Context: an optimization exercise on an open-source flow, tuned for small area and a short achievable clock period. The choices shown serve that exercise and are no tape-out recipe. The RTL was checked by simulation tests, not by an equivalence proof against the original design. Some runs may be left out. An edit can pass the tests and still lose a function that they never use. Power is estimated from default activity; no workload was simulated.

Figure 1. Placed cells, one color a class (run 1).
Drawn at 1.5 px/um.
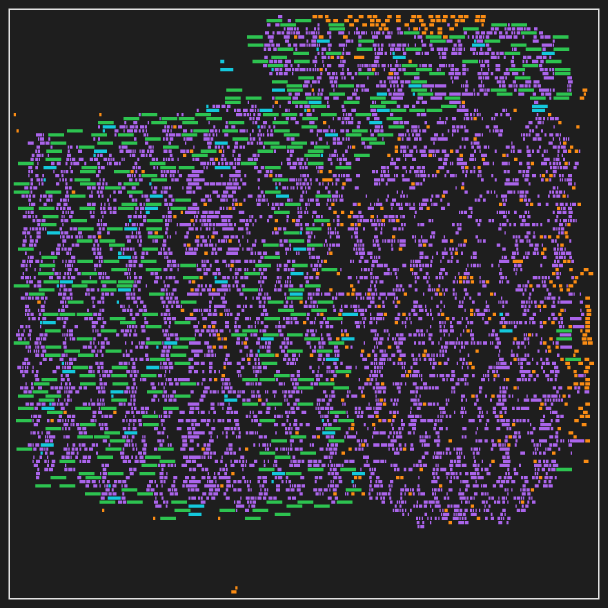
Figure 2. Cell area per tile (run 1).
Drawn at 1 px/um. 39 x 39 tiles, from white (low) to dark blue (high), 0 to 100% covered.
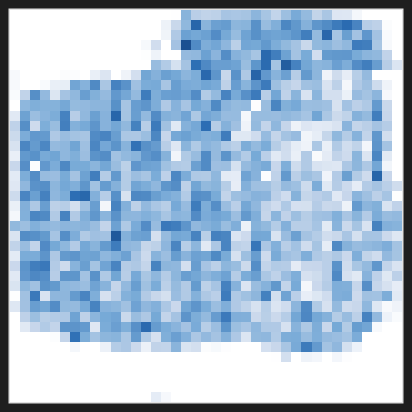
Figure 3. The worst timing path (run 1).
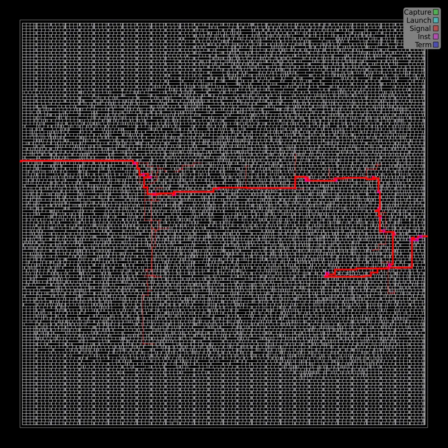
--- run.sh ---
#!/bin/bash
# synth_recipe.tcl (not shown) runs the flow's synth.tcl, then flattens the netlist and writes it again
# the make line also repeats each setting of config.mk as NAME=value (left out here)
make -C /OpenROAD-flow-scripts/flow DESIGN_CONFIG=/design/flow/config.mk WORK_HOME=/design/flow/orfs CLKGATE_MAP_FILE= SYNTH_SCRIPT=/design/flow/synth_recipe.tcl finish
--- constraint.sdc ---
create_clock -name core_clock -period 12.0 [get_ports {Clock}]
set_input_delay 2.4000 -clock core_clock [delete_from_list [all_inputs] [get_ports {Clock}]]
set_output_delay 2.4000 -clock core_clock [all_outputs]
set_load 0.01 [all_outputs]
--- config.mk ---
export PLATFORM = sky130hd
export DESIGN_NAME = ArithmeticLogicUnitSystem
export DESIGN_NICKNAME = ArithmeticLogicUnitSystem
export VERILOG_FILES = /design/flow/design.v
export SDC_FILE = /design/flow/constraint.sdc
export NUM_CORES = 4
export LEC_CHECK = 0
export CAP_MARGIN = 20
export CORE_MARGIN = 2
export CORE_UTILIZATION = 30
export PLACE_DENSITY = 0.5
export SETUP_SLACK_MARGIN = 0.3
export SLEW_MARGIN = 20
--- design.v ---
module Register32bit(
    input wire [31:0] I,
    input wire E,
    input wire [2:0] FunSel,
    input wire Clock,
    output reg [31:0] Q
    );
    always @(posedge Clock) begin
        if(E) begin
            case(FunSel)
                3'b000: Q <= Q - 1;
                3'b001: Q <= Q + 1;
                3'b010: Q <= I;
                3'b011: Q <= 32'b0;
                3'b100: begin 
                    Q[31:8] <= 24'b0;
                    Q[7:0] <= I[7:0];
                end
                3'b101: begin
                    Q[31:16] <= 16'b0;
                    Q[15:0] <= I[15:0];
                end
                3'b110: begin
                    Q[31:8] <= Q[23:0];
                    Q[7:0] <= I[7:0];
                end
                3'b111: begin
                    Q <= {{16{I[15]}} , I[15:0]};
                end
            endcase
        end    
    end
endmodule
module Register16bit(
    input wire [15:0] I,
    input wire E,
    input wire [1:0] FunSel,
    input wire Clock,
    output reg [15:0] Q
);
always @(posedge Clock) begin
    if(E) begin
        case(FunSel)
            2'b00 : Q <= Q - 1;
            2'b01 : Q <= Q + 1;
            2'b10 : Q <= I;
            2'b11 : Q <= 16'b0;
        endcase
    end
    else begin 
        Q <= Q;
    end
end
endmodule
module DataRegister(
    input wire [7:0] I,
    input wire E,
    input wire [1:0] FunSel,
    input wire Clock,
    output reg [31:0] DROut
    );
    always @(posedge Clock) begin
        if(E) begin
            case(FunSel)
                2'b00: DROut <= {{24{I[7]}},I[7:0]};
                2'b01: DROut <= {24'b0,I[7:0]};
                2'b10: DROut <= {DROut[23:0],I[7:0]};
                2'b11: DROut <= {I[7:0],DROut[31:8]};
            endcase
        end
        else DROut <= DROut;
    end
endmodule
module InstructionRegister(
    input wire [7:0] I,
    input wire Write,
    input wire LH,
    input wire Clock,
    output reg [15:0] IROut
    );
    always @(posedge Clock) begin
        if(Write) begin
            if(LH) begin
               IROut[15:8] <= I[7:0]; 
            end
            else begin
                IROut[7:0] <= I[7:0];
            end
        end
    end
endmodule
module RegisterFile(
    input wire [31:0] I,
    input wire Clock,
    input wire [2:0] FunSel,
    input wire [2:0] OutASel,
    input wire [2:0] OutBSel,
    input wire [3:0] RegSel,
    input wire [3:0] ScrSel,
    output reg [31:0] OutA, OutB
    );
    wire [31:0] R1Q, R2Q, R3Q, R4Q, S1Q, S2Q, S3Q, S4Q;
    Register32bit R1(.I(I), .FunSel(FunSel), .Clock(Clock), .E(RegSel[3]), .Q(R1Q));
    Register32bit R2(.I(I), .FunSel(FunSel), .Clock(Clock), .E(RegSel[2]), .Q(R2Q));
    Register32bit R3(.I(I), .FunSel(FunSel), .Clock(Clock), .E(RegSel[1]), .Q(R3Q));
    Register32bit R4(.I(I), .FunSel(FunSel), .Clock(Clock), .E(RegSel[0]), .Q(R4Q));
    Register32bit S1(.I(I), .FunSel(FunSel), .Clock(Clock), .E(ScrSel[3]), .Q(S1Q));
    Register32bit S2(.I(I), .FunSel(FunSel), .Clock(Clock), .E(ScrSel[2]), .Q(S2Q));
    Register32bit S3(.I(I), .FunSel(FunSel), .Clock(Clock), .E(ScrSel[1]), .Q(S3Q));
    Register32bit S4(.I(I), .FunSel(FunSel), .Clock(Clock), .E(ScrSel[0]), .Q(S4Q));
    always @* begin
        case(OutASel)
            3'b000: OutA = R1Q;
            3'b001: OutA = R2Q;
            3'b010: OutA = R3Q;
            3'b011: OutA = R4Q;
            3'b100: OutA = S1Q;
            3'b101: OutA = S2Q;
            3'b110: OutA = S3Q;
            3'b111: OutA = S4Q;
        endcase
        case(OutBSel)
            3'b000: OutB = R1Q;
            3'b001: OutB = R2Q;
            3'b010: OutB = R3Q;
            3'b011: OutB = R4Q;
            3'b100: OutB = S1Q;
            3'b101: OutB = S2Q;
            3'b110: OutB = S3Q;
            3'b111: OutB = S4Q;
        endcase
    end
endmodule
module AddressRegisterFile(
    input wire [31:0] I,
    input wire [2:0] RegSel,
    input wire [1:0] FunSel, OutCSel, OutDSel,
    output reg [15:0] OutC, OutD,
    input wire Clock
    );
    wire [15:0] PCQ, SPQ, ARQ;
    Register16bit PC(.I(I[15:0]), .E(RegSel[2]), .FunSel(FunSel), .Clock(Clock), .Q(PCQ));
    Register16bit SP(.I(I[15:0]), .E(RegSel[1]), .FunSel(FunSel), .Clock(Clock), .Q(SPQ));
    Register16bit AR(.I(I[15:0]), .E(RegSel[0]), .FunSel(FunSel), .Clock(Clock), .Q(ARQ));
    always @* begin
        case(OutCSel)
            2'b00: OutC = PCQ;
            2'b01: OutC = SPQ;
            2'b10: OutC = ARQ;
            2'b11: OutC = ARQ;
        endcase
        case(OutDSel)
            2'b00: OutD = PCQ;
            2'b01: OutD = SPQ;
            2'b10: OutD = ARQ;
            2'b11: OutD = ARQ;
        endcase
    end
endmodule
module ArithmeticLogicUnit(
    input wire [31:0] A, B,
    input wire [4:0] FunSel,
    input wire WF,
    output wire [31:0] ALUOut,
    output reg [3:0] FlagsOut,
    input wire Clock
    );
    wire [16:0] sum16 = {1'b0, A[15:0]} + {1'b0, B[15:0]};
    wire [16:0] sum16carry = {1'b0, A[15:0]} + {1'b0, B[15:0]} + FlagsOut[2];
    wire [16:0] subs16 = {1'b0, A[15:0]} - {1'b0, B[15:0]};
    wire [32:0] sum32 = {1'b0, A} + {1'b0, B};
    wire [32:0] sum32carry = {1'b0, A} + {1'b0, B} + FlagsOut[2];
    wire [32:0] subs32 = {1'b0, A} - {1'b0, B};
    wire [15:0] and16 = A[15:0] & B[15:0];
    wire [15:0] or16 = A[15:0] | B[15:0];
    wire [15:0] xor16 = A[15:0] ^ B[15:0];
    wire [15:0] nand16 = ~(A[15:0] & B[15:0]);
    wire [31:0] and32 = A & B;
    wire [31:0] or32 = A | B;
    wire [31:0] xor32 = A ^ B;
    wire [31:0] nand32 = ~(A & B);
    wire [31:0] lsl16 = {16'b0, A[15:0] << 1};
    wire [31:0] lsr16 = {16'b0, A[15:0] >> 1};
    wire [31:0] asr16 = {16'b0, $signed(A[15:0]) >>> 1};
    wire [31:0] csl16 = {16'b0, A[14:0], FlagsOut[2]};
    wire [31:0] csr16 = {16'b0, FlagsOut[2], A[15:1]};
    wire [31:0] lsl32 = A << 1;
    wire [31:0] lsr32 = A >> 1;
    wire [31:0] asr32 = $signed(A) >>> 1;
    wire [31:0] csl32 = {A[30:0], FlagsOut[2]};
    wire [31:0] csr32 = {FlagsOut[2], A[31:1]};
    assign ALUOut = (FunSel == 5'b00000) ? {16'b0, A[15:0]} :
                (FunSel == 5'b00001) ? {16'b0, B[15:0]} :
                (FunSel == 5'b10000) ? A :
                (FunSel == 5'b10001) ? B :
                (FunSel == 5'b00010) ? {16'b0, ~A[15:0]} :
                (FunSel == 5'b00011) ? {16'b0, ~B[15:0]} :
                (FunSel == 5'b10010) ? ~A :
                (FunSel == 5'b10011) ? ~B :
                (FunSel == 5'b00100) ? {16'b0, sum16[15:0]} :
                (FunSel == 5'b00101) ? {16'b0, sum16carry[15:0]} :
                (FunSel == 5'b00110) ? {16'b0, subs16[15:0]} :
                (FunSel == 5'b10100) ? sum32 :
                (FunSel == 5'b10101) ? sum32carry :
                (FunSel == 5'b10110) ? subs32 :
                (FunSel == 5'b00111) ? {16'b0, and16} :
                (FunSel == 5'b01000) ? {16'b0, or16} :
                (FunSel == 5'b01001) ? {16'b0, xor16} :
                (FunSel == 5'b01010) ? {16'b0, nand16} :
                (FunSel == 5'b10111) ? and32 :
                (FunSel == 5'b11000) ? or32 :
                (FunSel == 5'b11001) ? xor32 :
                (FunSel == 5'b11010) ? nand32 :
                (FunSel == 5'b01011) ? lsl16 :
                (FunSel == 5'b01100) ? lsr16 :
                (FunSel == 5'b01101) ? asr16 :
                (FunSel == 5'b01110) ? csl16 :
                (FunSel == 5'b01111) ? csr16 :
                (FunSel == 5'b11011) ? lsl32 :
                (FunSel == 5'b11100) ? lsr32 :
                (FunSel == 5'b11101) ? asr32 :
                (FunSel == 5'b11110) ? csl32 :
                (FunSel == 5'b11111) ? csr32 :
                32'b0;
    always @(posedge Clock) begin
        case(FunSel)
            5'b00000: begin
                if(WF) begin
                    FlagsOut[3] <= A[15:0]==16'b0;
                    FlagsOut[1] <= A[15];
                end
            end
            5'b00001: begin
                if(WF) begin
                    FlagsOut[3] <= B[15:0]==16'b0;
                    FlagsOut[1] <= B[15];
                end
            end
            5'b10000: begin
                if(WF) begin
                    FlagsOut[3] <= A == 32'b0;
                    FlagsOut[1] <= A[31];
                end
            end
            5'b10001: begin
                if(WF) begin
                    FlagsOut[3] <= B == 32'b0;
                    FlagsOut[1] <= B[31];
                end
            end
            5'b00010: begin
                if(WF) begin
                    FlagsOut[3] <= ~A[15:0]==16'b0;
                    FlagsOut[1] <= ~A[15];
                end
            end
            5'b00011: begin
                if(WF) begin
                    FlagsOut[3] <= ~B[15:0]==16'b0;
                    FlagsOut[1] <= ~B[15];
                end
            end
            5'b10010: begin
                if(WF) begin
                    FlagsOut[3] <= ~A == 32'b0;
                    FlagsOut[1] <= ~A[31];
                end
            end
            5'b10011: begin
                if(WF) begin
                    FlagsOut[3] <= ~B == 32'b0;
                    FlagsOut[1] <= ~B[31];
                end
            end
            5'b00100: begin
                if(WF) begin
                    FlagsOut[3] <= sum16[15:0] == 16'b0;
                    FlagsOut[2] <= sum16[16];
                    FlagsOut[1] <= sum16[15];
                    FlagsOut[0] <= (A[15] == B[15]) && (sum16[15] != A[15]);
                end
            end
            5'b00101: begin
                if(WF) begin
                    FlagsOut[3] <= sum16carry[15:0] == 16'b0;
                    FlagsOut[2] <= sum16carry[16];
                    FlagsOut[1] <= sum16carry[15];
                    FlagsOut[0] <= (A[15] == B[15]) && (sum16carry[15] != A[15]);
                end
            end
            5'b00110: begin
                if(WF) begin
                    FlagsOut[3] <= subs16[15:0] == 16'b0;
                    FlagsOut[2] <= subs16[16];
                    FlagsOut[1] <= subs16[15];
                    FlagsOut[0] <= (A[15] != B[15]) && (subs16[15] != A[15]);
                end
            end
            5'b10100: begin
                if(WF) begin
                    FlagsOut[3] <= sum32[31:0] == 32'b0;
                    FlagsOut[2] <= sum32[32];
                    FlagsOut[1] <= sum32[31];
                    FlagsOut[0] <= (A[31] == B[31]) && (sum32[31] != A[31]);
                end
            end
            5'b10101: begin
                if(WF) begin
                    FlagsOut[3] <= sum32carry[31:0] == 32'b0;
                    FlagsOut[2] <= sum32carry[32];
                    FlagsOut[1] <= sum32carry[31];
                    FlagsOut[0] <= (A[31] == B[31]) && (sum32carry[31] != A[31]);
                end
            end
            5'b10110: begin
                if(WF) begin
                    FlagsOut[3] <= subs32[31:0] == 32'b0;
                    FlagsOut[2] <= subs32[32];
                    FlagsOut[1] <= subs32[31];
                    FlagsOut[0] <= (A[31] != B[31]) && (subs32[31] != A[31]);
                end
            end
            5'b00111: begin
                if(WF) begin 
                    FlagsOut[3] <= and16 == 0;
                    FlagsOut[1] <= and16[15];
                end
            end
            5'b01000: begin
                if(WF) begin 
                    FlagsOut[3] <= or16 == 0;
                    FlagsOut[1] <= or16[15];
                end
            end
            5'b01001: begin
                if(WF) begin 
                    FlagsOut[3] <= xor16 == 0;
                    FlagsOut[1] <= xor16[15];
                end
            end
            5'b01010: begin
                if(WF) begin 
                    FlagsOut[3] <= nand16 == 0;
                    FlagsOut[1] <= nand16[15];
                end
            end
            5'b10111: begin
                if(WF) begin 
                    FlagsOut[3] <= and32 == 0;
                    FlagsOut[1] <= and32[31];
                end
            end
            5'b11000: begin
                if(WF) begin 
                    FlagsOut[3] <= or32 == 0;
                    FlagsOut[1] <= or32[31];
                end
            end
            5'b11001: begin
                if(WF) begin 
                    FlagsOut[3] <= xor32 == 0;
                    FlagsOut[1] <= xor32[31];
                end
            end
            5'b11010: begin
                if(WF) begin 
                    FlagsOut[3] <= nand32 == 0;
                    FlagsOut[1] <= nand32[31];
                end
            end
            5'b01011: begin
                if(WF) begin
                    FlagsOut[3] <= lsl16 == 32'b0;
                    FlagsOut[2] <= A[15];
                    FlagsOut[1] <= lsl16[15];
                end
            end
            5'b01100: begin
                if(WF) begin
                    FlagsOut[3] <= lsr16 == 32'b0;
                    FlagsOut[2] <= A[0];
                    FlagsOut[1] <= lsr16[15];
                end
            end
            5'b01101: begin
                if(WF) begin
                    FlagsOut[3] <= asr16 == 32'b0;
                end
            end
            5'b01110: begin
                if(WF) begin
                    FlagsOut[3] <= csl16 == 32'b0;
                    FlagsOut[2] <= A[15];
                    FlagsOut[1] <= csl16[15];
                end
            end
            5'b01111: begin
                if(WF) begin
                    FlagsOut[3] <= csr16 == 32'b0;
                    FlagsOut[2] <= A[0];
                    FlagsOut[1] <= csr16[15];
                end
            end
            5'b11011: begin
                if(WF) begin
                    FlagsOut[3] <= lsl32 == 32'b0;
                    FlagsOut[2] <= A[31];
                    FlagsOut[1] <= lsl32[31];
                end
            end
            5'b11100: begin
                if(WF) begin
                    FlagsOut[3] <= lsr32 == 32'b0;
                    FlagsOut[2] <= A[0];
                    FlagsOut[1] <= lsr32[31];
                end
            end
            5'b11101: begin
                if(WF) begin
                    FlagsOut[3] <= asr32 == 32'b0;
                end
            end
            5'b11110: begin
                if(WF) begin
                    FlagsOut[3] <= csl32 == 32'b0;
                    FlagsOut[2] <= A[31];
                    FlagsOut[1] <= csl32[31];
                end
            end
            5'b11111: begin
                if(WF) begin
                    FlagsOut[3] <= csr32 == 32'b0;
                    FlagsOut[2] <= A[0];
                    FlagsOut[1] <= csr32[31];
                end
            end
        endcase
    end
endmodule
module MUX4_1_32bit (
    input  wire [31:0] in1, in2, in3, in4,
    input  wire [1:0] sel,
    output reg  [31:0] out
);
  always @(*) begin
    case (sel)
      2'b00: out = in1;
      2'b01: out = in2;
      2'b10: out = in3;
      2'b11: out = in4;
    endcase
  end
endmodule
module MUX4_1_8bit (
    input  wire [7:0] in1, in2, in3, in4,
    input  wire [1:0] sel,
    output reg  [7:0] out
);
  always @(*) begin
    case (sel)
      2'b00: out = in1;
      2'b01: out = in2;
      2'b10: out = in3;
      2'b11: out = in4;
    endcase
  end
endmodule
module MUX2_1_32bit (
    input wire [31:0] in1, in2,
    input wire sel,
    output reg [31:0] out
);
  always @(*) begin
    case (sel)
      1'b0: out = in1;
      1'b1: out = in2;
    endcase
  end
endmodule
module ArithmeticLogicUnitSystem(
    input wire MuxDSel, IR_Write, IR_LH, 
               DR_E, ALU_WF,
               Clock,
    input wire [1:0] MuxASel, MuxBSel, MuxCSel, DR_FunSel, 
                     ARF_OutCSel, ARF_OutDSel, ARF_FunSel,
    input wire [2:0] RF_FunSel, RF_OutASel, RF_OutBSel, 
                     ARF_RegSel,
    input wire [3:0] RF_RegSel, RF_ScrSel, 
    input wire [4:0] ALU_FunSel,
    input wire [7:0] MemOut,
    output wire [15:0] Address,
    output wire [7:0] MemData,
    output wire [31:0] ALUOut,
    output wire Z, C, N, O
);
    wire [31:0] ALU_A, RF_I, ARF_I, MuxAOut, MuxBOut, MuxDOut;
    wire [7:0]  MEM_I, MuxCOut;
    wire [31:0] OutA, OutB, DROut;
    wire [15:0] IROut, OutD, OutC;
    wire [3:0]  FlagsOut;
    ArithmeticLogicUnit ALU(.WF(ALU_WF),.FunSel(ALU_FunSel),
                        .A(ALU_A),.B(OutB),.Clock(Clock),
                        .ALUOut(ALUOut),.FlagsOut(FlagsOut));
    RegisterFile RF(.I(RF_I),.Clock(Clock),.RegSel(RF_RegSel),
                .ScrSel(RF_ScrSel),.FunSel(RF_FunSel),
                .OutASel(RF_OutASel),.OutBSel(RF_OutBSel),.OutA(OutA),.OutB(OutB));
    AddressRegisterFile ARF(.I(ARF_I),.Clock(Clock),.RegSel(ARF_RegSel),
                      .FunSel(ARF_FunSel),.OutDSel(ARF_OutDSel),
                      .OutCSel(ARF_OutCSel),.OutD(OutD),.OutC(OutC));
    DataRegister DR(.I(MemOut),.Clock(Clock),.E(DR_E),.FunSel(DR_FunSel),.DROut(DROut));
    InstructionRegister IR(.I(MemOut),.Clock(Clock),.Write(IR_Write),.LH(IR_LH),.IROut(IROut));
    assign Address = OutD;
    assign RF_I = MuxAOut;
    assign ARF_I = MuxBOut;
    assign MEM_I = MuxCOut;
    assign ALU_A = MuxDOut;
    assign MemData = MEM_I;
    assign {Z, C, N, O} = FlagsOut;
    MUX4_1_32bit MuxA (
        .in1(ALUOut),
        .in2({16'b0, OutC}),
        .in3(DROut),
        .in4({24'b0, IROut[7:0]}),
        .sel(MuxASel),
        .out(MuxAOut)
    );
    MUX4_1_32bit MuxB (
        .in1(ALUOut),
        .in2({16'b0, OutC}),
        .in3(DROut),
        .in4({24'b0, IROut[7:0]}),
        .sel(MuxBSel),
        .out(MuxBOut)
    );
    MUX4_1_8bit MuxC (
        .in1(ALUOut[7:0]),
        .in2(ALUOut[15:8]),
        .in3(ALUOut[23:16]),
        .in4(ALUOut[31:24]),
        .sel(MuxCSel),
        .out(MuxCOut)
    );
    MUX2_1_32bit MuxD (
        .in1(OutA),
        .in2({16'b0, OutC}),
        .sel(MuxDSel),
        .out(MuxDOut)
    );
endmodule
==> results.tsv, run 1 <==
stage	metric	value	unit
status	status	finished clean	
logic_synthesis	average cell area after synthesis	7.904	um^2
worst_setup_path	required time of the worst setup path	9.60	ns
finish	number of nets in the finished design	5800	
logic_synthesis	Synthesis Warnings	10	
die	horizontal extent of the die	392.0	um
cts	insertion delay of the later-clocked pin in the worst-skew pair	0.70	ns
logic_synthesis	async set-reset flop share out of synthesis	0	%
sta	Setup violations, final	0	
worst_setup_path	most numerous cell on the critical path	buf_4	
worst_setup_path	reg-to-reg setup timing slack	4.03	ns
sta	max-slew violation count	0	
grt	pin count of the biggest net entering global routing	193	
grt	via count of the first global-routing pass	45660	
worst_setup_path	family with the most delay on the worst path	simple AND/OR/NAND/NOR gates	
cts	total clock buffers created by CTS	48	
placed_design	GPL Wtd Cong	1.052	
pwr	total power of the final layout	6.589	mW
routing	residual DRC count	0	
routing	number of nets with antenna violations after routing	0	
die	die area	153700	um^2
placed_design	number of port buffers	112	
logic_synthesis	number of distinct library cell variants in the gate-level netlist after synthesis	116	
worst_setup_path	maximum fanout count along the critical path	36	
cts	count of H-tree levels built during CTS	2	
finish	Area growth, synth to finish	11.36	%
hold_path	worst min-delay path class	register to register	
finish	leading cell types in the layout, fill and taps excluded	nand2_1, nor2_1, xnor2_1	
placed_design	Cell Count Post-Placement	7550	
finish	leading cell type in the layout, fill and taps excluded	nand2_1	
Notes on Figure 1 above:
all other logic -> purple  # cells 4786, share of their area 68%
other buffers and delay cells -> orange  # cells 402, share of their area 6.8%
clock drivers and dummy loads -> cyan  # cells 88, share of their area 3.2%
flip-flops -> green  # cells 348, share of their area 22%
standard-cell row count: 142
Final Instance Area: 50290 um^2
sequential share of cell area: 20.78%
Placeable Area: 149600 um^2

Notes on Figure 2 above:
nearly empty tiles = 23%
tiles over 75% full = 1.1%
mean over tiles = 31%
fullest tile = 87%
Util after Layout: 33.62%
initial cell density of the core: 30.19%

Notes on Figure 3 above:
Fin Setup TNS: 0 ns
Tmin final: 11.56 ns
Final Instance Count excl. Fillers: 7645

[run 1: synthesized netlist by cell type (90+ instances only)]
library cell	instances	area [um^2]
xnor2_1	370	3241
o21ai_0	322	1612
a22oi_1	239	1794
xor2_1	182	1594
mux2i_1	95	950.9
nor3_1	194	970.9
edfxtp_1	348	10450
nand4_1	98	613.1
nor2_1	428	1607
nand3_1	178	890.9
a221oi_1	120	1051
and3_1	90	563.0
nor4_1	92	575.6
inv_1	192	720.7
clkbuf_1	482	1809
ha_1	156	1952
nand2_1	489	1836
a21oi_1	244	1221
[run 1: report_power, final]
group,switching [mW],total [mW],internal (mW)
Sequential,0.380,1.91,1.53
Combinational,2.02,3.19,1.17
Clock,0.686,1.49,0.803
Total,3.09,6.59,3.50
[run 1: kinds of logic after synthesis]
logic type      count (synthesis)  share of synthesized area (%)
fa+ha+maj                     161                          4.543
compound gates               1681                          26.38
mux                           226                          6.543
xor+xnor                      554                          10.78
buf+inv                       781                          6.879
flops                         348                          23.14
simple gates                 1963                          21.74
[run 1: layer usage]
| metal | routed length, um | GRT usage [%] |
|---|---|---|
| met1 | 101800 | 42.09 |
| met2 | 107900 | 47.65 |
| met3 | 27410 | 6.742 |
| met4 | 14010 | 14.85 |
| met5 | 101 | 0 |
[run 1: stage by stage]
stage | worst slack [ns] | util, % | cell area [um^2] | hold WS, ns
6_report | 0.4361 | 33.62 | 50290 | 0.6899
5_1_grt | 0.3126 | 33.61 | 50280 | 0.6954
4_1_cts | 0.3268 | 33.52 | 50150 | 0.6899
3_5_place_dp | 0.07642 | 32.51 | 48630 | 0.6743
3_3_place_gp | 0.08264 | 32.50 | 48620 | 0.6612
2_1_floorplan | 1.633 | - | 45160 | 0.5877
[run 1: flip-flops by register name, indices dropped and copies added (netlist names)]
signal / flops
ARF.SP.Q: 16
ALU.FlagsOut: 4
IR.IROut: 8
ARF.AR.Q: 16
ARF.PC.Q: 16
RF.S4.Q: 32
RF.R1.Q: 32
RF.S3.Q: 32
RF.R2.Q: 32
RF.R3.Q: 32
RF.S1.Q: 32
DR.DROut: 32
RF.S2.Q: 32
RF.R4.Q: 32
[run 1: area by class of cell]
cell class	count	area [um^2]	area share, %
antenna	5	12.51	0.02488
clock buffer	56	1231	2.448
clock inverter	32	277.8	0.5523
inverter	201	754.5	1.500
multi-input combinational	4585	31790	63.21
sequential	348	10450	20.78
tap	2016	2522	5.015
timing repair buffer	402	3257	6.476
[run 1: worst min-delay path by stage]
stage / startpoint / endpoint / slack [ns]
6_report: DR.DROut[12]$_DFFE_PP_ / DR.DROut[4]$_DFFE_PP_ / 0.69
4_1_cts: DR.DROut[12]$_DFFE_PP_ / DR.DROut[4]$_DFFE_PP_ / 0.69
5_1_grt: DR.DROut[12]$_DFFE_PP_ / DR.DROut[4]$_DFFE_PP_ / 0.70
3_3_place_gp: DR.DROut[15]$_DFFE_PP_ / DR.DROut[7]$_DFFE_PP_ / 0.66
2_1_floorplan: DR.DROut[12]$_DFFE_PP_ / DR.DROut[4]$_DFFE_PP_ / 0.59
3_5_place_dp: DR.DROut[12]$_DFFE_PP_ / DR.DROut[4]$_DFFE_PP_ / 0.67
[run 1: timing repair]
item                                   in CTS  in global routing
setup endpoints to repair                  11                 12
hold buffers                                0                  0
setup buffers                               0                  2
pin swaps                                   0                  2
gates resized for setup                     6                 24
endpoints found under the hold margin       0                  0
gates cloned                                0                  0
--- run 2 (changed files replaced; the others as in run 1) ---
==> design.v <==
module DataRegister(
    input wire [7:0] I,
    input wire E,
    input wire [1:0] FunSel,
    input wire Clock,
    output reg [31:0] DROut
    );
    always @(posedge Clock) begin
        if(E) begin
            case(FunSel)
                2'b00: DROut <= {{24{I[7]}},I[7:0]};
                2'b01: DROut <= {24'b0,I[7:0]};
                2'b10: DROut <= {DROut[23:0],I[7:0]};
                2'b11: DROut <= {I[7:0],DROut[31:8]};
            endcase
        end
    end
endmodule
module InstructionRegister(
    input wire [7:0] I,
    input wire Write,
    input wire LH,
    input wire Clock,
    output reg [7:0] IROut
    );
    always @(posedge Clock) begin
        if(Write && !LH)
            IROut <= I;
    end
endmodule
module RegisterFile(
    input wire [31:0] I,
    input wire Clock,
    input wire [2:0] FunSel,
    input wire [2:0] OutASel,
    input wire [2:0] OutBSel,
    input wire [3:0] RegSel,
    input wire [3:0] ScrSel,
    output reg [31:0] OutA, OutB
    );
    wire [7:0] en = {ScrSel[0], ScrSel[1], ScrSel[2], ScrSel[3],
                     RegSel[0], RegSel[1], RegSel[2], RegSel[3]};
    wire incdec = (FunSel[2:1] == 2'b00);
    wire dec    = ~FunSel[0];
    wire shl8   = (FunSel == 3'b110);
    reg [31:0] X;
    always @* begin
        case (FunSel)
            3'b010:  X = I;
            3'b100:  X = {24'b0, I[7:0]};
            3'b101:  X = {16'b0, I[15:0]};
            3'b110:  X = {24'b0, I[7:0]};
            3'b111:  X = {{16{I[15]}}, I[15:0]};
            default: X = 32'b0;
        endcase
    end
    genvar k, i;
    generate
        for (k = 0; k < 8; k = k + 1) begin : R
            reg [31:0] q;
            wire a  = en[k] & incdec;
            wire sh = en[k] & shl8;
            wire ld = en[k] & ~incdec;
            wire [32:0] c;
            wire [31:0] m;
            assign c[0] = a;
            for (i = 0; i < 32; i = i + 1) begin : b
                assign c[i+1] = c[i] & (q[i] ^ dec);
                if (i >= 8) begin : hi
                    assign m[i] = sh ? q[i-8] : ld ? X[i] : q[i];
                end else begin : lo
                    assign m[i] = ld ? X[i] : q[i];
                end
            end
            always @(posedge Clock)
                q <= m ^ c[31:0];
        end
    endgenerate
    always @* begin
        case (OutASel)
            3'b000: OutA = R[0].q;
            3'b001: OutA = R[1].q;
            3'b010: OutA = R[2].q;
            3'b011: OutA = R[3].q;
            3'b100: OutA = R[4].q;
            3'b101: OutA = R[5].q;
            3'b110: OutA = R[6].q;
            3'b111: OutA = R[7].q;
        endcase
        case (OutBSel)
            3'b000: OutB = R[0].q;
            3'b001: OutB = R[1].q;
            3'b010: OutB = R[2].q;
            3'b011: OutB = R[3].q;
            3'b100: OutB = R[4].q;
            3'b101: OutB = R[5].q;
            3'b110: OutB = R[6].q;
            3'b111: OutB = R[7].q;
        endcase
    end
endmodule
module AddressRegisterFile(
    input wire [31:0] I,
    input wire [2:0] RegSel,
    input wire [1:0] FunSel, OutCSel, OutDSel,
    output reg [15:0] OutC, OutD,
    input wire Clock
    );
    wire [2:0] en = {RegSel[0], RegSel[1], RegSel[2]};    
    wire incdec = ~FunSel[1];
    wire dec    = ~FunSel[0];
    wire [15:0] X = FunSel[0] ? 16'b0 : I[15:0];           
    genvar k, i;
    generate
        for (k = 0; k < 3; k = k + 1) begin : A
            reg [15:0] q;
            wire a  = en[k] & incdec;
            wire ld = en[k] & ~incdec;
            wire [16:0] c;
            assign c[0] = a;
            for (i = 0; i < 16; i = i + 1) begin : b
                assign c[i+1] = c[i] & (q[i] ^ dec);
            end
            always @(posedge Clock)
                q <= (ld ? X : q) ^ c[15:0];
        end
    endgenerate
    always @* begin
        case (OutCSel)
            2'b00:   OutC = A[0].q;
            2'b01:   OutC = A[1].q;
            default: OutC = A[2].q;
        endcase
        case (OutDSel)
            2'b00:   OutD = A[0].q;
            2'b01:   OutD = A[1].q;
            default: OutD = A[2].q;
        endcase
    end
endmodule
module ArithmeticLogicUnit(
    input wire [31:0] A, B,
    input wire [4:0] FunSel,
    input wire WF,
    output wire [31:0] ALUOut,
    output reg [3:0] FlagsOut,
    input wire Clock
    );
    wire w32 = FunSel[4];
    wire [3:0] f = FunSel[3:0];
    wire cf = FlagsOut[2];
    reg [3:0] T;
    always @* begin
        case (f)
            4'b0000: T = 4'b1100;    
            4'b0001: T = 4'b1010;    
            4'b0010: T = 4'b0011;    
            4'b0011: T = 4'b0101;    
            4'b0100: T = 4'b0110;    
            4'b0101: T = 4'b0110;    
            4'b0110: T = 4'b1001;    
            4'b0111: T = 4'b1000;    
            4'b1000: T = 4'b1110;    
            4'b1001: T = 4'b0110;    
            4'b1010: T = 4'b0111;    
            default: T = 4'b0000;    
        endcase
    end
    wire arith = (f == 4'b0100) | (f == 4'b0101) | (f == 4'b0110);
    wire sub   = (f == 4'b0110);
    wire cin   = (f == 4'b0110) | ((f == 4'b0101) & cf);
    wire left  = (f == 4'b1011) | (f == 4'b1110);
    wire right = (f == 4'b1100) | (f == 4'b1101) | (f == 4'b1111);
    wire asr   = (f == 4'b1101);
    wire shift = left | right;
    wire [3:0] Thi = w32 ? T : 4'b0000;
    wire arith_hi = arith & w32;
    wire left_hi  = left & w32;
    wire right_hi = right & w32;
    wire lin0   = (f == 4'b1110) & cf;                    
    wire rin31  = (asr & A[31]) | ((f == 4'b1111) & cf);  
    wire rin15  = w32 ? A[16] : ((asr & A[15]) | ((f == 4'b1111) & cf));
    wire [31:0] L, g;
    genvar i;
    generate
        for (i = 0; i < 32; i = i + 1) begin : bitl
            wire [3:0] t = (i < 16) ? T : Thi;
            wire ar = (i < 16) ? arith : arith_hi;
            assign L[i] = A[i] ? (B[i] ? t[3] : t[2]) : (B[i] ? t[1] : t[0]);
            assign g[i] = ar & A[i] & ~L[i];
        end
    endgenerate
    wire [31:0] Gl [0:5];
    wire [31:0] Pl [0:5];
    assign Gl[0] = {g[31:1], g[0] | (L[0] & cin)};
    assign Pl[0] = L;
    genvar l;
    generate
        for (l = 0; l < 5; l = l + 1) begin : lvl
            for (i = 0; i < 32; i = i + 1) begin : b
                if (i & (1 << l)) begin : op
                    localparam integer j = ((i >> l) << l) - 1;
                    assign Gl[l+1][i] = Gl[l][i] | (Pl[l][i] & Gl[l][j]);
                    assign Pl[l+1][i] = Pl[l][i] & Pl[l][j];
                end else begin : pass
                    assign Gl[l+1][i] = Gl[l][i];
                    assign Pl[l+1][i] = Pl[l][i];
                end
            end
        end
    endgenerate
    wire [32:0] c = {Gl[5], cin};
    wire [31:0] res;
    generate
        for (i = 0; i < 32; i = i + 1) begin : outb
            wire lf = (i < 16) ? left : left_hi;
            wire rt = (i < 16) ? right : right_hi;
            wire ci = (i == 16) ? (c[16] & w32) : c[i];
            wire sl = (i == 0) ? lin0 : A[i-1];
            wire sr = (i == 31) ? rin31 : (i == 15) ? rin15 : A[i+1];
            assign res[i] = (L[i] ^ ci) | (lf & sl) | (rt & sr);
        end
    endgenerate
    assign ALUOut = res;
    wire zero = ~|res;
    wire neg  = w32 ? res[31] : res[15];
    wire cout = w32 ? c[32] : c[16];
    wire ovf  = w32 ? (c[31] ^ c[32]) : (c[15] ^ c[16]);
    wire atop = w32 ? A[31] : A[15];
    always @(posedge Clock) begin
        if (WF) begin
            FlagsOut[3] <= zero;
            if (!asr)
                FlagsOut[1] <= neg;
            if (arith)
                FlagsOut[2] <= cout ^ sub;
            else if (left)
                FlagsOut[2] <= atop;
            else if (right & !asr)
                FlagsOut[2] <= A[0];
            if (arith)
                FlagsOut[0] <= ovf;
        end
    end
endmodule
module ArithmeticLogicUnitSystem(
    input wire MuxDSel, IR_Write, IR_LH,
               DR_E, ALU_WF,
               Clock,
    input wire [1:0] MuxASel, MuxBSel, MuxCSel, DR_FunSel,
                     ARF_OutCSel, ARF_OutDSel, ARF_FunSel,
    input wire [2:0] RF_FunSel, RF_OutASel, RF_OutBSel,
                     ARF_RegSel,
    input wire [3:0] RF_RegSel, RF_ScrSel,
    input wire [4:0] ALU_FunSel,
    input wire [7:0] MemOut,
    output wire [15:0] Address,
    output wire [7:0] MemData,
    output wire [31:0] ALUOut,
    output wire Z, C, N, O
);
    wire [31:0] OutA, OutB, DROut;
    wire [15:0] OutC, OutD;
    wire [7:0]  IROut;
    wire [3:0]  FlagsOut;
    reg  [31:0] MuxAOut;
    reg  [15:0] MuxBOut;
    reg  [7:0]  MuxCOut;
    wire [31:0] ALU_A = MuxDSel ? {16'b0, OutC} : OutA;
    ArithmeticLogicUnit ALU(.WF(ALU_WF), .FunSel(ALU_FunSel),
                        .A(ALU_A), .B(OutB), .Clock(Clock),
                        .ALUOut(ALUOut), .FlagsOut(FlagsOut));
    RegisterFile RF(.I(MuxAOut), .Clock(Clock), .RegSel(RF_RegSel),
                .ScrSel(RF_ScrSel), .FunSel(RF_FunSel),
                .OutASel(RF_OutASel), .OutBSel(RF_OutBSel), .OutA(OutA), .OutB(OutB));
    AddressRegisterFile ARF(.I({16'b0, MuxBOut}), .Clock(Clock), .RegSel(ARF_RegSel),
                      .FunSel(ARF_FunSel), .OutDSel(ARF_OutDSel),
                      .OutCSel(ARF_OutCSel), .OutD(OutD), .OutC(OutC));
    DataRegister DR(.I(MemOut), .Clock(Clock), .E(DR_E), .FunSel(DR_FunSel), .DROut(DROut));
    InstructionRegister IR(.I(MemOut), .Clock(Clock), .Write(IR_Write), .LH(IR_LH), .IROut(IROut));
    always @* begin
        case (MuxASel)
            2'b00: MuxAOut = ALUOut;
            2'b01: MuxAOut = {16'b0, OutC};
            2'b10: MuxAOut = DROut;
            2'b11: MuxAOut = {24'b0, IROut};
        endcase
        case (MuxBSel)
            2'b00: MuxBOut = ALUOut[15:0];
            2'b01: MuxBOut = OutC;
            2'b10: MuxBOut = DROut[15:0];
            2'b11: MuxBOut = {8'b0, IROut};
        endcase
        case (MuxCSel)
            2'b00: MuxCOut = ALUOut[7:0];
            2'b01: MuxCOut = ALUOut[15:8];
            2'b10: MuxCOut = ALUOut[23:16];
            2'b11: MuxCOut = ALUOut[31:24];
        endcase
    end
    assign Address = OutD;
    assign MemData = MuxCOut;
    assign {Z, C, N, O} = FlagsOut;
endmodule
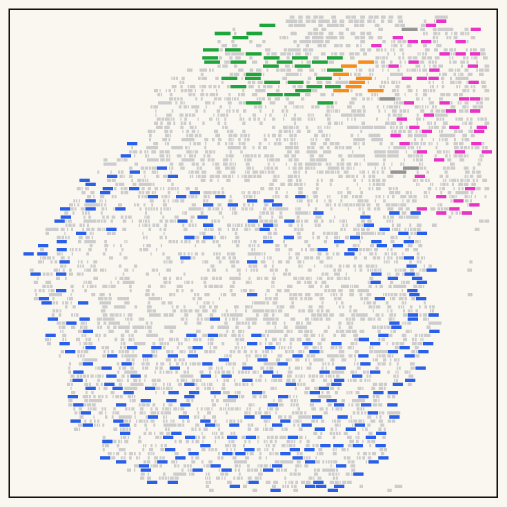
Figure 4: run 2, register map, names as in the netlist.
Drawn at 1.5 px/um.
RF.R.q -> blue  # sequential cells 256
IR.IROut -> orange  # sequential cells 8
DR.DROut -> green  # sequential cells 32, where top center
ARF.A.q -> magenta  # sequential cells 48, where upper right
sequential share of cell area: 21.57%
total sequential power: 1.89 mW
Util after Layout: 33.75%

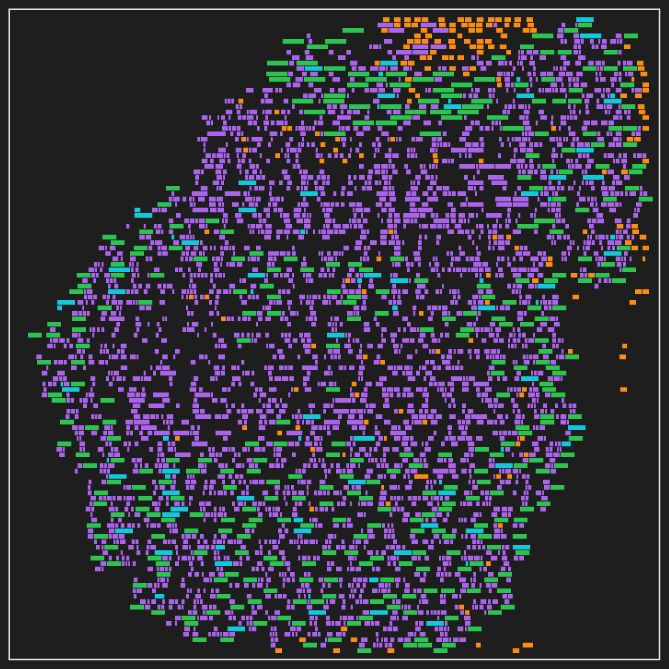
Figure 5: run 2, placed cells, one color a class.
Drawn at 2 px/um.
other buffers and delay cells -> orange  # cells 188, share of their area 5.1%
clock drivers and dummy loads -> cyan  # cells 83, share of their area 4.8%
flip-flops -> green  # cells 348, share of their area 23%
all other logic -> purple  # cells 3258, share of their area 67%
Placeable Area: 101700 um^2
standard-cell row count: 117
Final Instance Area: 34340 um^2

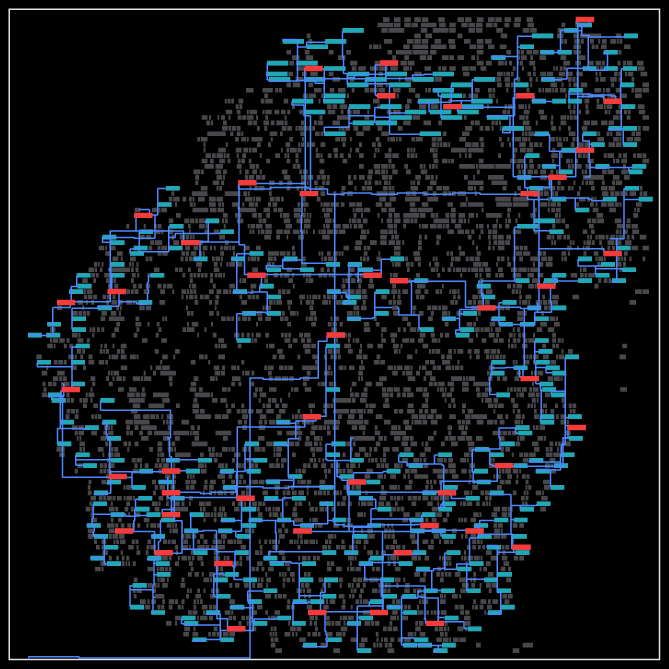
Figure 6: run 2, clock wires, drivers and flops.
Drawn at 2 px/um.
cells driving clock nets -> red  # count 47
clock wires -> blue  # length 6690 um
flip-flops -> cyan  # count 348
flops lie = spread over the die
routed clock nets = 48
power dissipated in the clock network: 1.49 mW
setup skew after layout: 0.02513 ns
clock share of power: 29.2%

==> run 2 against run 1 <==
Compared with the run above: combinational power shrank 46%; core utilization grew 0.13 points; worst hold slack lost 0.12 ns; clock-buffer cell count grew 3; via count shrank 36%; still clean on timing, DRC and antenna; sequential share of layout area grew 0.79 points; non-clock buffer count shrank 214; worst setup slack gained 0.72 ns; highest routed layer unchanged.
==> results.tsv, run 2 <==
stage	metric	value	unit	change
grt	pin count of the biggest net entering global routing	137		-29%
pwr	total power of the final layout	5.104	mW	-23%
logic_synthesis	async set-reset flop share out of synthesis	0	%	unchanged
logic_synthesis	Synthesis Warnings	6		-4
finish	leading cell type in the layout, fill and taps excluded	nand2_1		
finish	leading cell types in the layout, fill and taps excluded	nand2_1, dfxtp_1, a21oi_1		
worst_setup_path	maximum fanout count along the critical path	39		+8.3%
sta	Fin Setup TNS	0	ns	unchanged
worst_setup_path	number of cells on the worst reg-to-reg path	14		
grt	initial antenna violation count	6		
die	die area	105200	um^2	-32%
logic_synthesis	leading area contributor after synthesis	dfxtp_1		
worst_setup_path	endpoint of the most critical register-to-register path	RF.R[7].q[30]$_DFF_P_		
cts	TritonCTS clock tree	yes		
die	count of boundary I/O pins	113		
sta	Tmin final	10.84	ns	-0.7209 ns
logic_synthesis	most common cell in the synthesized netlist	nand2_1		
worst_setup_path	Critical R2R Launch	RF.R[2].q[7]$_DFF_P_		
sta	max-slew violation count	0		unchanged
logic_synthesis	top post-synthesis cells by area	dfxtp_1, mux2i_1, xnor2_1, xor2_1, a21oi_1		
finish	Top reg by flops	RF.R.q		
cts	cells resized by post-CTS repair	0		-6
hold_path	endpoint of the worst hold path	ARF.A[0].q[0]$_DFF_P_		
cts	total clock buffers created by CTS	47		-2.1%
logic_synthesis	fraction of synthesized cell area taken by the top area cell type	19.76	%	-3.4 points
status	status	finished clean		
hold_path	worst min-delay path class	register to register		
routing	number of nets with antenna violations after routing	0		unchanged
routing	DR WL/cell	28.26	um	
pwr	PwrDens	148.6	nW/um^2	
finish	largest registers	RF.R.q x256, ARF.A.q x48, DR.DROut x32		
routing	residual DRC count	0		unchanged
worst_setup_path	reg-to-reg setup timing slack	6.10	ns	+2.07 ns
placed_design	GPL Wtd Cong	0.9988		-5.1%
logic_synthesis	most frequently used flop master after synthesis	dfxtp_1		
cts	Hold-fix buffers, CTS	0		unchanged
sta	Setup violations, final	0		unchanged
cts	Setup Fix Bufs, Post-CTS	0		unchanged
logic_synthesis	ranking of synthesized cells by instance count	nand2_1, dfxtp_1, a21oi_1		
finish	Area growth, synth to finish	11.52	%	
finish	max FFs per register	256		
grt	sum of overflow across all layers after global routing	0		
cts	count of H-tree levels built during CTS	2		unchanged
die	horizontal extent of the die	324.4	um	-17%
logic_synthesis	Syn Inst Count	3948		
worst_setup_path	required time of the worst setup path	9.60	ns	about the same
die	initial cell density of the core	30.27	%	+0.076 points
logic_synthesis	number of distinct library cell variants in the gate-level netlist after synthesis	100		-14%
grt	via count of the first global-routing pass	28970		-37%
finish	number of nets in the finished design	3900		-33%
logic_synthesis	average cell area after synthesis	7.800	um^2	-1.3%
hold_path	hold wc startpoint	ARF.A[0].q[0]$_DFF_P_		
placed_design	number of port buffers	112		unchanged
die	Die Y-Extent	324.4	um	
placed_design	post-place instance area	32770	um^2	-33%
cts	insertion delay of the later-clocked pin in the worst-skew pair	0.63	ns	-0.07 ns
==> run 2: changes by cell type in the layout (fill, tap and decap cells not counted), sizes merged, moves of 152 or more <==
cell	delta
ha	-152
edfxtp	-304
nor2	-154
xnor2	-198
dfxtp	+304
buf	-224
a22oi	-169
==> run 2: worst max path at each step <==
| stage | cells after the start | start | endpoint |
|---|---|---|---|
| finish | 16 | RF_OutBSel[0] | MemData[4] |
| global route | 16 | RF_OutBSel[0] | MemData[4] |
| CTS | 16 | RF_OutBSel[0] | MemData[4] |
| detailed placement | 16 | RF_OutBSel[0] | MemData[4] |
| global placement | 13 | ARF_OutCSel[1] | MemData[4] |
| floorplan | 18 | RF_OutASel[0] | MemData[7] |
==> run 2: metal layers <==
metal / vias to the layer above / routed length [um] / global-route usage [%]
met3: 364 / 12200 / 4.824
li1: 14400 / - / -
met2: 1681 / 63940 / 40.71
met4: 4 / 8703 / 14.62
met1: 15460 / 63420 / 36.23
met5: - / 23 / 0
==> run 2: metrics by stage <==
| step | worst slack [ns] | hold slack [ns] | cells | util, % |
|---|---|---|---|---|
| CTS | 1.330 | 0.5633 | 5245 | 33.75 |
| floorplan | 3.363 | 0.4934 | 3948 | - |
| global route | 0.8143 | 0.5921 | 5248 | 33.75 |
| detailed placement | 1.335 | 0.5543 | 5162 | 32.21 |
| finish | 1.157 | 0.5683 | 5248 | 33.75 |
| global placement | 1.324 | 0.5387 | 5161 | 32.20 |
==> run 2: cell type report <==
class	count	area, um^2	area share, %
flip-flops and latches	348	7407	21.57
well taps	1368	1712	4.984
diodes	3	7.507	0.02186
inverters	64	240.2	0.6995
clock inverters	24	254.0	0.7396
clock buffers	59	1314	3.826
multi-input cells	3194	21730	63.28
repair buffers	188	1677	4.882
==> run 2: power breakdown <==
group | leakage (nW) | internal [mW] | total [mW] | switching (mW)
sequential | 2.96 | 1.38 | 1.89 | 0.508
clock | 0.762 | 0.863 | 1.49 | 0.627
combinational | 8.64 | 0.727 | 1.72 | 0.995
==> run 2: critical path, stage by stage <==
cell and delay [ns]:
buf_2 0.67, buf_4 0.51, and2_1 0.49, a222oi_1 0.16, o21ai_1 0.26, a21oi_1 0.14
or4b_1 0.54, a22o_1 0.28, o211ai_4 0.27, a2bb2oi_1 0.16, a21oi_1 0.33, o21ai_2 0.20
and3_1 0.21, o21ai_0 0.82, mux4_2 0.43, clkdlybuf4s50_1 0.53
==> run 2: logic make-up (layout without fill, tap and decap cells) <==
family | Yosys count | in the layout | share of synthesized area, %
AND/OR/NAND/NOR | 1255 | 1255 | 19.87
AO/OA/AOI/OAI | 1223 | 1223 | 26.22
buffers and inverters | 406 | 335 | 5.563
multiplexers | 365 | 365 | 14.26
flip-flops | 348 | 348 | 24.05
XOR/XNOR | 347 | 347 | 9.870
adder cells (fa/ha/maj) | 4 | 4 | 0.1625
other | 0 | 3 | 0
--- run 3 (diff from run 2) ---
--- a/config.mk
+++ b/config.mk
@@ -10,4 +10,4 @@
 export CORE_UTILIZATION = 30
 export PLACE_DENSITY = 0.5
-export SETUP_SLACK_MARGIN = 0.3
+export SETUP_SLACK_MARGIN = 3
 export SLEW_MARGIN = 20
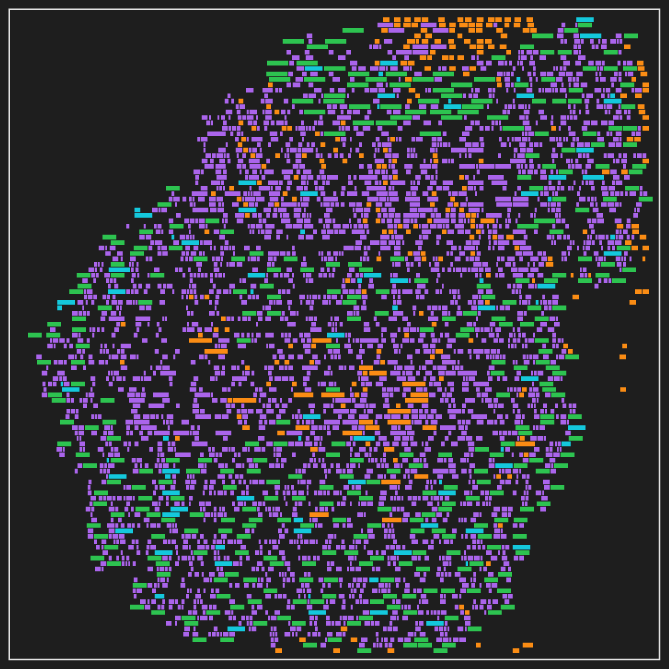
Figure 7: run 3, placed cells, one color a class.
Drawn at 2 px/um.
flip-flops -> green  # cells 348, share of their area 21%
other buffers and delay cells -> orange  # cells 282, share of their area 8.2%
clock drivers and dummy loads -> cyan  # cells 83, share of their area 4.5%
all other logic -> purple  # cells 3260, share of their area 66%
sequential share of cell area: 20.33%
Util after Layout: 35.81%
Final Instance Area: 36430 um^2

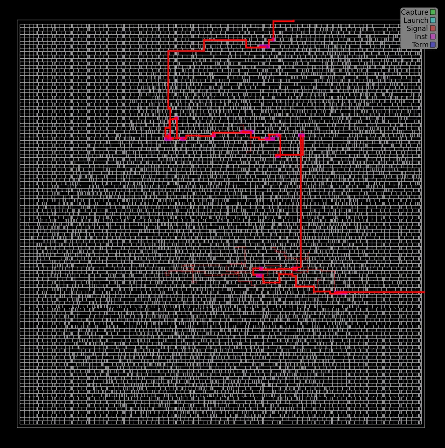
Figure 8: run 3, the worst timing path.
Tmin final: 8.969 ns
Final Instance Count excl. Fillers: 5342
Final Worst Setup Slack: 3.031 ns

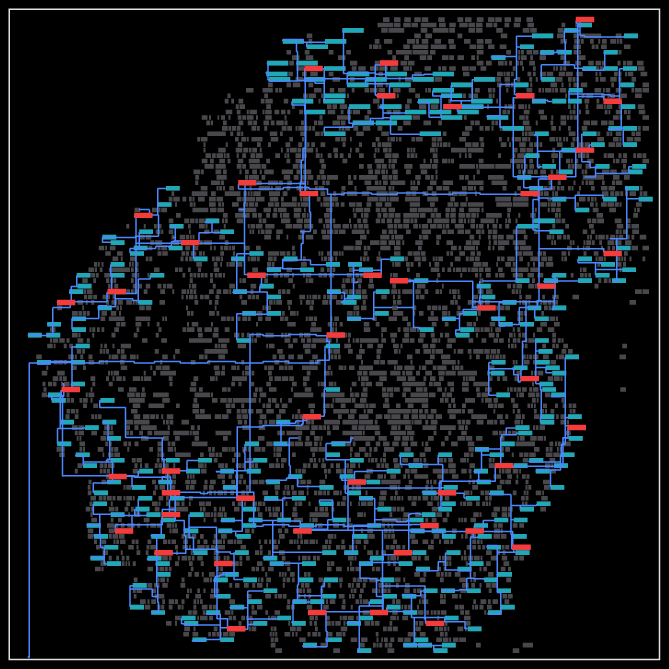
Figure 9: run 3, clock wires, drivers and flops.
Drawn at 2 px/um.
clock wires -> blue  # length 6710 um
cells driving clock nets -> red  # count 47
flip-flops -> cyan  # count 348
flops lie = spread over the die
routed clock nets = 48
setup skew after layout: 0.02941 ns
clock share of power: 28.4%
insertion delay of the later-clocked pin in the worst-skew pair: 0.64 ns

==> run 3 against run 2 <==
Compared with the run above: still clean; sequential share of layout area down 1.2 points; clock-buffer cell count unchanged; die area is the same; via count up 2.9%; clock power hardly changed; sequential power barely moved; critical endpoint is now MemData[6]; total power grew 3.1%; core utilization is 2.1 points higher; clock skew increased by 0.0043 ns; fmax up 21%.
==> results.tsv, run 3 <==
stage	metric	value	unit	change
routing	number of nets with antenna violations after routing	0		unchanged
finish	Top reg by flops	RF.R.q		
logic_synthesis	async set-reset flop share out of synthesis	0	%	unchanged
die	die area	105200	um^2	unchanged
die	horizontal extent of the die	324.4	um	unchanged
worst_setup_path	critical-path cell list	buf_16, nor2b_4, buf_4, a21oi_1, o21ai_1, o31ai_2, or4b_1, a22o_1, o211ai_4, o2bb2ai_4, o211ai_1, a211oi_2, buf_4, nor2_1, mux2_4, mux4_2, buf_2		
logic_synthesis	fraction of synthesized cell area taken by the top area cell type	19.76	%	unchanged
worst_setup_path	buffers plus inverters on the worst setup path	4		+1
finish	leading cell type in the layout, fill and taps excluded	nand2_1		
logic_synthesis	Synthesis Warnings	6		unchanged
die	standard-cell row count	117		unchanged
cts	total clock buffers created by CTS	47		unchanged
worst_setup_path	endpoint of the most critical register-to-register path	RF.R[7].q[30]$_DFF_P_		
cts	Hold-fix buffers, CTS	0		unchanged
die	count of boundary I/O pins	113		unchanged
worst_setup_path	Critical R2R Launch	RF.R[7].q[5]$_DFF_P_		
placed_design	number of port buffers	112		unchanged
sta	max-slew violation count	0		unchanged
logic_synthesis	average cell area after synthesis	7.800	um^2	unchanged
logic_synthesis	number of distinct library cell variants in the gate-level netlist after synthesis	100		unchanged
worst_setup_path	maximum fanout count along the critical path	28		-28%
logic_synthesis	most frequently used flop master after synthesis	dfxtp_1		
die	Placeable Area	101700	um^2	unchanged
worst_setup_path	number of cells on the worst reg-to-reg path	16		+2
worst_setup_path	family with the most delay on the worst path	compound AO/OA/AOI/OAI gates		
pwr	PwrDens	144.4	nW/um^2	-2.8%
logic_synthesis	top post-synthesis cells by area	dfxtp_1, mux2i_1, xnor2_1, xor2_1, a21oi_1		
status	status	finished clean		
-- run 3: area by class of cell --
class | instances | area, um^2
Tap cell | 1368 | 1712
Inverter | 64 | 261.5
Clock inverter | 24 | 254.0
Multi-Input combinational cell | 3195 | 22620
Sequential cell | 348 | 7407
Clock buffer | 59 | 1314
Antenna cell | 1 | 2.502
Fill cell | 10560 | 65310
Timing Repair inverter | 1 | 5.005
Timing Repair Buffer | 282 | 2855
-- run 3: how the worst max path moves through the flow --
| stage | start | endpoint | slack (ns) |
|---|---|---|---|
| floorplan | RF_OutASel[0] | MemData[7] | 3.36 |
| global placement | ARF_OutCSel[1] | MemData[4] | 1.32 |
| detailed placement | RF_OutBSel[0] | MemData[4] | 1.33 |
| CTS | ALU_FunSel[0] | MemData[7] | 3.02 |
| finish | RF_OutASel[0] | MemData[6] | 3.03 |
| global route | ALU_FunSel[1] | MemData[1] | 2.95 |
-- run 3: timing repair --
| action | 4_1_cts | 5_1_grt |
|---|---|---|
| gates cloned | 11 | 2 |
| resized for setup | 236 | 62 |
| pin swaps | 39 | 31 |
| endpoints found under the setup margin | 37 | 22 |
| buffers inserted | 63 | 20 |
-- run 3: where the power goes --
group / internal [mW] / leakage, nW / switching, mW
clock: 0.863 / 0.762 / 0.629
sequential: 1.38 / 2.96 / 0.514
combinational: 0.814 / 9.53 / 1.06
-- run 3: logic make-up after synthesis --
| kind of cell | synth area share (%) |
|---|---|
| buf+inv | 5.563 |
| mux | 14.26 |
| compound gates | 26.22 |
| flops | 24.05 |
| xor+xnor | 9.870 |
| fa+ha+maj | 0.1625 |
| simple gates | 19.87 |
-- run 3: per-stage QoR --
| step | hold slack, ns | instance area, um^2 | power (mW) |
|---|---|---|---|
| 2_1_floorplan | 0.4934 | 30790 | 2.812 |
| 3_3_place_gp | 0.5387 | 32760 | 3.577 |
| 3_5_place_dp | 0.5543 | 32770 | 3.585 |
| 4_1_cts | 0.5633 | 35980 | 5.180 |
| 5_1_grt | 0.5921 | 36430 | 5.461 |
| 6_report | 0.5687 | 36430 | 5.262 |
-- run 3: worst min-delay path, delay by kind of cell (launching register included) --
kind            cells  cell delay [ns]
simple gates        1             0.12
flops               1             0.36
compound gates      1             0.05
-- run 3: layer usage --
layer / part of all wire, % / vias to the layer above / global-route usage, %
li1: - / 14600 / -
met1: 42 / 15970 / 37.23
met2: 43 / 1811 / 41.33
met3: 8.8 / 445 / 5.239
met4: 6.4 / 4 / 15.75
met5: 0.014 / - / 0
--- run 4 (diff from run 3) ---
--- a/design.v
+++ b/design.v
@@ -59,44 +59,71 @@
         for (k = 0; k < 8; k = k + 1) begin : R
             reg [31:0] q;
-            wire a  = en[k] & incdec;
-            wire sh = en[k] & shl8;
-            wire ld = en[k] & ~incdec;
-            wire [32:0] c;
-            wire [31:0] m;
+            wire [31:0] d;
+            wire a   = en[k] & incdec;
+            wire sh  = en[k] & shl8;
+            wire ldl = en[k] & ~incdec;           
+            wire ldh = en[k] & ~incdec & ~shl8;   
+            wire hd  = ~(en[k] & ~incdec);        
+            wire [16:0] c;
             assign c[0] = a;
-            for (i = 0; i < 32; i = i + 1) begin : b
-                assign c[i+1] = c[i] & (q[i] ^ dec);
-                if (i >= 8) begin : hi
-                    assign m[i] = sh ? q[i-8] : ld ? X[i] : q[i];
-                end else begin : lo
-                    assign m[i] = ld ? X[i] : q[i];
+            for (i = 0; i < 16; i = i + 1) begin : s
+                if (i < 4) begin : lo
+                    RegSlice #(.SH(0)) sl(.q(q[2*i+1:2*i]), .qm8(2'b00), .x(X[2*i+1:2*i]),
+                        .c(c[i]), .dec(dec), .sh(1'b0), .ld(ldl), .hd(hd),
+                        .d(d[2*i+1:2*i]), .cn(c[i+1]));
+                end else begin : hi
+                    RegSlice #(.SH(1)) sl(.q(q[2*i+1:2*i]), .qm8(q[2*i-7:2*i-8]), .x(X[2*i+1:2*i]),
+                        .c(c[i]), .dec(dec), .sh(sh), .ld(ldh), .hd(hd),
+                        .d(d[2*i+1:2*i]), .cn(c[i+1]));
                 end
             end
             always @(posedge Clock)
-                q <= m ^ c[31:0];
+                q <= d;
+        end
+    endgenerate
+    wire [7:0] sa = 8'b1 << OutASel;
+    wire [7:0] sb = 8'b1 << OutBSel;
+    generate
+        for (i = 0; i < 32; i = i + 1) begin : rd
+            wire [7:0] col = {R[7].q[i], R[6].q[i], R[5].q[i], R[4].q[i],
+                              R[3].q[i], R[2].q[i], R[1].q[i], R[0].q[i]};
+            wire ya, yb;
+            ReadBit8 ra(.d(col), .s(sa), .y(ya));
+            ReadBit8 rb(.d(col), .s(sb), .y(yb));
+            always @* begin
+                OutA[i] = ya;
+                OutB[i] = yb;
+            end
+        end
+    endgenerate
+endmodule
+module RegSlice #(parameter SH = 1) (
+    input wire [1:0] q, qm8, x,
+    input wire c, dec, sh, ld, hd,
+    output wire [1:0] d,
+    output wire cn
+    );
+    wire c1 = c & (q[0] ^ dec);
+    assign cn = c1 & (q[1] ^ dec);
+    wire [1:0] m;
+    genvar j;
+    generate
+        for (j = 0; j < 2; j = j + 1) begin : b
+            if (SH) begin : s
+                assign m[j] = (sh & qm8[j]) | (ld & x[j]) | (hd & q[j]);
+            end else begin : n
+                assign m[j] = (ld & x[j]) | (hd & q[j]);
+            end
         end
     endgenerate
-    always @* begin
-        case (OutASel)
-            3'b000: OutA = R[0].q;
-            3'b001: OutA = R[1].q;
-            3'b010: OutA = R[2].q;
-            3'b011: OutA = R[3].q;
-            3'b100: OutA = R[4].q;
-            3'b101: OutA = R[5].q;
-            3'b110: OutA = R[6].q;
-            3'b111: OutA = R[7].q;
-        endcase
-        case (OutBSel)
-            3'b000: OutB = R[0].q;
-            3'b001: OutB = R[1].q;
-            3'b010: OutB = R[2].q;
-            3'b011: OutB = R[3].q;
-            3'b100: OutB = R[4].q;
-            3'b101: OutB = R[5].q;
-            3'b110: OutB = R[6].q;
-            3'b111: OutB = R[7].q;
-        endcase
-    end
+    assign d[0] = c  ? ~q[0] : m[0];
+    assign d[1] = c1 ? ~q[1] : m[1];
+endmodule
+module ReadBit8(
+    input wire [7:0] d,
+    input wire [7:0] s,
+    output wire y
+    );
+    assign y = |(d & s);
 endmodule
 module AddressRegisterFile(
@@ -115,27 +142,39 @@
         for (k = 0; k < 3; k = k + 1) begin : A
             reg [15:0] q;
+            wire [15:0] d;
             wire a  = en[k] & incdec;
             wire ld = en[k] & ~incdec;
-            wire [16:0] c;
+            wire [8:0] c;
             assign c[0] = a;
-            for (i = 0; i < 16; i = i + 1) begin : b
-                assign c[i+1] = c[i] & (q[i] ^ dec);
+            for (i = 0; i < 8; i = i + 1) begin : s
+                RegSlice #(.SH(0)) sl(.q(q[2*i+1:2*i]), .qm8(2'b00), .x(X[2*i+1:2*i]),
+                    .c(c[i]), .dec(dec), .sh(1'b0), .ld(ld), .hd(~ld),
+                    .d(d[2*i+1:2*i]), .cn(c[i+1]));
             end
             always @(posedge Clock)
-                q <= (ld ? X : q) ^ c[15:0];
+                q <= d;
         end
     endgenerate
-    always @* begin
-        case (OutCSel)
-            2'b00:   OutC = A[0].q;
-            2'b01:   OutC = A[1].q;
-            default: OutC = A[2].q;
-        endcase
-        case (OutDSel)
-            2'b00:   OutD = A[0].q;
-            2'b01:   OutD = A[1].q;
-            default: OutD = A[2].q;
-        endcase
-    end
+    wire [2:0] sc = {OutCSel[1], OutCSel == 2'b01, OutCSel == 2'b00};
+    wire [2:0] sd = {OutDSel[1], OutDSel == 2'b01, OutDSel == 2'b00};
+    generate
+        for (i = 0; i < 16; i = i + 1) begin : rd
+            wire [2:0] col = {A[2].q[i], A[1].q[i], A[0].q[i]};
+            wire yc, yd;
+            ReadBit3 rc(.d(col), .s(sc), .y(yc));
+            ReadBit3 rd(.d(col), .s(sd), .y(yd));
+            always @* begin
+                OutC[i] = yc;
+                OutD[i] = yd;
+            end
+        end
+    endgenerate
+endmodule
+module ReadBit3(
+    input wire [2:0] d,
+    input wire [2:0] s,
+    output wire y
+    );
+    assign y = |(d & s);
 endmodule
 module ArithmeticLogicUnit(
--- a/config.mk
+++ b/config.mk
@@ -12,2 +12,4 @@
 export SETUP_SLACK_MARGIN = 3
 export SLEW_MARGIN = 20
+export SYNTH_HIERARCHICAL = 1
+export SYNTH_MINIMUM_KEEP_SIZE = 0
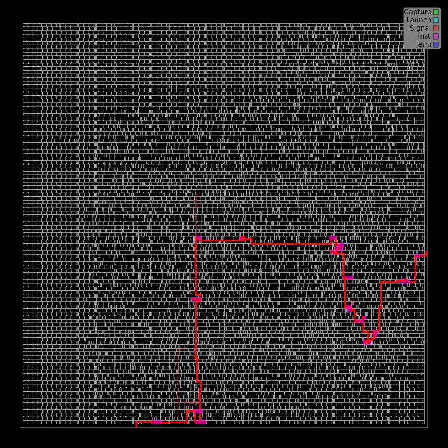
Figure 10: run 4, the worst timing path.
Util after Layout: 37.25%
Tmin final: 9.168 ns
Final Worst Setup Slack: 2.832 ns
Final Instance Count excl. Fillers: 4487

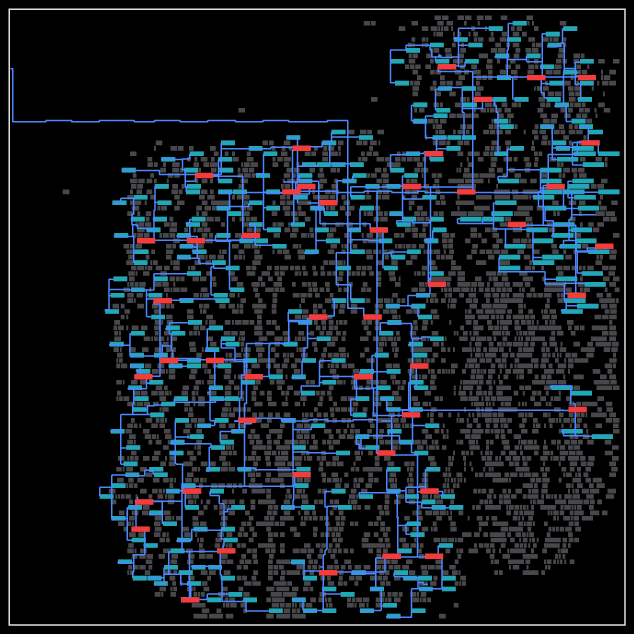
Figure 11: run 4, clock wires, drivers and flops.
Drawn at 2 px/um.
flip-flops -> cyan  # count 348
cells driving clock nets -> red  # count 45
clock wires -> blue  # length 6120 um
flops lie = spread over the die
routed clock nets = 46
setup skew after layout: 0.04620 ns
insertion delay of the later-clocked pin in the worst-skew pair: 0.61 ns
power dissipated in the clock network: 1.41 mW
clock share of power: 30.8%

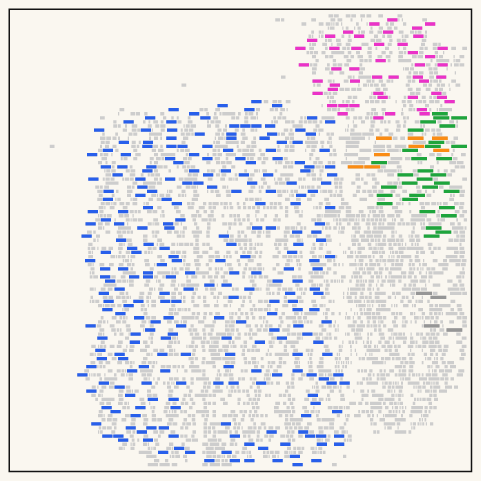
Figure 12: run 4, register map, names as in the netlist.
Drawn at 1.5 px/um.
RF.R.q -> blue  # sequential cells 256
ARF.A.q -> magenta  # sequential cells 48, where upper right
IR.IROut -> orange  # sequential cells 8
DR.DROut -> green  # sequential cells 32
not colored = 4
sequential share of cell area: 21.76%
total sequential power: 1.71 mW
area occupied by registers: 7407 um^2

==> run 4 against run 3 <==
Compared with the run above: clock power is 5% lower; core utilization grew 1.4 points; worst setup slack lost 0.20 ns; critical endpoint is now MemData[5]; sequential share of layout area up 1.4 points; non-clock buffer count is 53 higher; register-to-register slack got worse by 0.26 ns; clock-buffer cell count is 6 higher; flip-flop and latch count is the same; synthesized area down 10%; largest power group unchanged; fmax down 2.2%; still clean.
==> results.tsv, run 4 <==
stage	metric	value	unit	change
placed_design	half-perimeter wire length after detailed placement	87570	um	
worst_setup_path	number of cells on the worst reg-to-reg path	20		+4
hold_path	hold wc startpoint	ARF.A[0].q[15]$_DFF_P_		
worst_setup_path	kind of end point of the critical path	output port		
finish	leading cell type in the layout, fill and taps excluded	dfxtp_1		
cts	clock-pin slew on the worst setup and hold paths	0.06	ns	
routing	detailed route wirelength on metal2	55330	um	-15%
cts	TritonCTS clock tree	yes		
finish	Top reg by flops	RF.R.q		
die	standard-cell row count	111		-5.1%
finish	area occupied by multi-input gates	20130	um^2	-11%
placed_design	number of port buffers	112		unchanged
cts	Hold-fix buffers, CTS	0		unchanged
die	initial cell density of the core	30.17	%	
sta	maximum achievable frequency	0.1091	GHz	
logic_synthesis	average cell area after synthesis	9.044	um^2	+16%
routing	residual DRC count	0		
pwr	total power of the final layout	4.584	mW	-13%
sta	Min Hold Slack	0.4966	ns	-0.07210 ns
cts	total clock buffers created by CTS	45		-4.3%
worst_setup_path	Worst Setup Start Kind	input port		
worst_setup_path	endpoint of the most critical register-to-register path	RF.R[4].q[28]$_DFF_P_		
logic_synthesis	Synthesis Warnings	12		+6
grt	via count of the first global-routing pass	25870		
finish	filler cell count in the final layout	9222		-13%
sta	Final Hold Viols	0		
grt	sum of overflow across all layers after global routing	0		
finish	count of inserted antenna diode cells	0		-1
routing	number of nets with antenna violations after routing	0		unchanged
routing	metal1 wirelength	50560	um	-22%
die	Die Y-Extent	307.2	um	
status	status	finished clean		
pwr	PwrDens	134.7	nW/um^2	-6.8%
routing	Top Metal Used	met5		
die	Placeable Area	91390	um^2	-10%
die	horizontal extent of the die	307.2	um	-5.3%
cts	deepest clock path buffer count	3		
die	die area	94350	um^2	-10%
grt	initial antenna violation count	3		
routing	detailed route wirelength on metal3	11830	um	-12%
pwr	Worst IR Drop VDD	0.09847	mV	
finish	leading cell types in the layout, fill and taps excluded	dfxtp_1, a222oi_1, mux2i_1		
sta	Fin Setup TNS	0	ns	
finish	max FFs per register	256		
worst_setup_path	maximum fanout count along the critical path	16		-43%
routing	iteration-0 DRC count of the detailed router	4741		
worst_setup_path	Critical R2R Launch	ARF.A[0].q[1]$_DFF_P_		
die	count of boundary I/O pins	113		unchanged
sta	max-slew violation count	0		unchanged
==> run 4: changes by cell type in the layout (fill, tap and decap cells not counted), moves of 60 or more <==
| cell | before | now |
|---|---|---|
| a21oi_1 | 260 | 72 |
| a222oi_1 | 4 | 280 |
| a22oi_1 | 77 | 245 |
| and2_4 | 1 | 90 |
| and3_1 | 63 | 3 |
| nand2_1 | 347 | 256 |
| nand3_1 | 113 | 37 |
| nor2_1 | 263 | 63 |
| nor3_1 | 113 | 16 |
| o21ai_0 | 242 | 40 |
| or3_1 | 69 | 4 |
| xnor2_1 | 173 | 10 |
==> run 4: worst max path at each step <==
| stage | from | to | slack, ns |
|---|---|---|---|
| floorplan | RF_FunSel[0] | RF.R[0].q[31]$_DFF_P_ | 1.79 |
| global placement | ARF_OutCSel[1] | MemData[3] | 1.14 |
| detailed placement | ARF_OutCSel[1] | MemData[3] | 0.99 |
| CTS | RF_OutASel[1] | MemData[3] | 2.88 |
| global route | ALU_FunSel[1] | MemData[5] | 2.75 |
| finish | RF_OutASel[0] | MemData[5] | 2.83 |
==> run 4: final cells by class <==
cell class / count / share of cell area [%]
inverter: 61 / 0.6911
timing repair buffer: 335 / 9.653
clock buffer: 65 / 3.823
tap: 1186 / 4.360
clock inverter: 17 / 0.5735
multi-input combinational: 2475 / 59.14
sequential: 348 / 21.76
==> run 4: metal layers <==
metal | track usage [%] | vias to the layer above
met1 | 32.72 | 14140
met3 | 4.914 | 257
met4 | 6.897 | 4
li1 | - | 12870
met5 | 0 | -
met2 | 39.57 | 1672
==> run 4: repair_timing <==
item / 4_1_cts / 5_1_grt
gates cloned: 8 / 5
gates resized for setup: 237 / 86
endpoints found under the setup margin: 39 / 29
pin swaps: 56 / 57
buffers inserted: 88 / 44
==> run 4: worst max-delay path, cell delays in order <==
cell,delay (ns)
buf_12,0.11
nor3b_4,0.15
buf_12,0.14
buf_12,0.14
a22oi_2,0.21
nand4_1,0.26
mux2_4,0.38
nand2b_4,0.15
o32ai_2,0.23
or2_4,0.19
nor4_4,0.06
and3_4,0.19
a221o_1,0.43
buf_4,0.17
o211ai_1,0.16
buf_4,0.16
a21oi_4,0.06
o21ai_2,0.12
or3b_4,0.42
mux4_2,0.49
buf_6,0.14
==> run 4: stage by stage <==
step	utilization, %	setup slack [ns]	cell area (um^2)
floorplan	-	1.786	28030
global placement	33.01	1.137	30170
detailed placement	33.02	0.9944	30180
CTS	36.31	2.880	33180
global route	37.25	2.750	34040
finish	37.25	2.832	34040
==> run 4: power breakdown <==
part / internal, mW / switching [mW]
Clock: 0.822 / 0.590
Sequential: 1.34 / 0.367
Combinational: 0.656 / 0.809
Total: 2.82 / 1.77
--- run 5 (changed files replaced; the others as in run 4) ---
removed: run.sh
==> design.v <==
module DataRegister(
    input wire [7:0] I,
    input wire E,
    input wire [1:0] FunSel,
    input wire Clock,
    output reg [31:0] DROut
    );
    wire hd  = ~E;
    wire s00 = E & (FunSel == 2'b00);    
    wire s01 = E & (FunSel == 2'b01);    
    wire s10 = E & (FunSel == 2'b10);    
    wire s11 = E & (FunSel == 2'b11);    
    wire slo = s00 | s01 | s10;          
    wire [31:0] d;
    genvar i;
    generate
        for (i = 0; i < 32; i = i + 1) begin : b
            if (i < 8) begin : lo
                DataRegBit u(.q(DROut[i]), .hd(hd), .a(I[i]), .sa(slo), .b(DROut[i+8]), .sb(s11),
                             .c(1'b0), .sc(1'b0), .y(d[i]));
            end else if (i < 24) begin : mid
                DataRegBit u(.q(DROut[i]), .hd(hd), .a(I[7]), .sa(s00), .b(DROut[i+8]), .sb(s11),
                             .c(DROut[i-8]), .sc(s10), .y(d[i]));
            end else begin : hi
                DataRegBit u(.q(DROut[i]), .hd(hd), .a(I[7]), .sa(s00), .b(I[i-24]), .sb(s11),
                             .c(DROut[i-8]), .sc(s10), .y(d[i]));
            end
        end
    endgenerate
    always @(posedge Clock)
        DROut <= d;
endmodule
module DataRegBit(input wire q, hd, a, sa, b, sb, c, sc, output wire y);
    assign y = (hd & q) | (sa & a) | (sb & b) | (sc & c);
endmodule
module InstructionRegister(
    input wire [7:0] I,
    input wire Write,
    input wire LH,
    input wire Clock,
    output reg [7:0] IROut
    );
    always @(posedge Clock) begin
        if(Write && !LH)
            IROut <= I;
    end
endmodule
module RegisterFile(
    input wire [31:0] I,
    input wire Clock,
    input wire [2:0] FunSel,
    input wire [3:0] RegSel,
    input wire [3:0] ScrSel,
    output wire [255:0] Q
    );
    wire [7:0] en = {ScrSel[0], ScrSel[1], ScrSel[2], ScrSel[3],
                     RegSel[0], RegSel[1], RegSel[2], RegSel[3]};
    wire incdec = (FunSel[2:1] == 2'b00);
    wire dec    = ~FunSel[0];
    wire shl8   = (FunSel == 3'b110);
    reg [31:0] X;
    always @* begin
        case (FunSel)
            3'b010:  X = I;
            3'b100:  X = {24'b0, I[7:0]};
            3'b101:  X = {16'b0, I[15:0]};
            3'b110:  X = {24'b0, I[7:0]};
            3'b111:  X = {{16{I[15]}}, I[15:0]};
            default: X = 32'b0;
        endcase
    end
    genvar k, i;
    generate
        for (k = 0; k < 8; k = k + 1) begin : R
            reg [31:0] q;
            wire [31:0] d;
            wire a   = en[k] & incdec;
            wire sh  = en[k] & shl8;
            wire ldl = en[k] & ~incdec;           
            wire ldh = en[k] & ~incdec & ~shl8;   
            wire hd  = ~(en[k] & ~incdec);        
            wire [4:0] cl;           
            wire [32:8] c;           
            assign cl[0] = a;
            assign c[8] = cl[4];
            for (i = 0; i < 4; i = i + 1) begin : s
                RegSlice sl(.q(q[2*i+1:2*i]), .x(X[2*i+1:2*i]),
                    .c(cl[i]), .dec(dec), .ld(ldl), .hd(hd),
                    .d(d[2*i+1:2*i]), .cn(cl[i+1]));
            end
            for (i = 8; i < 32; i = i + 1) begin : t
                if (i % 2 == 0) begin : e
                    RegBitShT sl(.q(q[i]), .qm8(q[i-8]), .x(X[i]),
                        .c(c[i]), .dec(dec), .sh(sh), .ld(ldh), .hd(hd),
                        .d(d[i]), .ncn(c[i+1]));
                end else begin : o
                    RegBitShN sl(.q(q[i]), .qm8(q[i-8]), .x(X[i]),
                        .nc(c[i]), .dec(dec), .sh(sh), .ld(ldh), .hd(hd),
                        .d(d[i]), .cn(c[i+1]));
                end
            end
            always @(posedge Clock)
                q <= d;
            assign Q[32*k+31:32*k] = q;
        end
    endgenerate
endmodule
module RegSlice(
    input wire [1:0] q, x,
    input wire c, dec, ld, hd,
    output wire [1:0] d,
    output wire cn
    );
    wire c1 = c & (q[0] ^ dec);
    assign cn = c1 & (q[1] ^ dec);
    wire [1:0] m = ({2{ld}} & x) | ({2{hd}} & q);
    assign d[0] = c  ? ~q[0] : m[0];
    assign d[1] = c1 ? ~q[1] : m[1];
endmodule
module RegBitShT(
    input wire q, qm8, x,
    input wire c, dec, sh, ld, hd,
    output wire d,
    output wire ncn
    );
    wire nm, p;
    Aoi222 um(.a(sh), .b(qm8), .c(ld), .d(x), .e(hd), .f(q), .y(nm));
    Xor2 ux(.a(q), .b(dec), .y(p));
    Nand2 uc(.a(c), .b(p), .y(ncn));
    Mux2i ud(.a0(nm), .a1(q), .s(c), .y(d));         
endmodule
module RegBitShN(
    input wire q, qm8, x,
    input wire nc, dec, sh, ld, hd,
    output wire d,
    output wire cn
    );
    wire nm, np;
    Aoi222 um(.a(sh), .b(qm8), .c(ld), .d(x), .e(hd), .f(q), .y(nm));
    Xnor2 ux(.a(q), .b(dec), .y(np));
    Nor2 uc(.a(nc), .b(np), .y(cn));
    Mux2i ud(.a0(q), .a1(nm), .s(nc), .y(d));        
endmodule
module Xor2(input wire a, b, output wire y);
    assign y = a ^ b;
endmodule
module Xnor2(input wire a, b, output wire y);
    assign y = ~(a ^ b);
endmodule
module Nand2(input wire a, b, output wire y);
    assign y = ~(a & b);
endmodule
module Nor2(input wire a, b, output wire y);
    assign y = ~(a | b);
endmodule
module Mux2i(input wire a0, a1, s, output wire y);
    assign y = ~(s ? a1 : a0);
endmodule
module ReadBit8(input wire [7:0] d, input wire [7:0] s, output wire y);
    assign y = |(d & s);
endmodule
module ReadBit11(input wire [10:0] d, input wire [10:0] s, output wire y);
    wire n0, n1, n2, n3;
    Aoi222 u0(.a(d[0]), .b(s[0]), .c(d[1]), .d(s[1]), .e(d[2]), .f(s[2]), .y(n0));
    Aoi222 u1(.a(d[3]), .b(s[3]), .c(d[4]), .d(s[4]), .e(d[5]), .f(s[5]), .y(n1));
    Aoi222 u2(.a(d[6]), .b(s[6]), .c(d[7]), .d(s[7]), .e(d[8]), .f(s[8]), .y(n2));
    Aoi22  u3(.a(d[9]), .b(s[9]), .c(d[10]), .d(s[10]), .y(n3));
    Nand4  u4(.a(n0), .b(n1), .c(n2), .d(n3), .y(y));
endmodule
module Aoi222(input wire a, b, c, d, e, f, output wire y);
    assign y = ~((a & b) | (c & d) | (e & f));
endmodule
module Aoi22(input wire a, b, c, d, output wire y);
    assign y = ~((a & b) | (c & d));
endmodule
module Nand4(input wire a, b, c, d, output wire y);
    assign y = ~(a & b & c & d);
endmodule
module ReadBit4(input wire [3:0] d, input wire [3:0] s, output wire y);
    assign y = |(d & s);
endmodule
module ReadBit3(input wire [2:0] d, input wire [2:0] s, output wire y);
    assign y = |(d & s);
endmodule
module ReadBit2(input wire [1:0] d, input wire [1:0] s, output wire y);
    assign y = |(d & s);
endmodule
module AddressRegisterFile(
    input wire [15:0] I,
    input wire [2:0] RegSel,
    input wire [1:0] FunSel,
    output wire [47:0] Q,
    input wire Clock
    );
    wire [2:0] en = {RegSel[0], RegSel[1], RegSel[2]};    
    wire incdec = ~FunSel[1];
    wire dec    = ~FunSel[0];
    wire [15:0] X = FunSel[0] ? 16'b0 : I;                 
    genvar k, i;
    generate
        for (k = 0; k < 3; k = k + 1) begin : A
            reg [15:0] q;
            wire [15:0] d;
            wire a  = en[k] & incdec;
            wire ld = en[k] & ~incdec;
            wire [8:0] c;
            assign c[0] = a;
            for (i = 0; i < 8; i = i + 1) begin : s
                RegSlice sl(.q(q[2*i+1:2*i]), .x(X[2*i+1:2*i]),
                    .c(c[i]), .dec(dec), .ld(ld), .hd(~ld),
                    .d(d[2*i+1:2*i]), .cn(c[i+1]));
            end
            always @(posedge Clock)
                q <= d;
            assign Q[16*k+15:16*k] = q;
        end
    endgenerate
endmodule
module ArithmeticLogicUnit(
    input wire [31:0] A, B,
    input wire [4:0] FunSel,
    input wire WF,
    output wire [31:0] ALUOut,
    output reg [3:0] FlagsOut,
    input wire Clock
    );
    wire w32 = FunSel[4];
    wire [3:0] f = FunSel[3:0];
    wire cf = FlagsOut[2];
    reg [3:0] T;
    always @* begin
        case (f)
            4'b0000: T = 4'b1100;    
            4'b0001: T = 4'b1010;    
            4'b0010: T = 4'b0011;    
            4'b0011: T = 4'b0101;    
            4'b0111: T = 4'b1000;    
            4'b1000: T = 4'b1110;    
            4'b1001: T = 4'b0110;    
            4'b1010: T = 4'b0111;    
            default: T = 4'b0000;    
        endcase
    end
    wire arith = (f == 4'b0100) | (f == 4'b0101) | (f == 4'b0110);
    wire sub   = (f == 4'b0110);
    wire cin   = (f == 4'b0110) | ((f == 4'b0101) & cf);
    wire left  = (f == 4'b1011) | (f == 4'b1110);
    wire right = (f == 4'b1100) | (f == 4'b1101) | (f == 4'b1111);
    wire asr   = (f == 4'b1101);
    wire [3:0] Thi = w32 ? T : 4'b0000;
    wire arith_hi = arith & w32;
    wire left_hi  = left & w32;
    wire right_hi = right & w32;
    wire lin0   = (f == 4'b1110) & cf;                    
    wire rin31  = (asr & A[31]) | ((f == 4'b1111) & cf);  
    wire rin15  = w32 ? A[16] : ((asr & A[15]) | ((f == 4'b1111) & cf));
    wire [31:0] p, g;
    wire [31:0] Gl [0:5];
    wire [31:0] Pl [0:5];
    function integer par;
        input integer x;
        integer k;
        begin
            par = 0;
            for (k = 0; k < 32; k = k + 1)
                par = par ^ ((x >> k) & 1);
        end
    endfunction
    genvar i, l;
    generate
        for (i = 0; i < 32; i = i + 1) begin : pg
            if (i == 0) begin : b0
                AdderPG0 u(.a(A[i]), .b(B[i]), .sub(sub), .cin(cin), .p(p[i]), .g(g[i]));
            end else begin : bn
                AdderPG u(.a(A[i]), .b(B[i]), .sub(sub), .p(p[i]), .g(g[i]));
            end
        end
    endgenerate
    assign Gl[0] = g;
    assign Pl[0] = p;
    generate
        for (l = 0; l < 5; l = l + 1) begin : lvl
            for (i = 0; i < 32; i = i + 1) begin : b
                if (i & (1 << l)) begin : op
                    localparam integer j = ((i >> l) << l) - 1;
                    localparam integer pi_ = par(i & ((1 << l) - 1));
                    localparam integer pj_ = l % 2;
                    wire gj = (pi_ == pj_) ? Gl[l][j] : ~Gl[l][j];
                    wire pj = (pi_ == pj_) ? Pl[l][j] : ~Pl[l][j];
                    if (pi_ == 0) begin : t
                        AdderNodeT n(.gi(Gl[l][i]), .pi(Pl[l][i]), .gj(gj), .pj(pj),
                                     .ng(Gl[l+1][i]), .np(Pl[l+1][i]));
                    end else begin : n
                        AdderNodeN n(.ngi(Gl[l][i]), .npi(Pl[l][i]), .ngj(gj), .npj(pj),
                                     .g(Gl[l+1][i]), .p(Pl[l+1][i]));
                    end
                end else begin : pass
                    assign Gl[l+1][i] = Gl[l][i];
                    assign Pl[l+1][i] = Pl[l][i];
                end
            end
        end
    endgenerate
    wire [32:0] c;
    assign c[0] = cin;
    generate
        for (i = 1; i <= 32; i = i + 1) begin : cb
            if (par(i - 1)) begin : inv
                assign c[i] = ~Gl[5][i-1];
            end else begin : tru
                assign c[i] = Gl[5][i-1];
            end
        end
    endgenerate
    wire [31:0] res;
    generate
        for (i = 0; i < 32; i = i + 1) begin : outb
            wire [3:0] t = (i < 16) ? T : Thi;
            wire ar = (i < 16) ? arith : arith_hi;
            wire lf = (i < 16) ? left : left_hi;
            wire rt = (i < 16) ? right : right_hi;
            wire sl = (i == 0) ? lin0 : A[i-1];
            wire sr = (i == 31) ? rin31 : (i == 15) ? rin15 : A[i+1];
            wire other;
            AluOther uo(.a(A[i]), .b(B[i]), .t(t), .lf(lf), .sl(sl), .rt(rt), .sr(sr), .y(other));
            if (i > 0 && par(i - 1)) begin : resn
                AluResN ur(.p(p[i]), .nc(Gl[5][i-1]), .ar(ar), .other(other), .y(res[i]));
            end else begin : rest
                AluRes ur(.p(p[i]), .c(c[i]), .ar(ar), .other(other), .y(res[i]));
            end
        end
    endgenerate
    assign ALUOut = res;
    wire zero = ~|res;
    wire neg  = w32 ? res[31] : res[15];
    wire cout = w32 ? c[32] : c[16];
    wire ovf  = w32 ? (c[31] ^ c[32]) : (c[15] ^ c[16]);
    wire atop = w32 ? A[31] : A[15];
    always @(posedge Clock) begin
        if (WF) begin
            FlagsOut[3] <= zero;
            if (!asr)
                FlagsOut[1] <= neg;
            if (arith)
                FlagsOut[2] <= cout ^ sub;
            else if (left)
                FlagsOut[2] <= atop;
            else if (right & !asr)
                FlagsOut[2] <= A[0];
            if (arith)
                FlagsOut[0] <= ovf;
        end
    end
endmodule
module AdderPG(input wire a, b, sub, output wire p, g);
    wire bx = b ^ sub;
    assign p = a ^ bx;
    assign g = a & bx;
endmodule
module AdderPG0(input wire a, b, sub, cin, output wire p, g);
    wire bx = b ^ sub;
    assign p = a ^ bx;
    assign g = (a & bx) | (p & cin);
endmodule
module AdderNodeT(input wire gi, pi, gj, pj, output wire ng, np);
    assign ng = ~(gi | (pi & gj));
    assign np = ~(pi & pj);
endmodule
module AdderNodeN(input wire ngi, npi, ngj, npj, output wire g, p);
    assign g = ~(ngi & (npi | ngj));
    assign p = ~(npi | npj);
endmodule
module AluOther(input wire a, b, input wire [3:0] t, input wire lf, sl, rt, sr, output wire y);
    wire lg = a ? (b ? t[3] : t[2]) : (b ? t[1] : t[0]);
    assign y = lg | (lf & sl) | (rt & sr);
endmodule
module AluRes(input wire p, c, ar, other, output wire y);
    assign y = (ar & (p ^ c)) | other;
endmodule
module AluResN(input wire p, nc, ar, other, output wire y);
    assign y = (ar & ~(p ^ nc)) | other;
endmodule
module ArithmeticLogicUnitSystem(
    input wire MuxDSel, IR_Write, IR_LH,
               DR_E, ALU_WF,
               Clock,
    input wire [1:0] MuxASel, MuxBSel, MuxCSel, DR_FunSel,
                     ARF_OutCSel, ARF_OutDSel, ARF_FunSel,
    input wire [2:0] RF_FunSel, RF_OutASel, RF_OutBSel,
                     ARF_RegSel,
    input wire [3:0] RF_RegSel, RF_ScrSel,
    input wire [4:0] ALU_FunSel,
    input wire [7:0] MemOut,
    output wire [15:0] Address,
    output wire [7:0] MemData,
    output wire [31:0] ALUOut,
    output wire Z, C, N, O
);
    wire [255:0] RQ;
    wire [47:0]  AQ;
    wire [31:0]  ALU_A, OutB, DROut, MuxAOut;
    wire [15:0]  OutC, MuxBOut;
    wire [7:0]   IROut;
    wire [3:0]   FlagsOut;
    ArithmeticLogicUnit ALU(.WF(ALU_WF), .FunSel(ALU_FunSel),
                        .A(ALU_A), .B(OutB), .Clock(Clock),
                        .ALUOut(ALUOut), .FlagsOut(FlagsOut));
    RegisterFile RF(.I(MuxAOut), .Clock(Clock), .RegSel(RF_RegSel),
                .ScrSel(RF_ScrSel), .FunSel(RF_FunSel), .Q(RQ));
    AddressRegisterFile ARF(.I(MuxBOut), .Clock(Clock), .RegSel(ARF_RegSel),
                      .FunSel(ARF_FunSel), .Q(AQ));
    DataRegister DR(.I(MemOut), .Clock(Clock), .E(DR_E), .FunSel(DR_FunSel), .DROut(DROut));
    InstructionRegister IR(.I(MemOut), .Clock(Clock), .Write(IR_Write), .LH(IR_LH), .IROut(IROut));
    wire [7:0] selA  = MuxDSel ? 8'b0 : (8'b1 << RF_OutASel);
    wire [7:0] selB  = 8'b1 << RF_OutBSel;
    wire [2:0] selC  = {ARF_OutCSel[1], ARF_OutCSel == 2'b01, ARF_OutCSel == 2'b00};
    wire [2:0] selD  = {ARF_OutDSel[1], ARF_OutDSel == 2'b01, ARF_OutDSel == 2'b00};
    wire [2:0] selAC = MuxDSel ? selC : 3'b0;
    wire [3:0] sMA   = 4'b1 << MuxASel;
    wire [3:0] sMB   = 4'b1 << MuxBSel;
    wire [3:0] sMC   = 4'b1 << MuxCSel;
    genvar i;
    generate
        for (i = 0; i < 32; i = i + 1) begin : rd
            wire [7:0] col = {RQ[224+i], RQ[192+i], RQ[160+i], RQ[128+i],
                              RQ[96+i], RQ[64+i], RQ[32+i], RQ[i]};
            ReadBit8 rb(.d(col), .s(selB), .y(OutB[i]));
            if (i < 16) begin : lo
                wire [2:0] acol = {AQ[32+i], AQ[16+i], AQ[i]};
                ReadBit11 ra(.d({acol, col}), .s({selAC, selA}), .y(ALU_A[i]));
                ReadBit3 rc(.d(acol), .s(selC), .y(OutC[i]));
                ReadBit3 rdd(.d(acol), .s(selD), .y(Address[i]));
            end else begin : hi
                ReadBit8 ra(.d(col), .s(selA), .y(ALU_A[i]));
            end
        end
        for (i = 0; i < 32; i = i + 1) begin : ma
            if (i < 8) begin : b0
                ReadBit4 m(.d({IROut[i], DROut[i], OutC[i], ALUOut[i]}), .s(sMA), .y(MuxAOut[i]));
            end else if (i < 16) begin : b1
                ReadBit3 m(.d({DROut[i], OutC[i], ALUOut[i]}), .s(sMA[2:0]), .y(MuxAOut[i]));
            end else begin : b2
                ReadBit2 m(.d({DROut[i], ALUOut[i]}), .s({sMA[2], sMA[0]}), .y(MuxAOut[i]));
            end
        end
        for (i = 0; i < 16; i = i + 1) begin : mb
            if (i < 8) begin : b0
                ReadBit4 m(.d({IROut[i], DROut[i], OutC[i], ALUOut[i]}), .s(sMB), .y(MuxBOut[i]));
            end else begin : b1
                ReadBit3 m(.d({DROut[i], OutC[i], ALUOut[i]}), .s(sMB[2:0]), .y(MuxBOut[i]));
            end
        end
        for (i = 0; i < 8; i = i + 1) begin : mc
            ReadBit4 m(.d({ALUOut[24+i], ALUOut[16+i], ALUOut[8+i], ALUOut[i]}), .s(sMC), .y(MemData[i]));
        end
    endgenerate
    assign {Z, C, N, O} = FlagsOut;
endmodule
==> flow/run.sh <==
#!/bin/bash
# Layout flow: the standard flow (standard.sh, all steps unchanged, from
# the standard synthesis to the final layout), with one difference: the
# buffers that the placement step puts on every input and output port are
# sky130_fd_sc_hd__buf_2 cells instead of the resizer's default choice.
# make's full output goes to standard.log in the work folder; ORFS keeps each
# step's own log under orfs/logs.
set -euo pipefail
bash standard.sh "BUFFER_PORTS_ARGS=-buffer_cell sky130_fd_sc_hd__buf_2" finish > standard.log 2>&1
==> standard.sh <==
#!/bin/bash
# synth_recipe.tcl (not shown) runs the flow's synth.tcl, then flattens the netlist and writes it again
# the make line also repeats each setting of config.mk as NAME=value (left out here)
make -C /OpenROAD-flow-scripts/flow DESIGN_CONFIG=/design/flow/config.mk WORK_HOME=/design/flow/orfs CLKGATE_MAP_FILE= SYNTH_SCRIPT=/design/flow/synth_recipe.tcl "${@:-finish}"
==> config.mk <==
export PLATFORM = sky130hd
export DESIGN_NAME = ArithmeticLogicUnitSystem
export DESIGN_NICKNAME = ArithmeticLogicUnitSystem
export VERILOG_FILES = /design/flow/design.v
export SDC_FILE = /design/flow/constraint.sdc
export NUM_CORES = 4
export LEC_CHECK = 0
export CAP_MARGIN = 20
export CORE_MARGIN = 2
export CORE_UTILIZATION = 45
export CTS_CLUSTER_DIAMETER = 100
export CTS_CLUSTER_SIZE = 20
export PLACE_DENSITY = 0.65
export SETUP_SLACK_MARGIN = 4.0
export SLEW_MARGIN = 20
export SYNTH_HIERARCHICAL = 1
export SYNTH_MINIMUM_KEEP_SIZE = 0
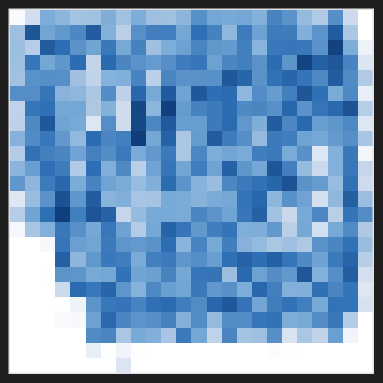
Figure 13: run 5, cell area per tile.
Drawn at 1.5 px/um. 24 x 24 tiles, from white (low) to dark blue (high), 0 to 100% covered.
fullest tile = 95%
emptiest ninth of the die = lower left
mean over tiles = 49%
nearly empty tiles = 12%
tiles over 75% full = 12%
initial cell density of the core: 45.28%
Util after Layout: 53.02%

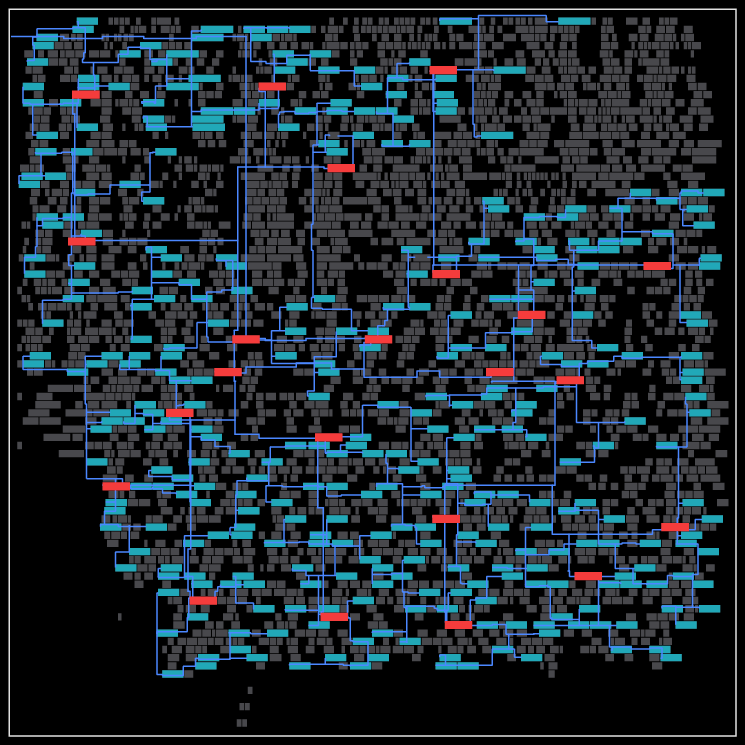
Figure 14: run 5, clock wires, drivers and flops.
Drawn at 3 px/um.
flip-flops -> cyan  # count 348
cells driving clock nets -> red  # count 22
clock wires -> blue  # length 4810 um
flops lie = spread over the die
routed clock nets = 23
insertion delay of the later-clocked pin in the worst-skew pair: 0.59 ns
setup skew after layout: 0.02927 ns

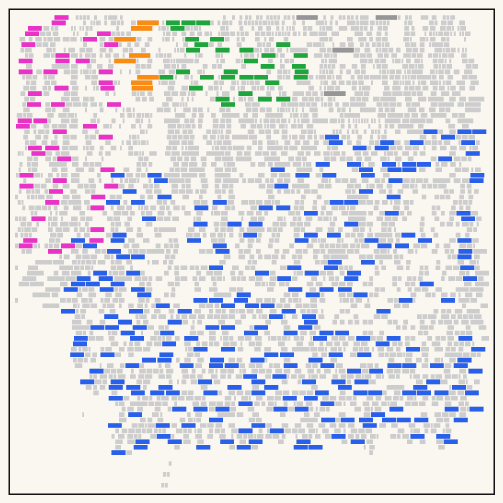
Figure 15: run 5, register map, names as in the netlist.
Drawn at 2 px/um.
RF.R.q -> blue  # sequential cells 256
ARF.A.q -> magenta  # sequential cells 48
DR.DROut -> green  # sequential cells 32, where top center
IR.IROut -> orange  # sequential cells 8, where upper left
sequential share of cell area: 23.80%
total sequential power: 1.65 mW
area occupied by registers: 7087 um^2

==> run 5 against run 4 <==
Compared with the run above: still clean on timing, DRC and antenna; clock power shrank 41%; flip-flop and latch count did not move; sequential share of layout area increased by 2.0 points; register-to-register slack better by 0.51 ns; first-iteration DRC count grew 26%; clock skew is 0.017 ns lower; fmax increased by 8.8%; total power fell by 22%; final cell count shrank 17%; wire length fell by 8.6%; worst setup slack gained 0.75 ns; final area is 12% lower.
==> results.tsv, run 5 <==
stage	metric	value	unit	change
status	status	finished clean		
sta	maximum achievable frequency	0.1187	GHz	+8.8%
routing	residual DRC count	0		unchanged
cts	count of H-tree levels built during CTS	1		
cts	total clock buffers created by CTS	22		-51%
worst_setup_path	critical path start-end classification	input port to output port		
finish	leading cell type in the layout, fill and taps excluded	a222oi_1		
worst_setup_path	Setup crit end	MemData[3]		
placed_design	number of port buffers	112		unchanged
die	Die Y-Extent	241.7	um	-21%
routing	iteration-0 DRC count of the detailed router	5960		+26%
die	Placeable Area	56170	um^2	-39%
worst_setup_path	biggest cell delay along the critical path	0.40	ns	-0.09 ns
finish	fraction of layout instances using a drive strength above 1	22.10	%	
placed_design	post-place instance area	27930	um^2	-7.5%
die	standard-cell row count	87		-22%
cts	deepest clock path buffer count	3		unchanged
sta	Fin Setup TNS	0	ns	unchanged
sta	Setup violations, final	0		
finish	leading cell types in the layout, fill and taps excluded	a222oi_1, dfxtp_1, a22oi_1		
pwr	Worst IR Drop VDD	0.1030	mV	+4.6%
cts	TritonCTS clock tree	yes		
sta	Final Hold Viols	0		unchanged
worst_setup_path	required time of the worst setup path	9.60	ns	
hold_path	worst min-delay path class	register to register		
worst_setup_path	maximum fanout count along the critical path	15		-1
placed_design	half-perimeter wire length after detailed placement	81480	um	-7.0%
grt	initial antenna violation count	0		-3
die	count of boundary I/O pins	113		unchanged
pwr	leakage dissipation	12.14	nW	
logic_synthesis	average cell area after synthesis	9.468	um^2	+4.7%
worst_setup_path	Worst Setup Start Kind	input port		
sta	pin slew with the least headroom to its limit	1.232	ns	
worst_setup_path	number of cells on the worst reg-to-reg path	19		-5.0%
grt	sum of overflow across all layers after global routing	0		unchanged
sta	Tmin final	8.423	ns	-0.7454 ns
finish	Final Instance Area	29780	um^2	-12%
worst_setup_path	CP max-delay cell	nand4_1		
cts	Hold-fix buffers, CTS	0		unchanged
finish	filler cell count in the final layout	5143		-44%
worst_setup_path	critical-path cell list	buf_6, and3b_2, buf_12, a22oi_2, nand4_1, xor2_1, ha_1, a21oi_4, o21ai_2, a21oi_4, o21ai_4, buf_12, buf_4, a21oi_2, xnor2_1, a21o_1, a22oi_2, nand2_1, buf_2		
worst_setup_path	kind of end point of the critical path	output port		
finish	Top reg by flops	RF.R.q		
worst_setup_path	beginning of the critical path	RF_OutBSel[2]		
die	horizontal extent of the die	241.7	um	-21%
logic_synthesis	Synthesis Warnings	11		-1
worst_setup_path	arrival time reported for the critical path endpoint	6.02	ns	
sta	max-slew violation count	0		unchanged
pwr	PwrDens	120.3	nW/um^2	-11%
finish	area occupied by multi-input gates	18770	um^2	-6.7%
sta	Min Hold Slack	0.5029	ns	+0.006304 ns
finish	max FFs per register	256		unchanged
die	die area	58430	um^2	-38%
grt	via count of the first global-routing pass	24940		-3.6%
worst_setup_path	Critical R2R Launch	RF.R[4].q[5]$_DFF_P_		
routing	number of nets with antenna violations after routing	0		unchanged
worst_setup_path	endpoint of the most critical register-to-register path	RF.R[1].q[23]$_DFF_P_		
cts	clock-pin slew on the worst setup and hold paths	0.09	ns	+0.03 ns
run 5: cell types whose count changed in the layout (fill, tap and decap cells not counted), moves of 39 or more:
cell	delta
buf_4	-53
buf_2	+98
and2_4	-90
nor2_2	+92
mux2i_1	-63
xnor2_1	+95
a222oi_1	+64
nand2_1	-56
xor2_1	+41
clkdlybuf4s50_1	-82
nand2b_1	-95
a22oi_1	+43
o22ai_1	-100
a21oi_2	+39
run 5: critical path, delay by kind of cell:
family / cells / cell delay, ns
compound gates: 8 / 1.38
simple gates: 3 / 0.75
buf+inv: 5 / 0.72
fa+ha+maj: 1 / 0.38
xor+xnor: 2 / 0.37
run 5: worst min-delay path by stage:
stage                     startpoint                    end
6_report       RF.R[2].q[31]$_DFF_P_  RF.R[2].q[31]$_DFF_P_
5_1_grt        RF.R[7].q[31]$_DFF_P_  RF.R[7].q[31]$_DFF_P_
4_1_cts        RF.R[7].q[31]$_DFF_P_  RF.R[7].q[31]$_DFF_P_
3_5_place_dp   RF.R[3].q[31]$_DFF_P_  RF.R[3].q[31]$_DFF_P_
3_3_place_gp   RF.R[7].q[31]$_DFF_P_  RF.R[7].q[31]$_DFF_P_
2_1_floorplan  RF.R[1].q[31]$_DFF_P_  RF.R[1].q[31]$_DFF_P_
run 5: metrics by stage:
stage	utilization, %	worst slack [ns]	std cells	total power [mW]
after floorplan	-	0.5896	2701	2.202
after global placement	49.67	2.948	3612	2.590
after detailed placement	49.72	2.770	3614	2.629
after CTS	52.27	3.747	3708	3.491
after global routing	53.02	3.506	3738	3.693
final	53.02	3.577	3739	3.584
run 5: repair_timing:
item                       in CTS  in global routing
cloned                          2                  3
buffers inserted               62                 27
pin swaps                      60                 22
resized for setup              62                 35
setup endpoints to repair      37                 41
run 5: layer usage:
layer	share of wire, %	track usage [%]
met1	38	47.05
met2	43	54.61
met3	12	7.125
met4	6.8	19.93
met5	0.13	0
run 5: cell type report:
type | count | share of cell area [%]
diodes | 1 | 0.008402
clock buffers | 26 | 2.004
clock inverters | 4 | 0.2143
inverters | 90 | 1.155
multi-input cells | 2249 | 63.04
flip-flops and latches | 348 | 23.80
well taps | 756 | 3.176
repair buffers | 264 | 6.592
repair inverters | 1 | 0.01680
run 5: power by group:
group	leakage [nW]	switching [mW]	internal [mW]
Clock	0.325	0.451	0.379
Sequential	2.87	0.353	1.30
Combinational	8.95	0.635	0.468
Total	12.1	1.44	2.14
--- run 6 (diff from run 5) ---
--- a/config.mk
+++ b/config.mk
@@ -8,8 +8,8 @@
 export CAP_MARGIN = 20
 export CORE_MARGIN = 2
-export CORE_UTILIZATION = 45
+export CORE_UTILIZATION = 40
 export CTS_CLUSTER_DIAMETER = 100
 export CTS_CLUSTER_SIZE = 20
-export PLACE_DENSITY = 0.65
+export PLACE_DENSITY = 0.6
 export SETUP_SLACK_MARGIN = 4.0
 export SLEW_MARGIN = 20
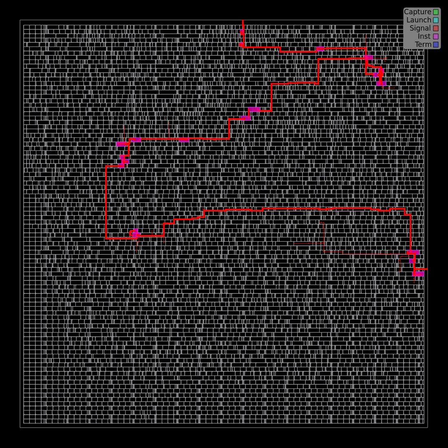
Figure 16: run 6, the worst timing path.
Final Worst Setup Slack: 3.606 ns
Tmin final: 8.394 ns
Final Instance Count excl. Fillers: 3857
Util after Layout: 48.04%

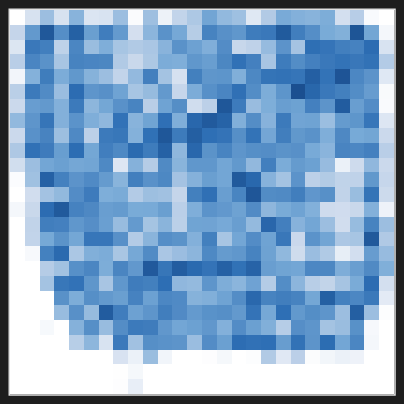
Figure 17: run 6, cell area per tile.
Drawn at 1.5 px/um. 26 x 26 tiles, from white (low) to dark blue (high), 0 to 100% covered.
fullest tile = 87%
nearly empty tiles = 14%
mean over tiles = 45%
tiles over 75% full = 6.4%
emptiest ninth of the die = lower left
initial cell density of the core: 40.39%
Placeable Area: 62970 um^2

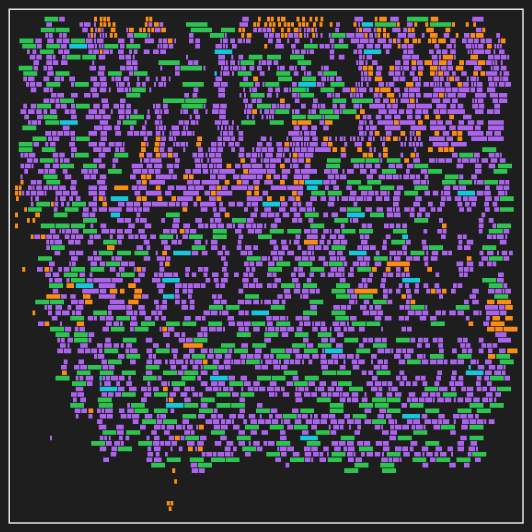
Figure 18: run 6, placed cells, one color a class.
Drawn at 2 px/um.
all other logic -> purple  # cells 2338, share of their area 66%
flip-flops -> green  # cells 348, share of their area 24%
clock drivers and dummy loads -> cyan  # cells 32, share of their area 2.3%
other buffers and delay cells -> orange  # cells 293, share of their area 7.7%
standard-cell row count: 92
Final Instance Area: 30250 um^2
sequential share of cell area: 23.43%

==> run 6 against run 5 <==
Compared with the run above: worst setup slack better by 0.029 ns; sequential power about the same; sequential share of layout area fell by 0.37 points; clock skew is 0.0025 ns higher; die area is 12% higher; clock-buffer cell count rose by 2; core utilization is 5.0 points lower; critical path type unchanged; largest cell class unchanged; largest power group unchanged; highest routed layer is now met4.
==> results.tsv, run 6 <==
stage	metric	value	unit	change
status	status	finished clean		
die	die area	65610	um^2	+12%
worst_setup_path	arrival time reported for the critical path endpoint	5.99	ns	-0.03 ns
sta	Setup violations, final	0		unchanged
worst_setup_path	CP max-delay cell	ha_1		
cts	total clock buffers created by CTS	23		+4.5%
sta	max-slew violation count	0		unchanged
pwr	Comb pwr share	31.1	%	+0.3 points
sta	pin slew with the least headroom to its limit	1.282	ns	+0.05066 ns
routing	number of nets with antenna violations after routing	0		unchanged
logic_synthesis	Synthesis Warnings	11		unchanged
pwr	Net Sw Power	1.476	mW	+2.5%
worst_setup_path	critical path start-end classification	input port to output port		
pwr	Worst IR Drop VDD	0.08033	mV	-22%
finish	Top reg by flops	RF.R.q		
cts	TritonCTS clock tree	yes		
worst_setup_path	critical-path cell list	buf_12, and3b_2, buf_12, a22oi_2, nand4_1, xor2_1, ha_1, a21o_1, a21oi_4, o21ai_4, a21oi_4, o21ai_4, buf_12, buf_8, a21oi_4, xnor2_1, a21o_1, a22oi_2, nand2_1, buf_2		
cts	insertion delay of the later-clocked pin in the worst-skew pair	0.59	ns	about the same
pwr	total power of the final layout	3.624	mW	+1.1%
sta	setup skew after layout	0.03180	ns	+0.002525 ns
logic_synthesis	average cell area after synthesis	9.468	um^2	unchanged
worst_setup_path	maximum fanout count along the critical path	8		-7
cts	clock-pin slew on the worst setup and hold paths	0.09	ns	about the same
pwr	Internal	2.148	mW	+0.16%
finish	area occupied by multi-input gates	18830	um^2	+0.30%
sta	Fin Setup TNS	0	ns	unchanged
sta	maximum achievable frequency	0.1191	GHz	+0.34%
pwr	proportion of total power due to net switching	40.72	%	+0.56 points
cts	count of H-tree levels built during CTS	1		unchanged
grt	initial antenna violation count	1		+1
worst_setup_path	required time of the worst setup path	9.60	ns	about the same
placed_design	half-perimeter wire length after detailed placement	84330	um	+3.5%
pwr	clock share of power	23.2	%	about the same
worst_setup_path	Worst Setup Start Kind	input port		
die	count of boundary I/O pins	113		unchanged
hold_path	worst min-delay path class	register to register		
finish	filler cell count in the final layout	5950		+16%
finish	max FFs per register	256		unchanged
die	Die Y-Extent	256.2	um	+6.0%
worst_setup_path	kind of end point of the critical path	output port		
pwr	PwrDens	119.8	nW/um^2	-0.45%
grt	pin count of the biggest net entering global routing	164		
die	horizontal extent of the die	256.2	um	+6.0%
finish	leading cell types in the layout, fill and taps excluded	a222oi_1, dfxtp_1, a22oi_1		
routing	iteration-0 DRC count of the detailed router	6054		+1.6%
sta	Final Hold Viols	0		unchanged
finish	leading cell type in the layout, fill and taps excluded	a222oi_1		
grt	via count of the first global-routing pass	25080		+0.57%
worst_setup_path	family with the most delay on the worst path	compound AO/OA/AOI/OAI gates		
routing	residual DRC count	0		unchanged
worst_setup_path	buffers plus inverters on the worst setup path	5		unchanged
cts	deepest clock path buffer count	3		unchanged
run 6: power by group through the flow:
| stage | Sequential, mW | Clock (mW) | Combinational [mW] |
|---|---|---|---|
| 2_1_floorplan | 1.49 | 0 | 0.715 |
| 3_3_place_gp | 1.65 | 0 | 0.965 |
| 3_5_place_dp | 1.66 | 0 | 0.991 |
| 4_1_cts | 1.63 | 0.845 | 1.05 |
| 5_1_grt | 1.66 | 0.879 | 1.20 |
| 6_report | 1.66 | 0.841 | 1.13 |
run 6: worst reg2reg max path: stages (launching register included):
cell      delay (ns)
dfxtp_1         0.47
a22oi_1         0.25
nand4_1         0.30
xor2_1          0.24
ha_1            0.32
a21o_1          0.23
a21oi_4         0.20
o21ai_4         0.09
a21oi_4         0.22
buf_4           0.17
inv_2           0.08
a21oi_4         0.16
xnor2_1         0.09
a21o_2          0.28
a222oi_1        0.46
inv_1           0.11
nand4_1         0.40
o21ai_1         0.49
a222oi_1        0.44
mux2i_1         0.13
run 6: through the flow:
| step | instances | worst slack [ns] | instance area, um^2 |
|---|---|---|---|
| global route | 3857 | 3.559 | 30250 |
| global placement | 3708 | 2.899 | 28070 |
| detailed placement | 3708 | 2.796 | 28080 |
| finish | 3857 | 3.606 | 30250 |
| CTS | 3820 | 3.810 | 29720 |
| floorplan | 2701 | 0.5896 | 26030 |
run 6: path summary, 6_finish.rpt:
kind	start	endpoint	slack [ns]	cells after the start
worst max-delay path	RF_OutBSel[0]	MemData[2]	3.61	20
worst min register to register	RF.R[0].q[31]$_DFF_P_	RF.R[0].q[31]$_DFF_P_	0.51	1
worst min-delay path	RF.R[0].q[31]$_DFF_P_	RF.R[0].q[31]$_DFF_P_	0.51	1
worst max register to register	RF.R[4].q[0]$_DFF_P_	RF.R[7].q[28]$_DFF_P_	6.75	19
run 6: what timing repair did:
action                                 4_1_cts  5_1_grt
resized for setup                           81       38
buffers inserted                            77       35
pin swaps                                   86       42
setup endpoints to repair                   37       33
hold buffers                                 0        0
cloned                                       3        0
endpoints found under the hold margin        0        0
run 6: final cells by class:
cell class / instances / share of cell area, %
Multi-Input combinational cell: 2248 / 62.25
Sequential cell: 348 / 23.43
Timing Repair Buffer: 293 / 7.470
Tap cell: 846 / 3.499
Clock buffer: 28 / 1.998
Inverter: 90 / 1.170
Clock inverter: 4 / 0.1903
run 6: layer usage:
layer	track usage (%)	part of all wire, %
met1	44.16	39
met2	51.51	45
met5	0	0
met4	15.45	5.6
met3	5.734	11
--- run 7 (diff from run 6) ---
--- a/design.v
+++ b/design.v
@@ -354,7 +354,11 @@
 endmodule
 module AdderPG(input wire a, b, sub, output wire p, g);
-    wire bx = b ^ sub;
-    assign p = a ^ bx;
-    assign g = a & bx;
+    wire bx;
+    Xor2 u0(.a(b), .b(sub), .y(bx));
+    Xor2 u1(.a(a), .b(bx), .y(p));
+    And2 u2(.a(a), .b(bx), .y(g));
+endmodule
+module And2(input wire a, b, output wire y);
+    assign y = a & b;
 endmodule
 module AdderPG0(input wire a, b, sub, cin, output wire p, g);
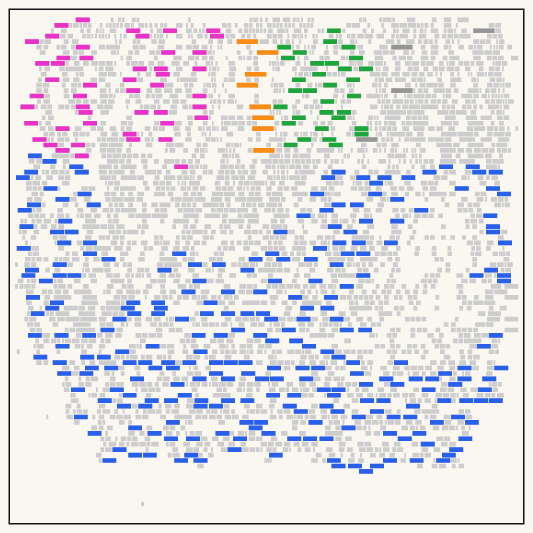
Figure 19: run 7, register map, names as in the netlist.
Drawn at 2 px/um.
ARF.A.q -> magenta  # sequential cells 48, where upper left
IR.IROut -> orange  # sequential cells 8, where top center
RF.R.q -> blue  # sequential cells 256
DR.DROut -> green  # sequential cells 32
not colored = 4
Util after Layout: 49.23%
sequential share of cell area: 22.82%

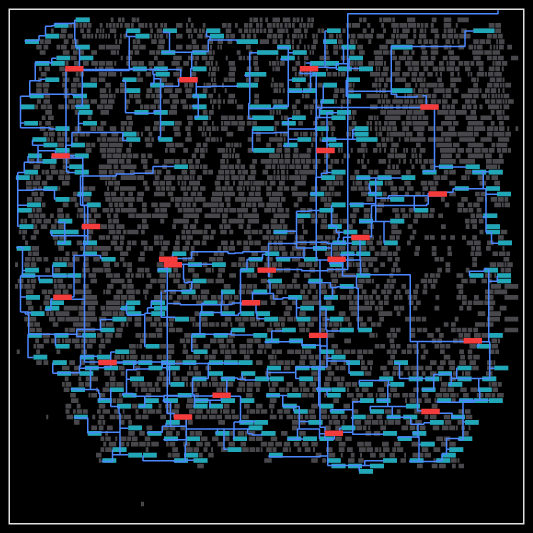
Figure 20: run 7, clock wires, drivers and flops.
Drawn at 2 px/um.
flip-flops -> cyan  # count 348
cells driving clock nets -> red  # count 22
clock wires -> blue  # length 5080 um
routed clock nets = 23
flops lie = spread over the die
power dissipated in the clock network: 813 uW
setup skew after layout: 0.02756 ns
clock share of power: 22.2%

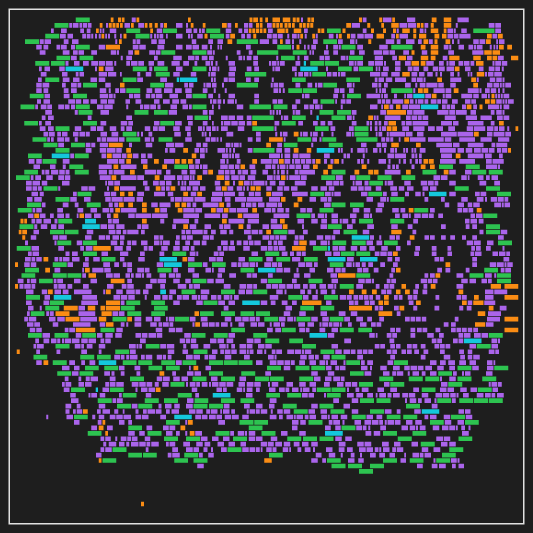
Figure 21: run 7, placed cells, one color a class.
Drawn at 2 px/um.
clock drivers and dummy loads -> cyan  # cells 31, share of their area 2.1%
flip-flops -> green  # cells 348, share of their area 24%
other buffers and delay cells -> orange  # cells 322, share of their area 8.9%
all other logic -> purple  # cells 2370, share of their area 65%
Placeable Area: 63080 um^2
Final Instance Area: 31060 um^2

==> run 7 against run 6 <==
Compared with the run above: first-iteration DRC count up 7.4%; sequential power about the same; clock-buffer cell count unchanged; wire length up 4.2%; via count up 2.4%; sequential share of layout area down 0.61 points; non-clock buffer count up 29; fmax up 0.33%; synthesized area up 0.31%; final cell count up 1.6%; largest cell class unchanged; largest power group unchanged; highest routed layer unchanged.
==> results.tsv, run 7 <==
stage	metric	value	unit	change
worst_setup_path	reg-to-reg setup timing slack	6.62	ns	-0.13 ns
sta	Tmin final	8.367	ns	-0.02783 ns
logic_synthesis	Synthesis Warnings	11		unchanged
grt	initial antenna violation count	0		-1
finish	filler cell count in the final layout	5979		+0.49%
finish	Top reg by flops	RF.R.q		
grt	sum of overflow across all layers after global routing	0		
placed_design	half-perimeter wire length after detailed placement	85750	um	+1.7%
sta	Final Hold Viols	0		unchanged
worst_setup_path	critical path start-end classification	input port to output port		
hold_path	worst min-delay path class	register to register		
worst_setup_path	maximum fanout count along the critical path	16		+8
status	status	finished clean		
pwr	total power of the final layout	3.661	mW	+1.0%
grt	pin count of the biggest net entering global routing	60		-63%
placed_design	Cell Count Post-Placement	3746		+1.0%
routing	residual DRC count	0		unchanged
die	initial cell density of the core	40.44	%	+0.049 points
die	count of boundary I/O pins	113		unchanged
worst_setup_path	Worst Setup Start Kind	input port		
logic_synthesis	average cell area after synthesis	9.389	um^2	-0.84%
routing	iteration-0 DRC count of the detailed router	6505		+7.4%
worst_setup_path	Setup crit end	MemData[0]		
finish	leading cell types in the layout, fill and taps excluded	a222oi_1, dfxtp_1, a22oi_1		
cts	total clock buffers created by CTS	22		-4.3%
cts	TritonCTS clock tree	yes		
worst_setup_path	required time of the worst setup path	9.60	ns	about the same
die	standard-cell row count	92		unchanged
finish	Final Instance Count excl. Fillers	3918		+1.6%
pwr	Worst IR Drop VDD	0.1040	mV	+30%
cts	Hold-fix buffers, CTS	0		unchanged
die	Die Y-Extent	256.5	um	+0.15%
sta	max-slew violation count	0		unchanged
grt	via count of the first global-routing pass	25790		+2.8%
worst_setup_path	arrival time reported for the critical path endpoint	5.97	ns	-0.02 ns
worst_setup_path	endpoint of the most critical register-to-register path	RF.R[3].q[25]$_DFF_P_		
worst_setup_path	critical-path cell list	buf_12, nor4b_4, buf_4, clkbuf_16, a222oi_1, nand4_1, xor2_1, nand2_1, o21ai_4, a21oi_4, o21ai_4, buf_12, clkinv_8, buf_4, o21ai_2, xor2_1, a21o_1, a22oi_2, nand2_1, buf_2		
worst_setup_path	kind of end point of the critical path	output port		
cts	deepest clock path buffer count	3		unchanged
pwr	PwrDens	117.9	nW/um^2	-1.6%
die	horizontal extent of the die	256.5	um	+0.15%
sta	pin slew with the least headroom to its limit	1.231	ns	-0.05129 ns
worst_setup_path	number of cells on the worst reg-to-reg path	19		unchanged
cts	clock-pin slew on the worst setup and hold paths	0.09	ns	about the same
sta	Setup violations, final	0		unchanged
sta	Fin Setup TNS	0	ns	unchanged
routing	number of nets with antenna violations after routing	0		unchanged
worst_setup_path	buffers plus inverters on the worst setup path	7		+2
worst_setup_path	CP max-delay cell	a222oi_1		
cts	count of H-tree levels built during CTS	1		unchanged
finish	max FFs per register	256		unchanged
worst_setup_path	depth of the critical timing path with buffers and inverters included	20		unchanged
run 7: changes by cell type in the layout (fill, tap and decap cells not counted), moves of 3 or more:
cell,change
buf_4,+22
ha_1,-28
inv_12,-3
ha_4,-3
buf_2,-7
xor2_2,+47
xor2_1,-16
and2_1,+29
buf_12,+8
run 7: metal layers:
layer,wire length [um],vias to the layer above,global-route usage (%)
met5,0,-,0
met4,6957,0,16.91
met3,13950,431,7.216
met2,51990,2047,52.00
met1,45950,13970,45.20
li1,-,12010,-
run 7: worst min-delay path by stage:
stage	to	startpoint	slack [ns]	cells after the start
floorplan	RF.R[1].q[31]$_DFF_P_	RF.R[1].q[31]$_DFF_P_	0.45	1
global placement	RF.R[2].q[31]$_DFF_P_	RF.R[2].q[31]$_DFF_P_	0.47	1
detailed placement	RF.R[0].q[31]$_DFF_P_	RF.R[0].q[31]$_DFF_P_	0.48	1
CTS	RF.R[0].q[31]$_DFF_P_	RF.R[0].q[31]$_DFF_P_	0.50	1
global route	RF.R[0].q[31]$_DFF_P_	RF.R[0].q[31]$_DFF_P_	0.51	1
finish	RF.R[0].q[31]$_DFF_P_	RF.R[0].q[31]$_DFF_P_	0.50	1
run 7: worst reg2reg max path: stages (launching register included):
cell and delay [ns]:
dfxtp_1 0.42, a222oi_1 0.55, nand4_1 0.27, ha_1 0.36, a21o_1 0.23, a21oi_4 0.20
o21ai_4 0.09, a21oi_4 0.24, buf_6 0.16, inv_6 0.05, a21oi_4 0.16, xnor2_1 0.08
a21o_2 0.26, buf_4 0.16, a222oi_1 0.34, inv_1 0.11, nand4_1 0.41, o21ai_1 0.56
a222oi_1 0.49, mux2i_1 0.13
run 7: repair_timing:
| item | 4_1_cts | 5_1_grt |
|---|---|---|
| buffers inserted | 77 | 57 |
| cloned | 3 | 3 |
| pin swaps | 61 | 70 |
| setup endpoints to repair | 37 | 52 |
| gates resized for setup | 122 | 87 |
run 7: area by class of cell:
| class | count | area [um^2] | share of cell area (%) |
|---|---|---|---|
| clock inverter | 3 | 41.29 | 0.1329 |
| inverter | 90 | 359.1 | 1.156 |
| timing repair inverter | 1 | 5.005 | 0.01611 |
| sequential | 348 | 7087 | 22.82 |
| timing repair buffer | 322 | 2664 | 8.577 |
| multi-input combinational | 2279 | 19250 | 61.97 |
| clock buffer | 28 | 594.3 | 1.914 |
| antenna | 1 | 2.502 | 0.008057 |
| tap | 846 | 1059 | 3.408 |
run 7: per-stage QoR:
| stage | area (um^2) | hold slack (ns) | utilization (%) | setup WS (ns) |
|---|---|---|---|---|
| 6_report | 31060 | 0.5023 | 49.23 | 3.633 |
| 5_1_grt | 31050 | 0.5147 | 49.23 | 3.561 |
| 4_1_cts | 30150 | 0.4971 | 47.79 | 3.749 |
| 3_5_place_dp | 28240 | 0.4771 | 44.76 | 2.574 |
| 3_3_place_gp | 28180 | 0.4747 | 44.67 | 2.664 |
| 2_1_floorplan | 26110 | 0.4483 | - | 0.5896 |
run 7: power breakdown:
| group | internal (mW) | leakage, nW | switching, mW |
|---|---|---|---|
| combinational | 0.516 | 9.36 | 0.682 |
| clock | 0.354 | 0.307 | 0.459 |
| sequential | 1.30 | 2.87 | 0.351 |
| total | 2.17 | 12.5 | 1.49 |

afterwards: timing with drivers on the ports:
The results above use ideal ports. As a check the final layouts listed here were re-extracted and re-timed, cells and wires unchanged. Step 1 sets driving cells, clkbuf_16 on the clock port and buf_2 on the other inputs (assumed; they add their load-dependent delay and slew). Step 2 adds t to the input delays and takes it off the output delays; t is the mean of the earliest and latest rising clock arrival at the registers after step 1. Input paths then give back, and output paths get back, about the clock's delay inside the block. a / b / c = ideal / step 1 / step 2; a / b = the first two.
run	shift t [ns]	setup slack, ns	clock arrival spread, ns	cell pins on the clock port's net
run 1	0.744	0.436 / 0.317 / 0.317	0.065 / 0.065	1
run 2	0.684	1.157 / 1.040 / 1.040	0.026 / 0.025	1
run 3	0.697	3.031 / 2.792 / 2.792	0.029 / 0.029	1
run 4	0.652	2.832 / 2.719 / 2.719	0.047 / 0.046	1
run 5	0.639	3.577 / 3.535 / 3.535	0.029 / 0.029	1
run 6	0.640	3.606 / 3.547 / 3.547	0.032 / 0.032	1
run 7	0.639	3.633 / 3.449 / 3.449	0.028 / 0.028	1
After both steps every run listed still meets setup and hold. The setup slack of run 3, which loses most, moves by -0.239 ns with the drivers and by -0.239 ns with both steps.
